This design comes from an exercise in tuning for small area on the open sky130 flow, not from production work.
In this exercise RTL edits were held to simulation tests only and were not proved equivalent to the original.
Not every run is shown, and edits may drop behaviour that the tests do not exercise.

## flow/design.v

```verilog
`timescale 1ns / 1ps
module regfile #(
    parameter REGISTERED_OUTPUT = 1,
    parameter ADDRESS_WIDTH     = 5,
    parameter DATA_WIDTH        = 64
)(
    input                          clk,
    input  [ADDRESS_WIDTH-1:0]     r0addr, r1addr,
    input  [ADDRESS_WIDTH-1:0]     waddr,
    input  [DATA_WIDTH-1:0]        wdata,
    input                          wena,
    input                          rst,
    output [DATA_WIDTH-1:0]        r0data,
    output [DATA_WIDTH-1:0]        r1data
);
    reg [DATA_WIDTH-1:0] register [0:2**ADDRESS_WIDTH-1];
    integer i;
    always @(negedge clk) begin
        if(rst) begin
            for (i = 0; i < 2**ADDRESS_WIDTH; i = i + 1) begin
                register[i] <= {DATA_WIDTH{1'b0}};
            end
        end
        else if (wena && waddr != 0)
            register[waddr] <= wdata;
    end
    generate
        if (REGISTERED_OUTPUT) begin
            reg [DATA_WIDTH-1:0] data_reg0;
            reg [DATA_WIDTH-1:0] data_reg1;
            always @(posedge clk) begin
                data_reg0 <= (r0addr != 0) ? register[r0addr] : {DATA_WIDTH{1'b0}};
                data_reg1 <= (r1addr != 0) ? register[r1addr] : {DATA_WIDTH{1'b0}};
            end
            assign r0data = data_reg0;
            assign r1data = data_reg1;
        end
        else begin
            assign r0data = (r0addr != 0) ? register[r0addr] : {DATA_WIDTH{1'b0}};
            assign r1data = (r1addr != 0) ? register[r1addr] : {DATA_WIDTH{1'b0}};
        end
    endgenerate
endmodule
`timescale 1ns / 1ps
module pipeline_datapath_core #(
    parameter DATA_WIDTH              = 64,
    parameter INSTR_WIDTH             = 32,
    parameter IMEM_ADDR_WIDTH         = 9,    
    parameter DMEM_ADDR_WIDTH         = 8,    
    parameter REGFILE_ADDRESS_WIDTH   = 5
)(
    input  wire                         clk,
    input  wire                         reset,
    input  wire                         enable,
    output reg  [IMEM_ADDR_WIDTH-1:0]    imem_addr,
    input  wire [INSTR_WIDTH-1:0]        imem_dout,
    output wire                         dmem_wea,
    output wire [DMEM_ADDR_WIDTH-1:0]   dmem_addra,
    output wire [DMEM_ADDR_WIDTH-1:0]   dmem_addrb,
    output wire [DATA_WIDTH-1:0]        dmem_dina,
    input  wire [DATA_WIDTH-1:0]        dmem_doutb
);
    reg [IMEM_ADDR_WIDTH-1:0] PC;
    reg [INSTR_WIDTH-1:0]              if_id_instr;
    reg                               id_ex_wmem_en;
    reg                               id_ex_wreg_en;
    reg [DATA_WIDTH-1:0]              id_ex_r1out;
    reg [DATA_WIDTH-1:0]              id_ex_r2out;
    reg [REGFILE_ADDRESS_WIDTH-1:0]   id_ex_wreg;
    reg                               ex_mem_wmem_en;
    reg                               ex_mem_wreg_en;
    reg [DATA_WIDTH-1:0]              ex_mem_r1out;
    reg [DATA_WIDTH-1:0]              ex_mem_r2out;
    reg [REGFILE_ADDRESS_WIDTH-1:0]   ex_mem_wreg;
    reg                               mem_wb_wreg_en;
    reg [DATA_WIDTH-1:0]              mem_wb_wdata;
    reg [REGFILE_ADDRESS_WIDTH-1:0]   mem_wb_wreg;
    wire [DATA_WIDTH-1:0] r0data;
    wire [DATA_WIDTH-1:0] r1data;
    regfile #(
        .REGISTERED_OUTPUT(0),
        .ADDRESS_WIDTH(REGFILE_ADDRESS_WIDTH),
        .DATA_WIDTH(DATA_WIDTH)
    ) u_regfile (
        .clk   (clk),
        .r0addr(if_id_instr[29:25]),
        .r1addr(if_id_instr[24:20]),
        .wdata (mem_wb_wdata),
        .wena  (mem_wb_wreg_en),
        .waddr (mem_wb_wreg),
        .rst   (reset),
        .r0data(r0data),
        .r1data(r1data)
    );
    assign dmem_wea   = ex_mem_wmem_en;
    assign dmem_addra = ex_mem_r1out[DMEM_ADDR_WIDTH-1:0];
    assign dmem_addrb = ex_mem_r1out[DMEM_ADDR_WIDTH-1:0];
    assign dmem_dina  = ex_mem_r2out;
    always @(posedge clk) begin
        if (reset) begin
            PC         <= {IMEM_ADDR_WIDTH{1'b0}};
            imem_addr  <= {IMEM_ADDR_WIDTH{1'b0}};
            if_id_instr <= {INSTR_WIDTH{1'b0}};
            id_ex_wmem_en <= 1'b0;
            id_ex_wreg_en <= 1'b0;
            id_ex_r1out   <= {DATA_WIDTH{1'b0}};
            id_ex_r2out   <= {DATA_WIDTH{1'b0}};
            id_ex_wreg    <= {REGFILE_ADDRESS_WIDTH{1'b0}};
            ex_mem_wmem_en <= 1'b0;
            ex_mem_wreg_en <= 1'b0;
            ex_mem_r1out   <= {DATA_WIDTH{1'b0}};
            ex_mem_r2out   <= {DATA_WIDTH{1'b0}};
            ex_mem_wreg    <= {REGFILE_ADDRESS_WIDTH{1'b0}};
            mem_wb_wreg_en <= 1'b0;
            mem_wb_wdata   <= {DATA_WIDTH{1'b0}};
            mem_wb_wreg    <= {REGFILE_ADDRESS_WIDTH{1'b0}};
        end else if (enable) begin
            imem_addr <= PC;
            PC <= PC + 1'b1;
            if_id_instr <= imem_dout;
            id_ex_wmem_en <= if_id_instr[31];
            id_ex_wreg_en <= if_id_instr[30];
            id_ex_r1out   <= r0data;
            id_ex_r2out   <= r1data;
            id_ex_wreg    <= if_id_instr[19:15];
            ex_mem_wmem_en <= id_ex_wmem_en;
            ex_mem_wreg_en <= id_ex_wreg_en;
            ex_mem_r1out   <= id_ex_r1out;
            ex_mem_r2out   <= id_ex_r2out;
            ex_mem_wreg    <= id_ex_wreg;
            mem_wb_wdata   <= dmem_doutb;
            mem_wb_wreg_en <= ex_mem_wreg_en;
            mem_wb_wreg    <= ex_mem_wreg;
        end
    end
endmodule
```

## flow/run.sh

```bash
#!/bin/bash
# synth_recipe.tcl (not shown) runs the flow's synth.tcl, then flattens the netlist and writes it again
# the make line also repeats each setting of config.mk as NAME=value (left out here)
make -C /OpenROAD-flow-scripts/flow DESIGN_CONFIG=/design/flow/config.mk WORK_HOME=/design/flow/orfs CLKGATE_MAP_FILE= SYNTH_SCRIPT=/design/flow/synth_recipe.tcl finish
```

## flow/config.mk

```make
export PLATFORM = sky130hd
export DESIGN_NAME = pipeline_datapath_core
export DESIGN_NICKNAME = pipeline_datapath_core
export VERILOG_FILES = /design/flow/design.v
export SDC_FILE = /design/flow/constraint.sdc
export NUM_CORES = 4
export LEC_CHECK = 0
export CAP_MARGIN = 20
export CORE_MARGIN = 2
export CORE_UTILIZATION = 40
export SLEW_MARGIN = 20
```

## flow/constraint.sdc

```tcl
create_clock -name core_clock -period 8.0 [get_ports {clk}]
set_input_delay 1.6000 -clock core_clock [delete_from_list [all_inputs] [get_ports {clk}]]
set_output_delay 1.6000 -clock core_clock [all_outputs]
set_load 0.01 [all_outputs]
```

==> impl_metrics.ini, run 1 <==
[timing]
setup_viol = 0
relSlewSlack = 0.239
tightestPinTransition_ns = 1.14
slew_viol_final = 0
finalHoldViolations = 0

[critical_path]
worstReg2RegStart = mem_wb_wreg[4]
path_class = reg -> reg
critPathRequiredTime_ns = 4.76
critical_path_peak_fanout = 64
startpoint_type = register
endpoint_kind = register
rr_worst_depth = 4
reg2reg_to = u_regfile.register[23][21]

[synthesis]
synth_compound_area_frac = 0.0343
synth_flop_cell = edfxtp_1
synth-adder-area-share = 0.000122
synth_common_cells = 2048 x edfxtp_1, 1986 x and2_1, 546 x clkbuf_1
synth_top_area_share = 0.599
syn_area_sq_mm = 0.103
synthSimpleGateAreaFrac = 0.140
ys_seq_elements = 2311
ys_seq_area_frac = 0.650
yosys.area.top_type = edfxtp_1
synthCells = 6769
synth_edf_count = 2048
synth_area_leaders = edfxtp_1 60%, and2_1 12%, mux4_2 10%, dfxtp_1 5.1%, mux2i_1 4.0%
synth.distinct_cells = 56

[flow_run]
drv_cap = 0

[global_route]
antenna_found_initial = 34
grt_max_degree = 110
overflow = 0

[final_layout]
final_nets = 8933
design_area_sq_mm = 0.126
drive_above_1_share = 0.134
final_cell_mix = 2083 x inv_1, 2048 x edfxtp_1, 1985 x and2_1
final_core_util = 0.491
fillers = 22167

[floorplan]
core_sq_mm = 0.256
start_util = 0.401
dieArea_sq_mm = 0.261
rows = 186
io_pins = 189
fp.dieH_um = 511

[clocking]
cts.clk_slew.worst_paths_ns = 0.06
cts_hold_buf = 0
cts_setup_buffers = 0
clockRootBuffer = clkbuf_16
cts-resized-gates = 0
cts_tree = built
cts_max_level = 5

[worst_hold_path]
whs_path_depth = 1
min-delay-path-class = reg -> reg

[place]
place_congestion = 0.800
dpl_cell_area_sq_mm = 0.109
io_buffers = 173

[status]
status = finished clean

[routing]
drtIter0Drc = 8404
drcViolationCount = 0
dr.pass1.iters = 8
wl_per_cell_um = 26.6
## run 1: stage by stage
| step | worst slack, ns | std cells | hold WS (ns) |
|---|---|---|---|
| 3_5_place_dp | 0.472 | 9883 | 0.460 |
| 6_report | 1.26 | 12426 | 0.471 |
| 3_3_place_gp | 0.473 | 9883 | 0.459 |
| 2_1_floorplan | 0.219 | 6832 | 0.420 |
| 5_1_grt | 1.21 | 12415 | 0.493 |
| 4_1_cts | 1.36 | 12414 | 0.473 |
## run 1: critical path: stages (launching register included)
cell	delay [ns]
dfxtp_1	0.69
nand3b_1	0.46
nor2_4	0.21
buf_4	0.84
and2_1	0.24
## run 1: layout make-up
cell class / count / area, sq um / area share
Sequential cell: 2311 / 66800 / 0.531
Timing Repair Buffer: 368 / 4320 / 0.0343
Multi-Input combinational cell: 3816 / 33600 / 0.267
Clock buffer: 326 / 7580 / 0.0602
Tap cell: 3384 / 4230 / 0.0336
Antenna cell: 12 / 30.0 / 0.000239
Clock inverter: 2206 / 9280 / 0.0737
Inverter: 3 / 12.5 / 0.0000994
## run 1: routing by layer
layer  GRT usage  vias up  wire length [um]
met5           0        -                95
met2       0.400     3664            157000
met4       0.103       16              9960
met3      0.0686      678             34000
li1            -    29135                 -
met1       0.323    34739            130000
## run 1: worst max-delay path by stage
| stage | end |
|---|---|
| 6_report | u_regfile.register[23][21] |
| 5_1_grt | u_regfile.register[23][19] |
| 4_1_cts | u_regfile.register[23][21] |
| 3_5_place_dp | u_regfile.register[12][44] |
| 3_3_place_gp | u_regfile.register[12][44] |
| 2_1_floorplan | u_regfile.register[11][0] |
## run 1: state kept, by name, summed over array words and instances (netlist names)
signal	cells
u_regfile.register	2048
ex_mem_r2out	64
ex_mem_wreg_en	1
imem_addr	9
PC	9
ex_mem_wreg	5
id_ex_r2out	64
id_ex_wreg	5
mem_wb_wreg_en	1
id_ex_wmem_en	1
mem_wb_wreg	5
mem_wb_wdata	64
ex_mem_r1out	8
ex_mem_wmem_en	1
id_ex_r1out	8
if_id_instr	17
id_ex_wreg_en	1
==> run_1/layer_met1.png <==
Bar = 200 um.
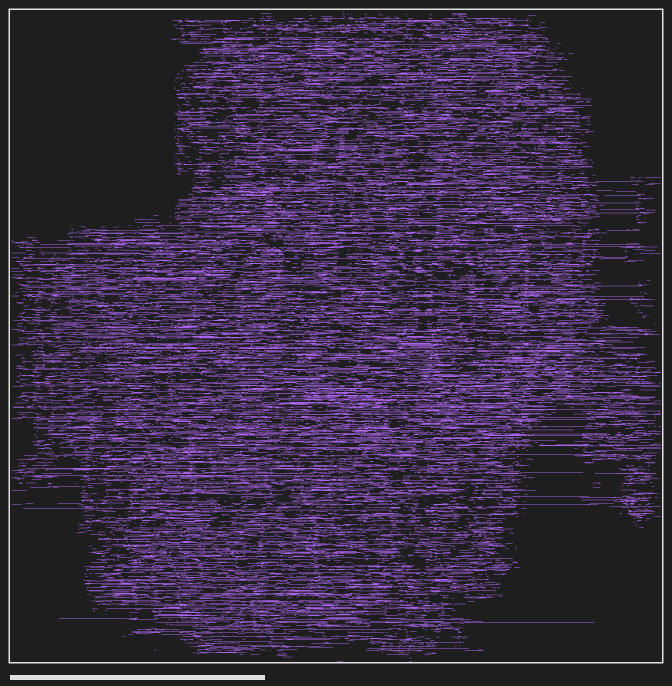
longest straight run: 117 um
nets with wire on the layer: 8729
final WL: 331 mm
met1 GRT Util: 0.323
Via Count: 68232

==> run_1/layer_met2.png <==
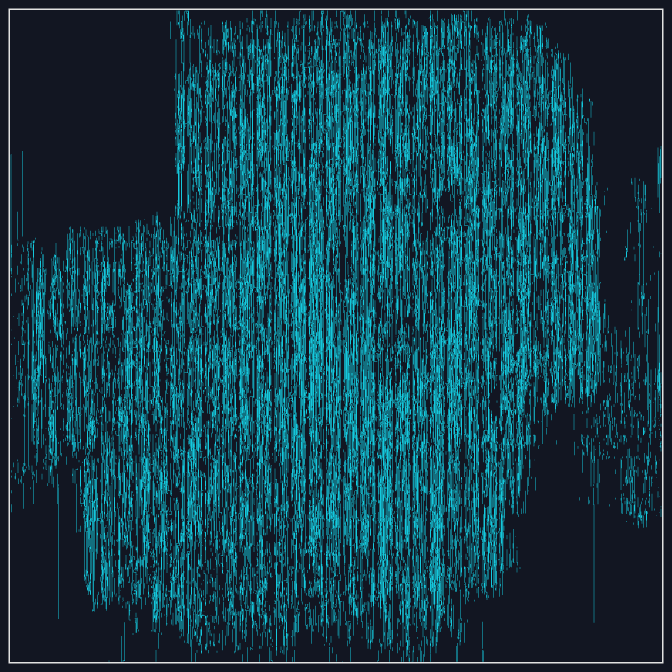
wire length on this layer: 157 mm
main direction: vertical
longest straight run: 144 um
share of all routed wire: 47%
nets with wire on the layer: 7590
met2 GRT Util: 0.400

==> run_1/layer_met3.png <==
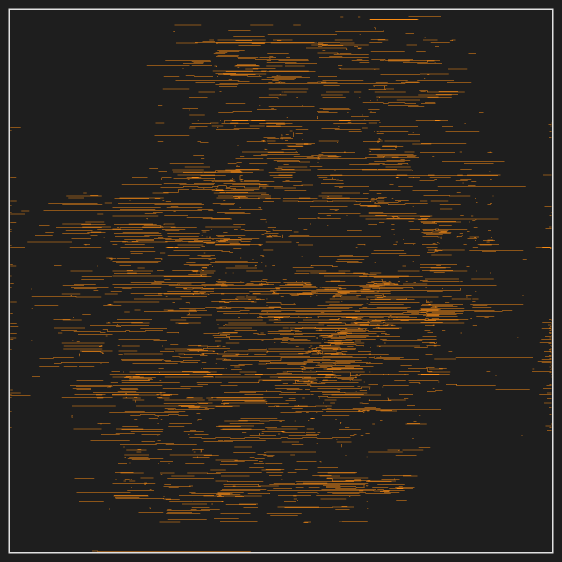
longest straight run: 219 um
share of all routed wire: 10%
main direction: horizontal
wire length on this layer: 34.0 mm
met3 Track Usage GR: 0.0686

--- run 2 (changed files replaced; the others as in run 1) ---
==> flow/design.v <==
`timescale 1ns / 1ps
module rf_aoi222 (
    input  a0, b0, a1, b1, a2, b2,
    output y
);
    assign y = ~((a0 & b0) | (a1 & b1) | (a2 & b2));
endmodule
module rf_read_bit (
    input  [30:0] sel,
    input  [30:0] data,
    output        y
);
    wire [10:0] g;
    genvar k;
    generate
        for (k = 0; k < 10; k = k + 1) begin : grp
            rf_aoi222 u_aoi (
                .a0(sel[3*k]),   .b0(data[3*k]),
                .a1(sel[3*k+1]), .b1(data[3*k+1]),
                .a2(sel[3*k+2]), .b2(data[3*k+2]),
                .y (g[k])
            );
        end
    endgenerate
    assign g[10] = ~(sel[30] & data[30]);
    assign y = ~&g;
endmodule
`timescale 1ns / 1ps
module pipeline_datapath_core #(
    parameter DATA_WIDTH              = 64,
    parameter INSTR_WIDTH             = 32,
    parameter IMEM_ADDR_WIDTH         = 9,
    parameter DMEM_ADDR_WIDTH         = 8,
    parameter REGFILE_ADDRESS_WIDTH   = 5
)(
    input  wire                         clk,
    input  wire                         reset,
    input  wire                         enable,
    output reg  [IMEM_ADDR_WIDTH-1:0]    imem_addr,
    input  wire [INSTR_WIDTH-1:0]        imem_dout,
    output wire                         dmem_wea,
    output wire [DMEM_ADDR_WIDTH-1:0]   dmem_addra,
    output wire [DMEM_ADDR_WIDTH-1:0]   dmem_addrb,
    output wire [DATA_WIDTH-1:0]        dmem_dina,
    input  wire [DATA_WIDTH-1:0]        dmem_doutb
);
    reg                               pc_started;
    reg                               if_id_wmem_en;
    reg                               if_id_wreg_en;
    reg [4:0]                         if_id_rs1;
    reg [4:0]                         if_id_rs2;
    reg [4:0]                         if_id_rd;
    reg                               id_ex_wmem_en;
    reg                               id_ex_wreg_en;
    reg [DMEM_ADDR_WIDTH-1:0]         id_ex_r1out;
    reg [DATA_WIDTH-1:0]              id_ex_r2out;
    reg [4:0]                         id_ex_wreg;
    reg                               ex_mem_wmem_en;
    reg                               ex_mem_wreg_en;
    reg [DMEM_ADDR_WIDTH-1:0]         ex_mem_r1out;
    reg [DATA_WIDTH-1:0]              ex_mem_r2out;
    reg [4:0]                         ex_mem_wreg;
    reg [DATA_WIDTH-1:0] register [1:31];
    reg [31:1]           valid;
    wire rf_we = enable && !reset && ex_mem_wreg_en;
    integer i;
    always @(posedge clk) begin
        for (i = 1; i < 32; i = i + 1)
            if (rf_we && ex_mem_wreg == i)
                register[i] <= dmem_doutb;
    end
    always @(posedge clk) begin
        if (reset)
            valid <= 31'd0;
        else
            for (i = 1; i < 32; i = i + 1)
                if (rf_we && ex_mem_wreg == i)
                    valid[i] <= 1'b1;
    end
    reg [30:0] sel1, sel2;
    always @(*) begin
        for (i = 1; i < 32; i = i + 1) begin
            sel1[i-1] = !reset && valid[i] && if_id_rs1 == i;
            sel2[i-1] = !reset && valid[i] && if_id_rs2 == i;
        end
    end
    wire [DMEM_ADDR_WIDTH-1:0] r0data;
    wire [DATA_WIDTH-1:0]      r1data;
    genvar b;
    generate
        for (b = 0; b < DATA_WIDTH; b = b + 1) begin : rd2
            wire [30:0] col;
            genvar r;
            for (r = 1; r < 32; r = r + 1) begin : c
                assign col[r-1] = register[r][b];
            end
            rf_read_bit u_rd (.sel(sel2), .data(col), .y(r1data[b]));
        end
        for (b = 0; b < DMEM_ADDR_WIDTH; b = b + 1) begin : rd1
            wire [30:0] col;
            genvar r;
            for (r = 1; r < 32; r = r + 1) begin : c
                assign col[r-1] = register[r][b];
            end
            rf_read_bit u_rd (.sel(sel1), .data(col), .y(r0data[b]));
        end
    endgenerate
    assign dmem_wea   = ex_mem_wmem_en;
    assign dmem_addra = ex_mem_r1out;
    assign dmem_addrb = ex_mem_r1out;
    assign dmem_dina  = ex_mem_r2out;
    always @(posedge clk) begin
        if (reset) begin
            imem_addr      <= {IMEM_ADDR_WIDTH{1'b0}};
            pc_started     <= 1'b0;
            if_id_wmem_en  <= 1'b0;
            if_id_wreg_en  <= 1'b0;
            id_ex_wmem_en  <= 1'b0;
            id_ex_wreg_en  <= 1'b0;
            ex_mem_wmem_en <= 1'b0;
            ex_mem_wreg_en <= 1'b0;
            ex_mem_r1out   <= {DMEM_ADDR_WIDTH{1'b0}};
            ex_mem_r2out   <= {DATA_WIDTH{1'b0}};
        end else if (enable) begin
            imem_addr      <= imem_addr + pc_started;
            pc_started     <= 1'b1;
            if_id_wmem_en  <= imem_dout[31];
            if_id_wreg_en  <= imem_dout[30];
            id_ex_wmem_en  <= if_id_wmem_en;
            id_ex_wreg_en  <= if_id_wreg_en;
            ex_mem_wmem_en <= id_ex_wmem_en;
            ex_mem_wreg_en <= id_ex_wreg_en;
            ex_mem_r1out   <= id_ex_r1out;
            ex_mem_r2out   <= id_ex_r2out;
        end
    end
    always @(posedge clk) begin
        if (reset || enable) begin
            id_ex_r1out <= r0data;
            id_ex_r2out <= r1data;
        end
    end
    always @(posedge clk) begin
        if (enable) begin
            if_id_rs1   <= imem_dout[29:25];
            if_id_rs2   <= imem_dout[24:20];
            if_id_rd    <= imem_dout[19:15];
            id_ex_wreg  <= if_id_rd;
            ex_mem_wreg <= id_ex_wreg;
        end
    end
endmodule
==> flow/config.mk <==
export PLATFORM = sky130hd
export DESIGN_NAME = pipeline_datapath_core
export DESIGN_NICKNAME = pipeline_datapath_core
export VERILOG_FILES = /design/flow/design.v
export SDC_FILE = /design/flow/constraint.sdc
export NUM_CORES = 4
export LEC_CHECK = 0
export CAP_MARGIN = 20
export CORE_MARGIN = 2
export CORE_UTILIZATION = 60
export CTS_BUF_LIST = sky130_fd_sc_hd__clkbuf_8
export SLEW_MARGIN = 20
export SYNTH_HIERARCHICAL = 1
==> impl_metrics.ini, run 2 <==
[routing]
drtIter0Drc = 10274
dr_wl_met2_mm = 113
wl_per_cell_um = 38.1
dr_wl_met3_mm = 31.3
drcViolationCount = 0
dr.pass1.iters = 13
postRouteAntennaNets = 0
routed.top_layer = met5
met1_length_mm = 82.1
vias_per_cell = 7.45

[place]
dpl_cell_area_sq_mm = 0.0819
dp.final_hpwl_mm = 118
dp.cells = 5586
io_buffers = 173
place_congestion = 0.881

[clocking]
cts-resized-gates = 0
cts.clk_slew.worst_paths_ns = 0.06
cts_setup_buffers = 0
cts_buffers = 348
cts_tree = built
clockBufferDepth = 4
cts.sinks = 2200
cts_max_level = 5
clockRootBuffer = clkbuf_8
cts_hold_buf = 0
clk_latency_ns = 1.02

[flow_run]
drv_cap = 0

[global_route]
grt_pass1_vias = 45254
grt_max_degree = 70
antenna_found_initial = 11
overflow = 0
grtUsageTotal = 0.357
grt_pass1_wl_mm = 326

[timing]
fin_worst_skew_ns = 0.0478
fin_crit_sh = 0.511
final.setup.tns_ns = 0
setup_viol = 0
max_freq_mhz = 245
holdWs_ns = 0.418
finalCriticalPeriod_ns = 4.09
rsz0062_at_grt = false
finalHoldViolations = 0
slew_viol_final = 0
tightestPinTransition_ns = 1.18
relSlewSlack = 0.214

[floorplan]
die-width_um = 362
fp.dieH_um = 362
rows = 131
dieArea_sq_mm = 0.131
core_sq_mm = 0.127
io_pins = 189
start_util = 0.603

[synthesis]
synth_flop_cell = edfxtp_1
yosys.area.top_type = edfxtp_1
async_reset_ff_frac = 0
synth_top_area_share = 0.814
synth_edf_count = 2081
synth.distinct_cells = 35
syn_area_sq_mm = 0.0767
synthCells = 3644
ys_seq_area_frac = 0.845
syn_avg_cell_area_sq_um = 21.1
synth_common_cells = 2081 x edfxtp_1, 720 x a222oi_1, 146 x nand4_1
synth_area_leaders = edfxtp_1 81%, a222oi_1 9.4%, dfxtp_1 3.1%, nand4_1 1.2%, a2111o_1 1.1%
synth_warnings = 8
synth_most_common_cell = edfxtp_1
ys_seq_elements = 2200

[status]
status = finished clean

[critical_path]
path_class = in -> reg
startpoint_type = input port
endpoint_kind = register
critical_path_peak_fanout = 69
arrival_ns = 4.79
critPathRequiredTime_ns = 8.70

[final_layout]
area_growth_pct = 15.1
final_cells = 6202
final_cell_mix = 2081 x edfxtp_1, 720 x a222oi_1, 381 x clkbuf_8
final_common_cell = edfxtp_1
largest_register = register
largestRegisters = register: 1984 flops, ex_mem_r2out: 64 flops, id_ex_r2out: 64 flops
final_nets = 4376
design_area_sq_mm = 0.0883
largest_reg_flops = 1984
drive_above_1_share = 0.149

[worst_hold_path]
min-delay-path-class = reg -> reg
==> run 2: kinds of logic (layout without fill, tap and decap cells) <==
logic type               after synthesis  count (layout)  share of synthesized area
flip-flops                          2200            2200                      0.845
AO/OA/AOI/OAI                        831             831                      0.107
AND/OR/NAND/NOR                      485             485                     0.0335
multiplexers                          80              80                     0.0104
buffers and inverters                 43             932                    0.00313
XOR/XNOR                               3               3                   0.000342
adder cells (fa/ha/maj)                2               2                   0.000326
other                                  0               7                          0
==> run 2: layout make-up <==
type / count / area, sq um
antenna: 7 / 17.5
clock buffer: 381 / 5240
clock inverter: 227 / 1110
fill: 8042 / 38900
inverter: 1 / 3.75
multi-input combinational: 1401 / 12100
sequential: 2200 / 64900
tap: 1662 / 2080
timing repair buffer: 323 / 2890
==> run 2: Yosys stat by module, one instance, submodules excluded <==
| module | cell area (sq um) | cells | flops+latches |
|---|---|---|---|
| rf_aoi222 | 10.0 | 1 | 0 |
| rf_read_bit | 27.5 | 4 | 0 |
| pipeline_datapath_core | 67600 | 2636 | 2200 |
==> run 2: through the flow <==
step,worst slack (ns),utilization
2_1_floorplan,0.111,-
3_3_place_gp,3.01,0.643
3_5_place_dp,2.99,0.644
4_1_cts,4.05,0.694
5_1_grt,3.97,0.694
6_report,3.91,0.694
==> run 2: worst max-delay path, cell delays in order <==
cell and delay [ns]:
buf_4 0.58, nand2b_1 0.33, nor3_2 0.08, buf_4 0.34, buf_4 0.46, a222oi_1 0.68, nand4_1 0.18, a2111o_1 0.44
==> run 2: worst paths after layout <==
path | from | endpoint | slack (ns) | cells after the start
max | reset | id_ex_r2out[54] | 3.91 | 8
min | id_ex_wreg[3] | ex_mem_wreg[3] | 0.42 | 0
max reg2reg | if_id_rs2[0] | id_ex_r2out[54] | 4.36 | 7
min reg2reg | id_ex_wreg[3] | ex_mem_wreg[3] | 0.42 | 0
==> run 2: layer usage <==
layer	global-route usage	vias up
met2	0.576	3866
met5	0	-
li1	-	18197
met3	0.0873	681
met1	0.468	23471
met4	0.154	6
==> run_2/ir_drop.png <==
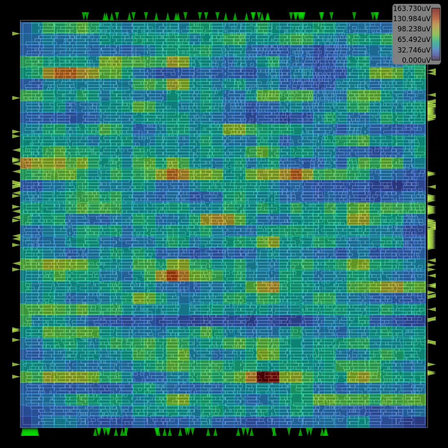

==> run_2/layer_met1.png <==
Bar = 100 um.
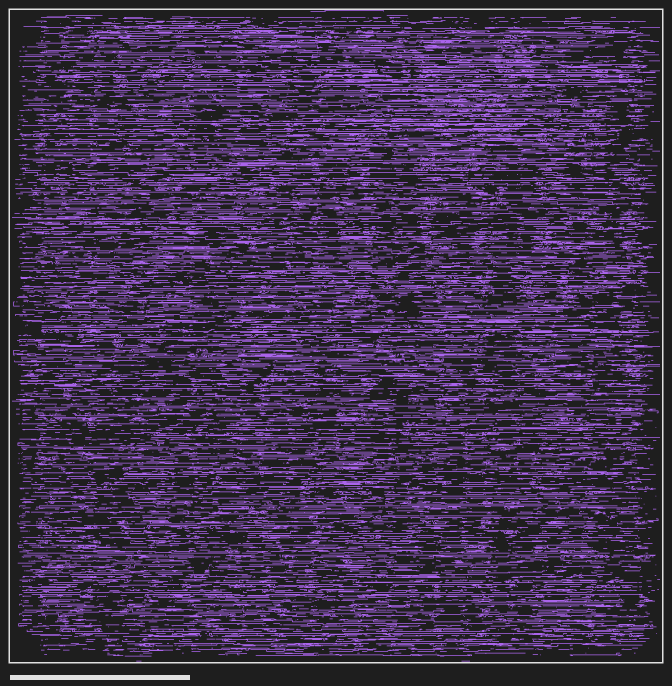
main direction: horizontal
longest straight run: 95.2 um
wire length on this layer: 82.1 mm
nets with wire on the layer: 4237
Via Count: 46221
met1 GRT Util: 0.468
final WL: 236 mm

==> run_2/layer_met2.png <==
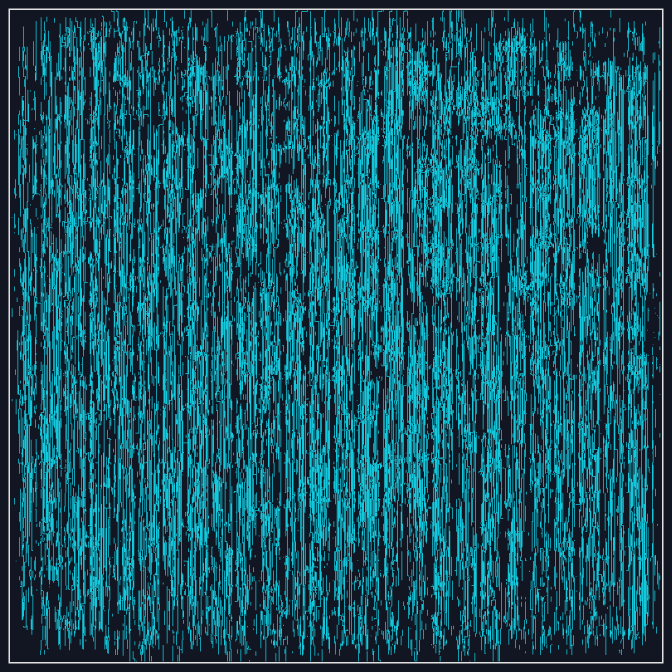
longest straight run: 139 um
share of all routed wire: 48%
met2 GRT Util: 0.576

==> run 3: changes to the inputs <==
==> flow/flow/run.sh (new file) <==
#!/bin/bash
# The standard layout with two changes:
#  - port buffers are the smallest buffer cell (buf_1) instead of buffer_ports' default;
#  - clock tree: clkbuf_8 only, larger sink clusters, and no dummy loads.
set -euo pipefail
export BUFFER_PORTS_ARGS="-buffer_cell sky130_fd_sc_hd__buf_1"
export CTS_ARGS="-sink_clustering_enable -repair_clock_nets -dont_use_dummy_load -buf_list sky130_fd_sc_hd__clkbuf_8 -sink_clustering_size 15 -sink_clustering_max_diameter 50"
bash standard.sh > flow_make.log 2>&1
==> flow/standard.sh (new file) <==
#!/bin/bash
# synth_recipe.tcl (not shown) runs the flow's synth.tcl, then flattens the netlist and writes it again
# the make line also repeats each setting of config.mk as NAME=value (left out here)
make -C /OpenROAD-flow-scripts/flow DESIGN_CONFIG=/design/flow/config.mk WORK_HOME=/design/flow/orfs CLKGATE_MAP_FILE= SYNTH_SCRIPT=/design/flow/synth_recipe.tcl "${@:-finish}"
--- a/flow/config.mk
+++ b/flow/config.mk
@@ -8,6 +8,5 @@
 export CAP_MARGIN = 20
 export CORE_MARGIN = 2
 export CORE_UTILIZATION = 60
-export CTS_BUF_LIST = sky130_fd_sc_hd__clkbuf_8
 export SLEW_MARGIN = 20
 export SYNTH_HIERARCHICAL = 1
removed: flow/run.sh
==> impl_metrics.ini, run 3 <==
[critical_path]
path_class = in -> reg
reg2reg_to = id_ex_r2out[51]
cp-endpoint = register[13][47]
arrival_ns = 4.84
worstReg2RegStart = if_id_rs2[0]
startpoint_type = input port
reg2reg_setup_slack_ns = 4.33
endpoint_kind = register
critical_path_peak_fanout = 75
crit_start = reset
rr_worst_depth = 7
critPathRequiredTime_ns = 8.49

[synthesis]
async_reset_ff_frac = 0
synth_most_common_cell = edfxtp_1
synth_top_area_share = 0.814
synth_area_leaders = edfxtp_1 81%, a222oi_1 9.4%, dfxtp_1 3.1%, nand4_1 1.2%, a2111o_1 1.1%
synth_flop_cell = edfxtp_1
synthCells = 3644
syn_area_sq_mm = 0.0767
synth.distinct_cells = 35
ys_seq_area_frac = 0.845
synth_edf_count = 2081
syn_avg_cell_area_sq_um = 21.1
synth_warnings = 8
synth_common_cells = 2081 x edfxtp_1, 720 x a222oi_1, 146 x nand4_1
yosys.area.top_type = edfxtp_1
ys_seq_elements = 2200

[floorplan]
die-width_um = 362
io_pins = 189
rows = 131
core_sq_mm = 0.127
dieArea_sq_mm = 0.131
fp.dieH_um = 362
start_util = 0.603

[timing]
fin_worst_skew_ns = 0.0580
holdWs_ns = 0.396
tightestPinTransition_ns = 1.20
final.setup.tns_ns = 0
setup_ws_ns = 3.65
setup_viol = 0
fin_crit_sh = 0.544
finalHoldViolations = 0
relSlewSlack = 0.195
rsz0062_at_grt = false
max_freq_mhz = 230
slew_viol_final = 0

[worst_hold_path]
whs_path_depth = 0
min-delay-path-class = reg -> reg

[final_layout]
largestRegisters = register: 1984 flops, ex_mem_r2out: 64 flops, id_ex_r2out: 64 flops
final_nets = 4201
area_growth_pct = 8.89
fillers = 8433
final-seq-area_sq_mm = 0.0649
largest_reg_flops = 1984
largest_register = register
multiInputGateArea_sq_mm = 0.0121
drive_above_1_share = 0.115
final_cell_mix = 2081 x edfxtp_1, 720 x a222oi_1, 181 x clkbuf_8
final_cells = 5765
final_common_cell = edfxtp_1

[routing]
drcViolationCount = 0
vias_per_cell = 7.74
dr.pass1.iters = 12
drtIter0Drc = 10013
wl_per_cell_um = 40.2
postRouteAntennaNets = 0

[clocking]
cts_setup_buffers = 0
cts-resized-gates = 0
clockRootBuffer = clkbuf_8
cts.clk_slew.worst_paths_ns = 0.07
cts_hold_buf = 0
cts_buffers = 181
cts.sinks = 2200
clk_latency_ns = 0.92
cts_max_level = 4
clockBufferDepth = 3
cts_tree = built

[place]
place_congestion = 0.845
place_ws_ns = 2.81
dp.final_hpwl_mm = 114
io_buffers = 173
dp.cells = 5575

[flow_run]
drv_cap = 0

[global_route]
grtUsageTotal = 0.350
overflow = 0
antenna_found_initial = 9
grt_pass1_wl_mm = 318
grtUsageMet1 = 0.480
grt_max_degree = 76
grt_pass1_vias = 43006
top_usage_layer = met2

[status]
status = finished clean
run 3: worst min path at each step:
stage | start | endpoint | slack, ns
global placement | id_ex_wreg[0] | ex_mem_wreg[0] | 0.40
global route | if_id_rd[1] | id_ex_wreg[1] | 0.40
CTS | id_ex_wreg[0] | ex_mem_wreg[0] | 0.39
floorplan | id_ex_wreg[0] | ex_mem_wreg[0] | 0.40
detailed placement | id_ex_wreg[0] | ex_mem_wreg[0] | 0.40
finish | if_id_rd[1] | id_ex_wreg[1] | 0.40
run 3: kinds of logic (layout without fill, tap and decap cells):
group | after synthesis | in the layout | synth area share
adder cells (fa/ha/maj) | 2 | 2 | 0.000326
buffers and inverters | 43 | 497 | 0.00313
other | 0 | 5 | 0
multiplexers | 80 | 80 | 0.0104
XOR/XNOR | 3 | 3 | 0.000342
flip-flops | 2200 | 2200 | 0.845
AO/OA/AOI/OAI | 831 | 831 | 0.107
AND/OR/NAND/NOR | 485 | 485 | 0.0335
run 3: modules after synthesis (local to each module, per instance):
module / flops+latches / cell area [sq um] / times used / cells
rf_aoi222: 0 / 10.0 / 720 / 1
rf_read_bit: 0 / 27.5 / 72 / 4
pipeline_datapath_core: 2200 / 67600 / 1 / 2636
run 3: layout make-up:
class / instances / area share
multi-input combinational: 1401 / 0.144
sequential: 2200 / 0.776
inverter: 1 / 0.0000449
antenna: 5 / 0.000150
clock buffer: 181 / 0.0298
timing repair buffer: 315 / 0.0244
tap: 1662 / 0.0249
run 3: metal layers:
| layer | vias up | wire, um |
|---|---|---|
| li1 | 17563 | - |
| met3 | 627 | 30600 |
| met2 | 3719 | 109000 |
| met4 | 10 | 9920 |
| met1 | 22695 | 82500 |
| met5 | - | 63 |
run 3: critical path, stage by stage:
cell      delay (ns)
clkbuf_4        0.54
nor3b_1         0.46
nand2_1         0.43
nor2_4          0.76
buf_4           0.90
run 3: stage by stage:
step                      instance area (sq um)
final                                     83600
after global placement                    80800
after CTS                                 83400
after detailed placement                  80900
after global routing                      83600
after floorplan                           76700
==> run_3/layer_met2.png <==
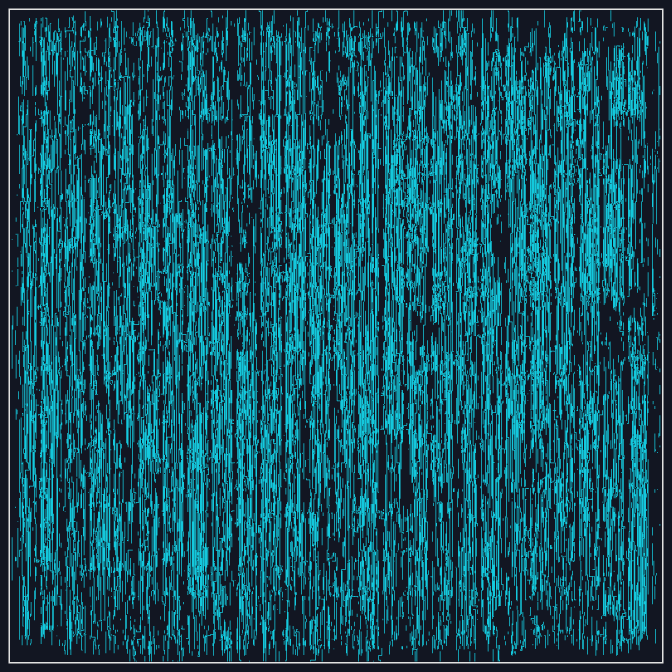
wire length on this layer: 109 mm
longest straight run: 155 um
final WL: 232 mm
Via Count: 44614
met2 GRT Util: 0.552

==> run_3/layer_met3.png <==
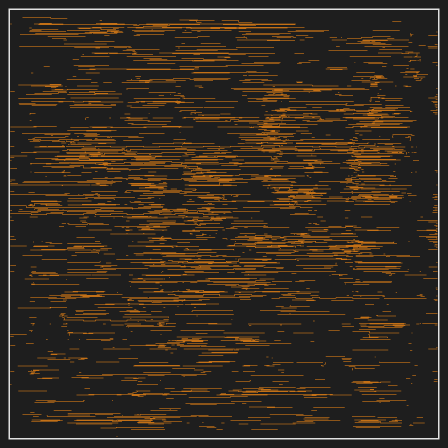
met3 Track Usage GR: 0.0757

==> run_3/worst_path.png <==
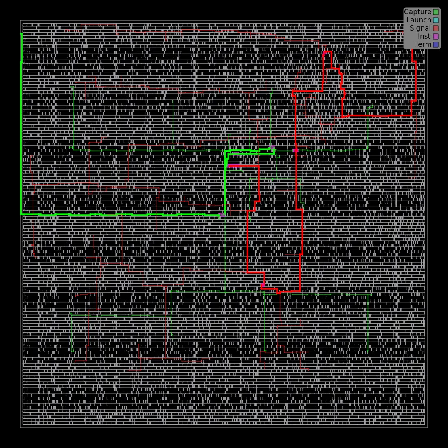
Finished Core Util: 0.657
Tmin final: 4.35 ns

==> run 4: changes to the inputs <==
==> flow/flow/run.sh (replaced) <==
#!/bin/bash
# The standard layout with two changes:
#  - port buffers are the smallest buffer cell (buf_1) instead of buffer_ports' default;
#  - clock tree: clkbuf_8 only, sink clusters of at most 16 flip-flops, and no dummy loads.
set -euo pipefail
export BUFFER_PORTS_ARGS="-buffer_cell sky130_fd_sc_hd__buf_1"
export CTS_ARGS="-sink_clustering_enable -repair_clock_nets -dont_use_dummy_load -buf_list sky130_fd_sc_hd__clkbuf_8 -sink_clustering_size 16 -sink_clustering_max_diameter 60"
bash standard.sh > flow_make.log 2>&1
--- a/flow/config.mk
+++ b/flow/config.mk
@@ -7,6 +7,6 @@
 export LEC_CHECK = 0
 export CAP_MARGIN = 20
 export CORE_MARGIN = 2
-export CORE_UTILIZATION = 60
+export CORE_UTILIZATION = 70
 export SLEW_MARGIN = 20
 export SYNTH_HIERARCHICAL = 1
==> run_4/worst_path.png <==
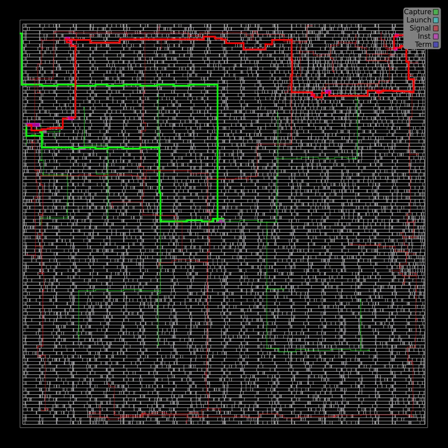
Non-Filler Instances: 5490
setup TNS: 0 ns
Finished Core Util: 0.760
Tmin final: 4.31 ns
Setup WS post-layout: 3.69 ns

==> run_4/layer_met1.png <==
Bar = 100 um.
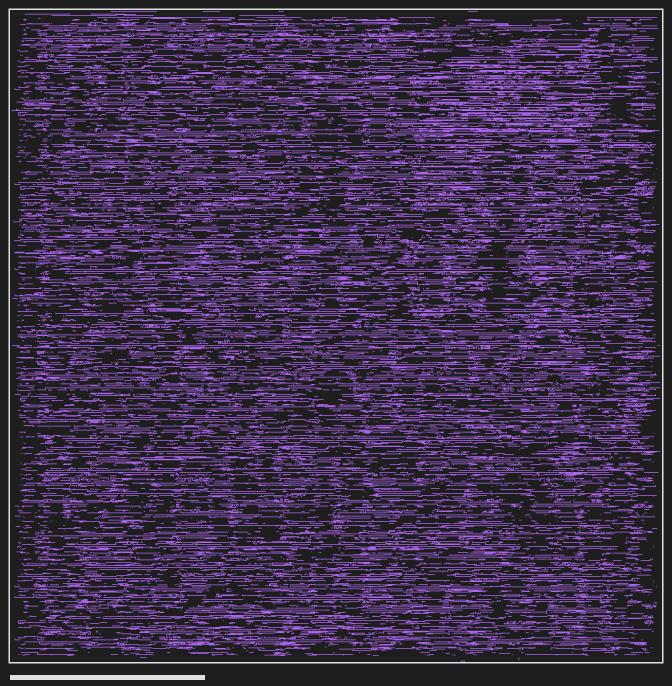
Via Count: 44587
final WL: 215 mm
met1 GRT Util: 0.526

==> impl_metrics.ini, run 4 <==
[status]
status = finished clean

[final_layout]
final-seq-area_sq_mm = 0.0649
final_nets = 4173
final_cell_mix = 2081 x edfxtp_1, 720 x a222oi_1, 160 x clkbuf_8
drive_above_1_share = 0.111
largest_register = register
area_growth_pct = 7.86
multiInputGateArea_sq_mm = 0.0121
final_common_cell = edfxtp_1
largestRegisters = register: 1984 flops, ex_mem_r2out: 64 flops, id_ex_r2out: 64 flops
fillers = 5949
largest_reg_flops = 1984

[critical_path]
reg2reg_to = id_ex_r2out[55]
path_class = in -> reg
critPathBufInv = 3
crit_start = reset
rr_worst_depth = 6
critical_path_peak_fanout = 65
crit_cells = 8
worstReg2RegStart = if_id_rs2[0]
max_stage_delay_ns = 0.75
crit_slowest_cell = buf_4
crit_chain = clkbuf_4 > buf_4 > nand2b_1 > nor4_2 > buf_4 > a222oi_1 > nand2_1 > a2111o_1
critPathTopFamily = buffers and inverters
cpMostUsedCell = buf_4
critPathRequiredTime_ns = 8.64
reg2reg_setup_slack_ns = 4.26
arrival_ns = 4.95
endpoint_kind = register
startpoint_type = input port
cp-endpoint = id_ex_r2out[36]

[clocking]
cts_buffers = 160
cts.sinks = 2200
cts-resized-gates = 0
clk_latency_ns = 0.91
cts.clk_slew.worst_paths_ns = 0.09
cts_max_level = 4
cts_hold_buf = 0
clockRootBuffer = clkbuf_8
cts_setup_buffers = 0
cts_tree = built
clockBufferDepth = 3

[synthesis]
synth_edf_count = 2081
synth_area_leaders = edfxtp_1 81%, a222oi_1 9.4%, dfxtp_1 3.1%, nand4_1 1.2%, a2111o_1 1.1%
yosys.area.top_type = edfxtp_1
synthCells = 3644
syn_avg_cell_area_sq_um = 21.1
synth.distinct_cells = 35
ys_seq_elements = 2200
synth_most_common_cell = edfxtp_1
synth_warnings = 8
syn_area_sq_mm = 0.0767
async_reset_ff_frac = 0
synth_top_area_share = 0.814
ys_seq_area_frac = 0.845
synth_flop_cell = edfxtp_1
synth_common_cells = 2081 x edfxtp_1, 720 x a222oi_1, 146 x nand4_1

[timing]
rsz0062_at_grt = false
max_freq_mhz = 232
relSlewSlack = 0.185
slew_viol_final = 0
tightestPinTransition_ns = 1.22
setup_viol = 0
fin_worst_skew_ns = 0.0846
finalHoldViolations = 0
fin_crit_sh = 0.539

[global_route]
grtUsageTotal = 0.381
grt_max_degree = 66
met2_usage = 0.594
overflow = 0
top_usage_layer = met2
grt_pass1_vias = 43313
grt_pass1_wl_mm = 300
antenna_found_initial = 9

[routing]
drtIter0Drc = 10465
vias_per_cell = 8.12
postRouteAntennaNets = 0
drcViolationCount = 0
dr.pass1.iters = 20
wl_per_cell_um = 39.1

[worst_hold_path]
min-delay-path-class = reg -> reg

[floorplan]
start_util = 0.705
rows = 121
dieArea_sq_mm = 0.112
die-width_um = 335
io_pins = 189
fp.dieH_um = 335
core_sq_mm = 0.109

[place]
dp.final_hpwl_mm = 111
place_congestion = 0.895
io_buffers = 173

[flow_run]
drv_cap = 0
==> run_4/layer_met3.png <==
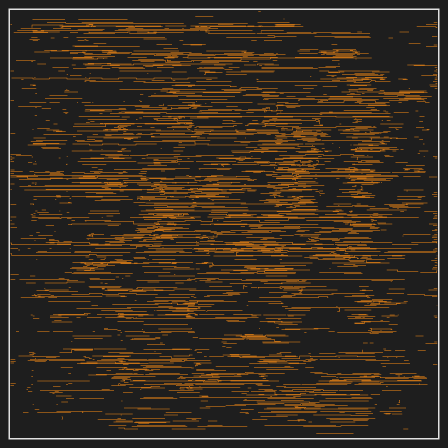
share of all routed wire: 15%
wire length on this layer: 32.6 mm
met3 Track Usage GR: 0.0911

[run 4: cell counts after synthesis]
Identical to the previous run, type by type.
[run 4: metal layers]
metal	vias up	wire length, um
met4	10	9180
met3	599	32600
met2	4183	100000
met5	-	114
li1	17500	-
met1	22295	72400
[run 4: layout make-up]
| type | instances | share of cell area |
|---|---|---|
| inverters | 1 | 0.0000453 |
| diodes | 6 | 0.000181 |
| clock buffers | 160 | 0.0266 |
| well taps | 1414 | 0.0214 |
| flip-flops and latches | 2200 | 0.784 |
| repair buffers | 308 | 0.0221 |
| multi-input cells | 1401 | 0.146 |
[run 4: worst min path at each step]
| stage | from | endpoint | slack (ns) | depth (start not counted) |
|---|---|---|---|---|
| 3_3_place_gp | if_id_rd[1] | id_ex_wreg[1] | 0.40 | 0 |
| 6_report | if_id_rd[0] | id_ex_wreg[0] | 0.43 | 0 |
| 5_1_grt | if_id_rd[2] | id_ex_wreg[2] | 0.43 | 0 |
| 4_1_cts | if_id_rd[2] | id_ex_wreg[2] | 0.43 | 0 |
| 2_1_floorplan | id_ex_wreg[0] | ex_mem_wreg[0] | 0.40 | 0 |
| 3_5_place_dp | id_ex_wreg[0] | ex_mem_wreg[0] | 0.40 | 0 |
[run 4: through the flow]
stage	setup slack [ns]	util	hold slack [ns]	instance area [sq um]	std cells
after global placement	2.96	0.739	0.402	80400	5321
after floorplan	0.111	-	0.400	76700	3644
after CTS	3.85	0.759	0.429	82600	5482
final	3.69	0.760	0.429	82800	5490
after detailed placement	2.90	0.739	0.405	80400	5322
after global routing	3.62	0.760	0.433	82800	5487
[run 4: cell families after synthesis]
| family | synth area share |
|---|---|
| buffers and inverters | 0.00313 |
| adders and majority gates | 0.000326 |
| DFF | 0.845 |
| and+or+nand+nor | 0.0335 |
| xor gates and xnor gates | 0.000342 |
| AOI/OAI and AO/OA | 0.107 |
| muxes | 0.0104 |
[run 4: modules after synthesis (local to each module, per instance)]
module	copies in the design	flip-flops and latches	cells
rf_aoi222	720	0	1
rf_read_bit	72	0	4
pipeline_datapath_core	1	2200	2636
==> run 5: changes to the inputs <==
--- a/flow/config.mk
+++ b/flow/config.mk
@@ -7,6 +7,6 @@
 export LEC_CHECK = 0
 export CAP_MARGIN = 20
 export CORE_MARGIN = 2
-export CORE_UTILIZATION = 70
+export CORE_UTILIZATION = 60
 export SLEW_MARGIN = 20
 export SYNTH_HIERARCHICAL = 1
==> run_5/layer_met1.png <==
Bar = 100 um.
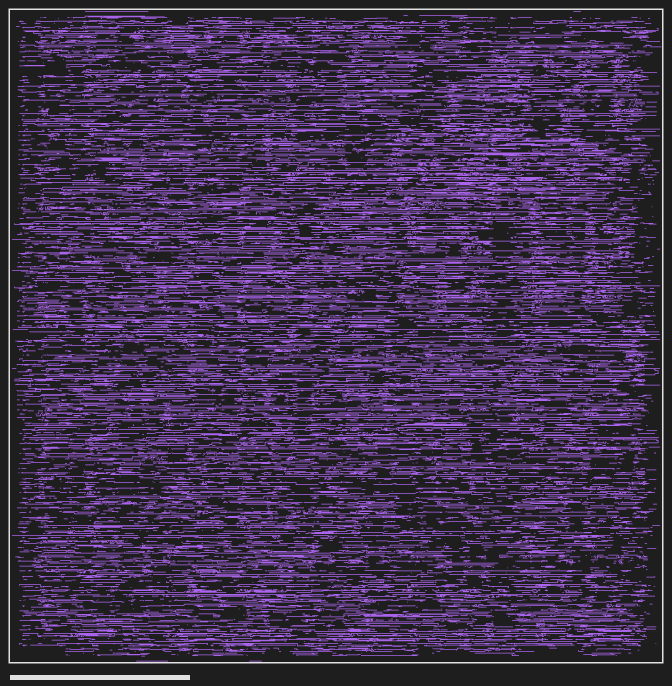
longest straight run: 142 um
wire length on this layer: 83.0 mm
final WL: 232 mm
Via Count: 44352
met1 GRT Util: 0.479

==> run_5/worst_path.png <==
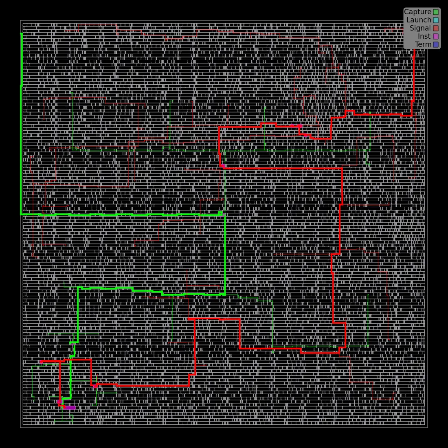
Non-Filler Instances: 5747
Finished Core Util: 0.655

==> impl_metrics.ini, run 5 <==
[floorplan]
fp.dieH_um = 362
start_util = 0.603
die-width_um = 362
core_sq_mm = 0.127
dieArea_sq_mm = 0.131
rows = 131
io_pins = 189

[critical_path]
endpoint_kind = register
crit_start = reset
critPathRequiredTime_ns = 8.67
reg2reg_to = id_ex_r2out[51]
cp-endpoint = id_ex_r2out[20]
path_class = in -> reg
rr_worst_depth = 7
reg2reg_setup_slack_ns = 4.38
startpoint_type = input port
worstReg2RegStart = if_id_rs2[0]
critical_path_peak_fanout = 75
arrival_ns = 5.04

[routing]
dr.pass1.iters = 15
postRouteAntennaNets = 0
wl_per_cell_um = 40.3
drtIter0Drc = 10007
vias_per_cell = 7.72
drcViolationCount = 0

[final_layout]
largestRegisters = register: 1984 flops, ex_mem_r2out: 64 flops, id_ex_r2out: 64 flops
drive_above_1_share = 0.111
final_nets = 4180
largest_register = register
final_cell_mix = 2081 x edfxtp_1, 720 x a222oi_1, 160 x clkbuf_8
area_growth_pct = 8.52
final_common_cell = edfxtp_1
largest_reg_flops = 1984
fillers = 8472
design_area_sq_mm = 0.0833

[clocking]
cts.clk_slew.worst_paths_ns = 0.09
cts_buffers = 160
cts_setup_buffers = 0
cts_tree = built
clk_latency_ns = 0.93
cts_hold_buf = 0
cts_max_level = 4
clockRootBuffer = clkbuf_8
cts.sinks = 2200
cts-resized-gates = 0
clockBufferDepth = 3

[timing]
setup_viol = 0
relSlewSlack = 0.197
finalHoldViolations = 0
max_freq_mhz = 229
finalCriticalPeriod_ns = 4.37
fin_crit_sh = 0.546
fin_worst_skew_ns = 0.0659
slew_viol_final = 0
final.setup.tns_ns = 0
rsz0062_at_grt = false
tightestPinTransition_ns = 1.20

[synthesis]
yosys.area.top_type = edfxtp_1
synth_flop_cell = edfxtp_1
synthCells = 3644
synth.distinct_cells = 35
synth_most_common_cell = edfxtp_1
synth_top_area_share = 0.814
synth_area_leaders = edfxtp_1 81%, a222oi_1 9.4%, dfxtp_1 3.1%, nand4_1 1.2%, a2111o_1 1.1%
synth_common_cells = 2081 x edfxtp_1, 720 x a222oi_1, 146 x nand4_1
async_reset_ff_frac = 0
syn_area_sq_mm = 0.0767
ys_seq_area_frac = 0.845
synth_edf_count = 2081
synth_warnings = 8
syn_avg_cell_area_sq_um = 21.1
ys_seq_elements = 2200

[global_route]
grt_pass1_vias = 42851
overflow = 0
antenna_found_initial = 9
grt_pass1_wl_mm = 318
grtUsageTotal = 0.350
grt_max_degree = 76

[place]
dp.final_hpwl_mm = 114
dpl_cell_area_sq_mm = 0.0809
place_congestion = 0.845
dp.cells = 5575
io_buffers = 173

[status]
status = finished clean

[worst_hold_path]
min-delay-path-class = reg -> reg

[flow_run]
drv_cap = 0
==> run_5/layer_met2.png <==
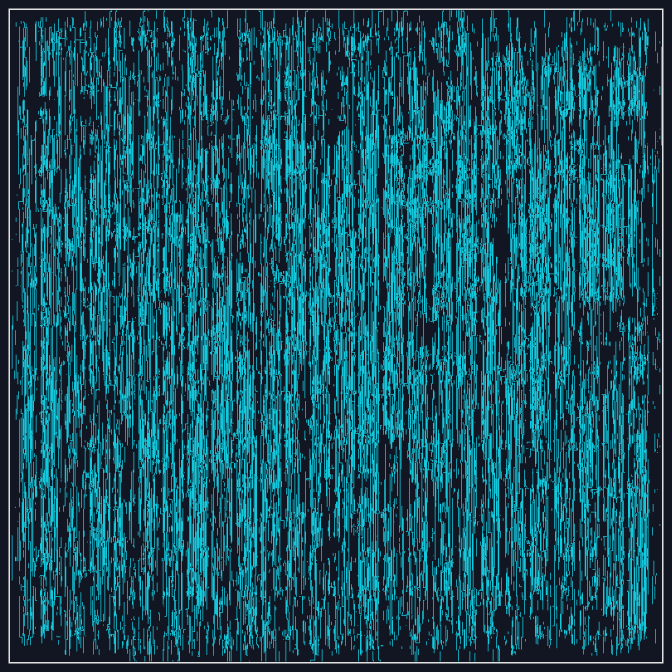
share of all routed wire: 47%
main direction: vertical
nets with wire on the layer: 3661
wire length on this layer: 109 mm
met2 GRT Util: 0.553

run 5: Yosys stat by module (local to each module, per instance):
| module | cells | times used | area, sq um |
|---|---|---|---|
| pipeline_datapath_core | 2636 | 1 | 67600 |
| rf_read_bit | 4 | 72 | 27.5 |
| rf_aoi222 | 1 | 720 | 10.0 |
run 5: how the worst min path moves through the flow:
stage,startpoint,to,cells past startpoint
finish,id_ex_wreg[0],ex_mem_wreg[0],0
CTS,id_ex_wreg[0],ex_mem_wreg[0],0
global placement,id_ex_wreg[0],ex_mem_wreg[0],0
global route,if_id_rd[1],id_ex_wreg[1],0
detailed placement,id_ex_wreg[0],ex_mem_wreg[0],0
floorplan,id_ex_wreg[0],ex_mem_wreg[0],0
run 5: area by class of cell:
type,instances,area [sq um],area share
Clock buffer,160,2200,0.0264
Sequential cell,2200,64900,0.779
Inverter,1,3.75,0.0000451
Antenna cell,8,20.0,0.000240
Multi-Input combinational cell,1401,12100,0.145
Tap cell,1662,2080,0.0250
Timing Repair Buffer,315,2040,0.0244
run 5: cells by family (layout without fill, tap and decap cells):
family / count (synthesis) / after routing / share of synthesized area
multiplexers: 80 / 80 / 0.0104
buffers and inverters: 43 / 476 / 0.00313
AO/OA/AOI/OAI: 831 / 831 / 0.107
flip-flops: 2200 / 2200 / 0.845
adder cells (fa/ha/maj): 2 / 2 / 0.000326
AND/OR/NAND/NOR: 485 / 485 / 0.0335
other: 0 / 8 / 0
XOR/XNOR: 3 / 3 / 0.000342
run 5: per-stage QoR:
stage	worst slack (ns)	hold WS [ns]
2_1_floorplan	0.111	0.400
3_3_place_gp	2.87	0.402
3_5_place_dp	2.81	0.405
4_1_cts	3.78	0.431
5_1_grt	3.57	0.443
6_report	3.63	0.423
run 5: metal layers:
metal  global-route usage  share of wire
met4                0.143          0.041
met5                    0        0.00022
met3               0.0784           0.13
met1                0.479           0.36
met2                0.553           0.47
run 5: critical path, cell delays in order:
cell and delay (ns):
clkbuf_4 0.79, nand2b_1 0.30, nor3_2 0.07, buf_4 0.32, buf_4 0.46, a222oi_1 0.67
nand4_1 0.25, a2111o_1 0.40
==> run 6: changes to the inputs <==
--- a/flow/design.v
+++ b/flow/design.v
@@ -24,6 +24,28 @@
     endgenerate
     assign g[10] = ~(sel[30] & data[30]);
     assign y = ~&g;
+endmodule
+module rf_next (
+    input  ld, d, hold, q,
+    output y
+);
+    assign y = (ld & d) | (hold & q);
+endmodule
+module rf_next_w #(
+    parameter W = 1
+) (
+    input          ld,
+    input  [W-1:0] d,
+    input          hold,
+    input  [W-1:0] q,
+    output [W-1:0] y
+);
+    genvar k;
+    generate
+        for (k = 0; k < W; k = k + 1) begin : b
+            rf_next u_n (.ld(ld), .d(d[k]), .hold(hold), .q(q[k]), .y(y[k]));
+        end
+    endgenerate
 endmodule
 `timescale 1ns / 1ps
 module pipeline_datapath_core #(
@@ -63,19 +85,28 @@
     reg [DATA_WIDTH-1:0] register [1:31];
     reg [31:1]           valid;
     wire rf_we = enable && !reset && ex_mem_wreg_en;
+    reg [31:1] row_we;
     integer i;
-    always @(posedge clk) begin
+    always @(*)
         for (i = 1; i < 32; i = i + 1)
-            if (rf_we && ex_mem_wreg == i)
-                register[i] <= dmem_doutb;
-    end
+            row_we[i] = rf_we && ex_mem_wreg == i;
+    wire [31:1] row_hold = ~row_we;
+    genvar b, r;
+    generate
+        for (r = 1; r < 32; r = r + 1) begin : row
+            wire [DATA_WIDTH-1:0] next;
+            rf_next_w #(.W(DATA_WIDTH)) u_next (
+                .ld(row_we[r]), .d(dmem_doutb),
+                .hold(row_hold[r]), .q(register[r]), .y(next));
+            always @(posedge clk)
+                register[r] <= next;
+        end
+    endgenerate
     always @(posedge clk) begin
         if (reset)
             valid <= 31'd0;
         else
-            for (i = 1; i < 32; i = i + 1)
-                if (rf_we && ex_mem_wreg == i)
-                    valid[i] <= 1'b1;
+            valid <= valid | row_we;
     end
     reg [30:0] sel1, sel2;
     always @(*) begin
@@ -86,11 +117,9 @@
     end
     wire [DMEM_ADDR_WIDTH-1:0] r0data;
     wire [DATA_WIDTH-1:0]      r1data;
-    genvar b;
     generate
         for (b = 0; b < DATA_WIDTH; b = b + 1) begin : rd2
             wire [30:0] col;
-            genvar r;
             for (r = 1; r < 32; r = r + 1) begin : c
                 assign col[r-1] = register[r][b];
             end
@@ -98,7 +127,6 @@
         end
         for (b = 0; b < DMEM_ADDR_WIDTH; b = b + 1) begin : rd1
             wire [30:0] col;
-            genvar r;
             for (r = 1; r < 32; r = r + 1) begin : c
                 assign col[r-1] = register[r][b];
             end
@@ -119,8 +147,6 @@
             id_ex_wreg_en  <= 1'b0;
             ex_mem_wmem_en <= 1'b0;
             ex_mem_wreg_en <= 1'b0;
-            ex_mem_r1out   <= {DMEM_ADDR_WIDTH{1'b0}};
-            ex_mem_r2out   <= {DATA_WIDTH{1'b0}};
         end else if (enable) begin
             imem_addr      <= imem_addr + pc_started;
             pc_started     <= 1'b1;
@@ -130,23 +156,37 @@
             id_ex_wreg_en  <= if_id_wreg_en;
             ex_mem_wmem_en <= id_ex_wmem_en;
             ex_mem_wreg_en <= id_ex_wreg_en;
-            ex_mem_r1out   <= id_ex_r1out;
-            ex_mem_r2out   <= id_ex_r2out;
         end
     end
+    wire exm_ld   = enable && !reset;
+    wire exm_hold = !enable && !reset;
+    wire [DMEM_ADDR_WIDTH-1:0] ex_mem_r1_next;
+    wire [DATA_WIDTH-1:0]      ex_mem_r2_next;
+    rf_next_w #(.W(DMEM_ADDR_WIDTH)) u_exm1 (
+        .ld(exm_ld), .d(id_ex_r1out), .hold(exm_hold), .q(ex_mem_r1out), .y(ex_mem_r1_next));
+    rf_next_w #(.W(DATA_WIDTH)) u_exm2 (
+        .ld(exm_ld), .d(id_ex_r2out), .hold(exm_hold), .q(ex_mem_r2out), .y(ex_mem_r2_next));
     always @(posedge clk) begin
-        if (reset || enable) begin
-            id_ex_r1out <= r0data;
-            id_ex_r2out <= r1data;
-        end
+        ex_mem_r1out <= ex_mem_r1_next;
+        ex_mem_r2out <= ex_mem_r2_next;
     end
+    wire idx_ld   = reset || enable;
+    wire idx_hold = !idx_ld;
+    wire [DMEM_ADDR_WIDTH-1:0] id_ex_r1_next;
+    wire [DATA_WIDTH-1:0]      id_ex_r2_next;
+    rf_next_w #(.W(DMEM_ADDR_WIDTH)) u_idx1 (
+        .ld(idx_ld), .d(r0data), .hold(idx_hold), .q(id_ex_r1out), .y(id_ex_r1_next));
+    rf_next_w #(.W(DATA_WIDTH)) u_idx2 (
+        .ld(idx_ld), .d(r1data), .hold(idx_hold), .q(id_ex_r2out), .y(id_ex_r2_next));
     always @(posedge clk) begin
-        if (enable) begin
-            if_id_rs1   <= imem_dout[29:25];
-            if_id_rs2   <= imem_dout[24:20];
-            if_id_rd    <= imem_dout[19:15];
-            id_ex_wreg  <= if_id_rd;
-            ex_mem_wreg <= id_ex_wreg;
-        end
+        id_ex_r1out <= id_ex_r1_next;
+        id_ex_r2out <= id_ex_r2_next;
     end
+    wire [24:0] regnum_q = {if_id_rs1, if_id_rs2, if_id_rd, id_ex_wreg, ex_mem_wreg};
+    wire [24:0] regnum_next;
+    rf_next_w #(.W(25)) u_regnum (
+        .ld(enable), .d({imem_dout[29:15], if_id_rd, id_ex_wreg}),
+        .hold(!enable), .q(regnum_q), .y(regnum_next));
+    always @(posedge clk)
+        {if_id_rs1, if_id_rs2, if_id_rd, id_ex_wreg, ex_mem_wreg} <= regnum_next;
 endmodule
==> run_6/layer_met3.png <==
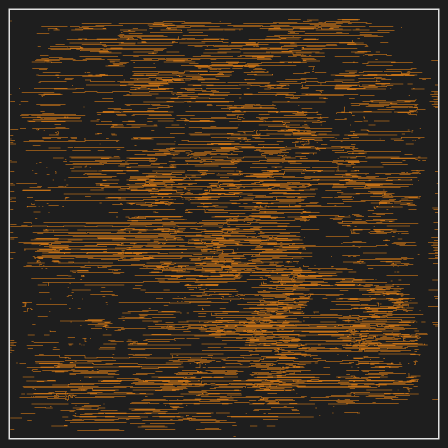
share of all routed wire: 15%
longest straight run: 160 um
Via Count: 64564
met3 Track Usage GR: 0.135
final WL: 290 mm

==> run_6/worst_path.png <==
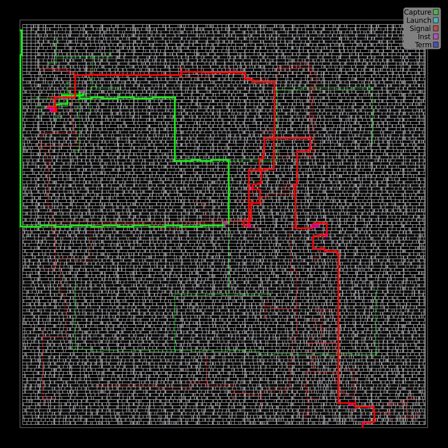
Tmin final: 5.37 ns
Finished Core Util: 0.662

==> run_6/layer_met4.png <==
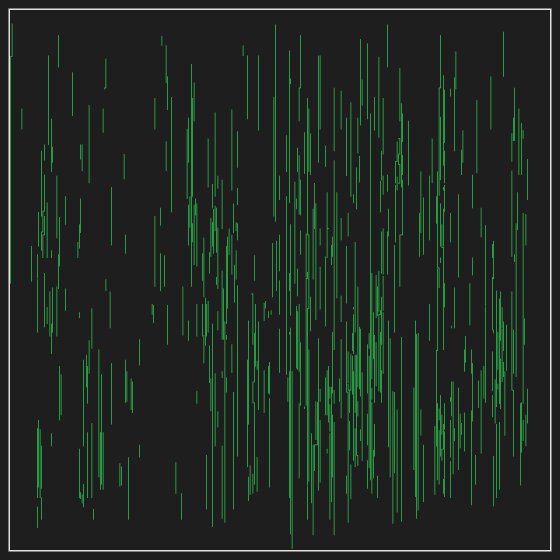
longest straight run: 241 um
main direction: vertical
wire length on this layer: 16400 um
share of all routed wire: 5.6%

==> impl_metrics.ini, run 6 <==
[timing]
finalHoldViolations = 0
fin_worst_skew_ns = 0.0635
rsz0062_at_grt = false
setup_viol = 0
max_freq_mhz = 186
relSlewSlack = 0.151
tightestPinTransition_ns = 1.27
fin_crit_sh = 0.672
final.setup.tns_ns = 0
setup_ws_ns = 2.63
slew_viol_final = 0

[synthesis]
synthCells = 5668
syn_area_sq_mm = 0.0738
yosys.area.top_type = dfxtp_1
ys_seq_area_frac = 0.596
synth_area_leaders = dfxtp_1 60%, a22o_1 26%, a222oi_1 9.8%, nand4_1 1.3%, a2111o_1 1.1%
synth_common_cells = 2200 x dfxtp_1, 2153 x a22o_1, 720 x a222oi_1
synth_warnings = 9
ys_seq_elements = 2200
syn_avg_cell_area_sq_um = 13.0
synth_most_common_cell = dfxtp_1
synth_edf_count = 0
synth.distinct_cells = 41
synth_top_area_share = 0.596
synth_flop_cell = dfxtp_1
async_reset_ff_frac = 0

[clocking]
cts.clk_slew.worst_paths_ns = 0.10
cts_tree = built
cts.sinks = 2200
clockRootBuffer = clkbuf_8
cts_buffers = 160
clockBufferDepth = 3
cts_max_level = 4
cts_hold_buf = 0
cts_setup_buffers = 0
clk_latency_ns = 0.96
cts-resized-gates = 0

[critical_path]
endpoint_kind = register
startpoint_type = input port
critPathRequiredTime_ns = 8.88
max_stage_delay_ns = 1.20
critical_path_peak_fanout = 51
crit_chain = clkbuf_2 > and4b_1 > buf_4 > nand3_4 > inv_4 > buf_4 > a22o_1
cpMostUsedCell = buf_4
path_class = in -> reg
crit_slowest_cell = and4b_1
arrival_ns = 6.25

[final_layout]
design_area_sq_mm = 0.0808
largest_register = register
largest_reg_flops = 1984
final_common_cell = dfxtp_1
largestRegisters = register: 1984 flops, ex_mem_r2out: 64 flops, id_ex_r2out: 64 flops
drive_above_1_share = 0.0802
final_cell_mix = 2200 x dfxtp_1, 2153 x a22o_1, 720 x a222oi_1
area_growth_pct = 9.44
final_nets = 6286

[floorplan]
rows = 128
start_util = 0.605
die-width_um = 355
core_sq_mm = 0.122
io_pins = 189
fp.dieH_um = 355
dieArea_sq_mm = 0.126

[place]
dpl_cell_area_sq_mm = 0.0785
io_buffers = 173
place_ws_ns = 1.93
dp.final_hpwl_mm = 151
place_congestion = 0.878

[routing]
drcViolationCount = 0
vias_per_cell = 8.26
drtIter0Drc = 14481
wl_per_cell_um = 37.2
dr.pass1.iters = 14
postRouteAntennaNets = 0

[global_route]
grt_pass1_vias = 60276
antenna_found_initial = 6
grt_pass1_wl_mm = 414
grt_max_degree = 93
overflow = 0
grtUsageTotal = 0.438

[status]
status = finished clean

[worst_hold_path]
min-delay-path-class = reg -> reg

[flow_run]
drv_cap = 0
==> run 6: stage by stage <==
stage               hold slack, ns  instances
global route                 0.486       7811
floorplan                    0.434       5668
detailed placement           0.451       7646
CTS                          0.469       7806
finish                       0.466       7815
global placement             0.450       7646
==> run 6: final cells by class <==
| class | count | area (sq um) |
|---|---|---|
| diodes | 7 | 17.5 |
| clock buffers | 160 | 2200 |
| fillers | 9350 | 41200 |
| inverters | 34 | 180 |
| multi-input cells | 3404 | 30100 |
| flip-flops and latches | 2200 | 44000 |
| well taps | 1625 | 2030 |
| repair buffers | 385 | 2280 |
==> run 6: path summary, 6_finish.rpt <==
check	depth (start not counted)	end	from	slack, ns
setup / recovery	7	register[18][46]	reset	2.63
hold reg to reg	1	ex_mem_r2out[33]	id_ex_r2out[33]	0.47
hold / removal	1	ex_mem_r2out[33]	id_ex_r2out[33]	0.47
setup reg to reg	6	register[18][46]	ex_mem_wreg_en	3.72
==> run 6: per-module statistics from Yosys (local to each module, per instance), a selection <==
module | cells | times used | cell area (sq um) | flip-flops and latches
rf_aoi222 | 1 | 720 | 10.0 | 0
rf_next | 1 | 2153 | 8.76 | 0
pipeline_datapath_core | 2507 | 1 | 45800 | 2200
rf_read_bit | 4 | 72 | 27.5 | 0
==> run 6: routing by layer <==
metal | track usage | share of wire
met5 | 0 | 0.000093
met2 | 0.634 | 0.42
met1 | 0.590 | 0.38
met3 | 0.135 | 0.15
met4 | 0.225 | 0.056
==> run 6: critical path, delay by kind of cell <==
family | cells | cell delay [ns]
buf+inv | 4 | 2.50
simple gates | 2 | 1.76
compound gates | 1 | 0.26
==> run 6: cell families after synthesis <==
group / after synthesis / share of synthesized area
buffers and inverters: 64 / 0.00415
AO/OA/AOI/OAI: 2953 / 0.364
XOR/XNOR: 3 / 0.000356
adder cells (fa/ha/maj): 2 / 0.000339
AND/OR/NAND/NOR: 438 / 0.0332
multiplexers: 8 / 0.00108
flip-flops: 2200 / 0.596
==> run 7: changes to the inputs <==
--- a/flow/config.mk
+++ b/flow/config.mk
@@ -7,6 +7,6 @@
 export LEC_CHECK = 0
 export CAP_MARGIN = 20
 export CORE_MARGIN = 2
-export CORE_UTILIZATION = 60
+export CORE_UTILIZATION = 70
 export SLEW_MARGIN = 20
 export SYNTH_HIERARCHICAL = 1
==> run_7/ir_drop.png <==
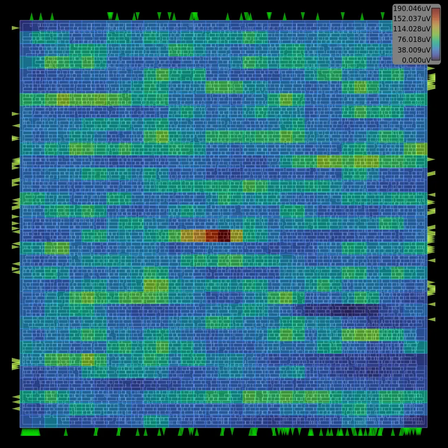

==> run_7/layer_met2.png <==
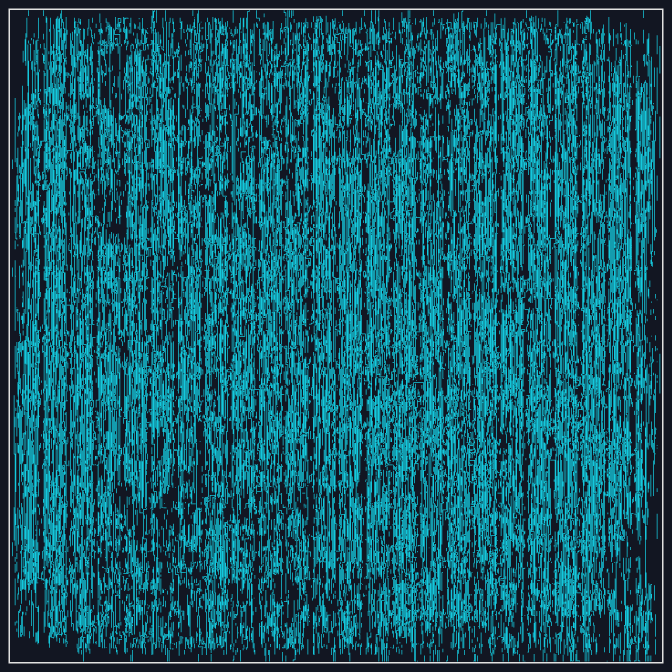
final WL: 277 mm
Via Count: 65691
met2 GRT Util: 0.680

==> impl_metrics.ini, run 7 <==
[place]
dp.final_hpwl_mm = 146
place_congestion = 0.927
place_ws_ns = 2.90
io_buffers = 173

[clocking]
cts_max_level = 4
clk_latency_ns = 0.91
cts_tree = built
cts.clk_slew.worst_paths_ns = 0.10
clockRootBuffer = clkbuf_8
cts_buffers = 157
cts_setup_buffers = 0
cts.sinks = 2200
cts-resized-gates = 0
clockBufferDepth = 3
cts_hold_buf = 0

[floorplan]
io_pins = 189
dieArea_sq_mm = 0.108
core_sq_mm = 0.105
die-width_um = 329
start_util = 0.704
fp.dieH_um = 329
rows = 119

[critical_path]
critical_path_peak_fanout = 44
reg2reg_setup_slack_ns = 3.98
reg2reg_to = register[13][35]
endpoint_kind = register
cpMostUsedCell = buf_4
arrival_ns = 5.41
crit_start = reset
crit_cells = 7
rr_worst_depth = 5
max_stage_delay_ns = 1.20
path_class = in -> reg
startpoint_type = input port
critPathBufInv = 4
critPathRequiredTime_ns = 8.77
critPathTopFamily = buffers and inverters
cp-endpoint = register[16][35]
worstReg2RegStart = ex_mem_wreg[3]
crit_chain = buf_1 > and4b_1 > buf_4 > nand3_4 > clkinv_2 > buf_4 > a22o_1
crit_slowest_cell = clkinv_2

[synthesis]
ys_seq_area_frac = 0.596
synth_flop_cell = dfxtp_1
async_reset_ff_frac = 0
syn_area_sq_mm = 0.0738
synth.distinct_cells = 41
synth_common_cells = 2200 x dfxtp_1, 2153 x a22o_1, 720 x a222oi_1
synth_most_common_cell = dfxtp_1
synth_warnings = 9
yosys.area.top_type = dfxtp_1
synthCells = 5668
syn_avg_cell_area_sq_um = 13.0
synth_area_leaders = dfxtp_1 60%, a22o_1 26%, a222oi_1 9.8%, nand4_1 1.3%, a2111o_1 1.1%
synth_edf_count = 0
ys_seq_elements = 2200
synth_top_area_share = 0.596

[final_layout]
largest_register = register
largestRegisters = register: 1984 flops, ex_mem_r2out: 64 flops, id_ex_r2out: 64 flops
fillers = 6988
drive_above_1_share = 0.0783
final_nets = 6274
area_growth_pct = 8.94
final_cell_mix = 2200 x dfxtp_1, 2153 x a22o_1, 720 x a222oi_1
final_common_cell = dfxtp_1
largest_reg_flops = 1984

[global_route]
grtUsageTotal = 0.487
overflow = 0
grt_pass1_wl_mm = 400
grt_max_degree = 86
antenna_found_initial = 5
grt_pass1_vias = 62187

[status]
status = finished clean

[worst_hold_path]
min-delay-path-class = reg -> reg
whs_path_depth = 1

[timing]
finalCriticalPeriod_ns = 4.63
fin_worst_skew_ns = 0.0579
slew_viol_final = 0
finalHoldViolations = 0
max_freq_mhz = 216
setup_ws_ns = 3.37
fin_crit_sh = 0.579
final.setup.tns_ns = 0
holdWs_ns = 0.475
tightestPinTransition_ns = 1.30
rsz0062_at_grt = false
setup_viol = 0
relSlewSlack = 0.135

[routing]
drtIter0Drc = 15607
drcViolationCount = 0
vias_per_cell = 8.68
postRouteAntennaNets = 0
wl_per_cell_um = 36.6
dr.pass1.iters = 13

[flow_run]
drv_cap = 0
==> run_7/layer_met3.png <==
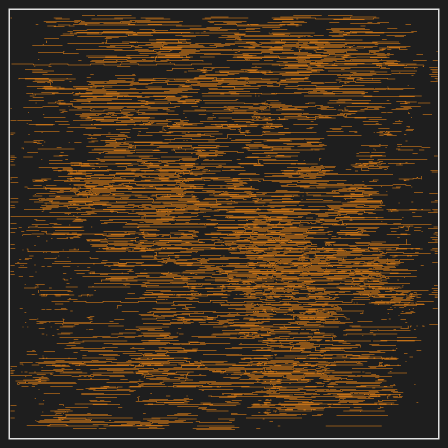
met3 Track Usage GR: 0.187

## run 7: cell counts after synthesis
No cell type changed its count.
## run 7: final cells by class
class | count | area [sq um] | share of cell area
antenna | 10 | 25.0 | 0.000311
multi-input combinational | 3404 | 30100 | 0.374
tap | 1391 | 1740 | 0.0216
inverter | 34 | 171 | 0.00213
sequential | 2200 | 44000 | 0.547
clock buffer | 157 | 2160 | 0.0269
timing repair buffer | 376 | 2240 | 0.0278
## run 7: per-layer routing
metal	vias up	GRT usage	wire, um
li1	25958	-	-
met1	31780	0.644	99800
met2	6570	0.680	112000
met3	1370	0.187	47600
met4	13	0.268	17200
met5	-	0.0226	428
## run 7: worst min-delay path by stage
stage | startpoint | end | slack (ns)
2_1_floorplan | if_id_rs1[2] | if_id_rs1[2] | 0.43
3_5_place_dp | register[13][51] | register[13][51] | 0.45
4_1_cts | ex_mem_r2out[46] | ex_mem_r2out[46] | 0.48
6_report | ex_mem_r2out[43] | ex_mem_r2out[43] | 0.48
3_3_place_gp | ex_mem_r2out[51] | ex_mem_r2out[51] | 0.45
5_1_grt | ex_mem_r2out[57] | ex_mem_r2out[57] | 0.48
## run 7: kinds of logic (layout without fill, tap and decap cells)
group                      after synthesis  count (layout)  share of synthesized area
xor gates and xnor gates                 3               3                   0.000356
muxes                                    8               8                    0.00108
adders and majority gates                2               2                   0.000339
buffers and inverters                   64             567                    0.00415
AOI/OAI and AO/OA                     2953            2953                      0.364
other                                    0              10                          0
and+or+nand+nor                        438             438                     0.0332
DFF                                   2200            2200                      0.596
## run 7: Yosys stat by module (local to each module, per instance), excerpt
module	cells inside	copies in the design	flops+latches	area, sq um
pipeline_datapath_core	2507	1	2200	45800
rf_read_bit	4	72	0	27.5
rf_aoi222	1	720	0	10.0
rf_next	1	2153	0	8.76
## run 7: per-stage QoR
step / util / cells / cell area, sq um
floorplan: - / 5668 / 73800
global placement: 0.745 / 7402 / 78200
detailed placement: 0.745 / 7402 / 78200
CTS: 0.765 / 7559 / 80300
global route: 0.766 / 7564 / 80400
finish: 0.766 / 7572 / 80400

==> re-timing with driven ports <==
The flow's constraints put no driver on any port. The routed layouts listed below were extracted and timed again, unchanged, in two steps. Step 1, drivers: a clkbuf_16 drives clk and a buf_2 each remaining input, both assumed. Step 2 adds t to the input delays and takes it off the output delays; t is the mean of the earliest and latest rising clock arrival at the registers after step 1. Input paths then give back, and output paths get back, about the clock's delay inside the block. Three values: ideal ports, drivers, drivers and shift; two values: the first two.
run | t (ns) | slack for setup (ns) | worst setup path at the end | latest minus earliest clock arrival (ns)
run 2 | 1.063 | 3.911 / 3.954 / 2.891 | input to register | 0.048 / 0.048
run 3 | 0.972 | 3.650 / 3.698 / 2.726 | input to register | 0.076 / 0.076
run 4 | 0.941 | 3.689 / 3.721 / 2.780 | input to register | 0.084 / 0.085
run 5 | 0.974 | 3.628 / 3.675 / 2.701 | input to register | 0.071 / 0.071
run 6 | 1.004 | 2.625 / 2.678 / 1.674 | input to register | 0.066 / 0.065
run 7 | 0.959 | 3.368 / 3.416 / 2.457 | input to register | 0.063 / 0.062
After both steps every run listed still meets setup and hold. For run 2, which loses most, drivers alone change the setup slack by +0.043 ns; drivers and shift together by -1.020 ns.
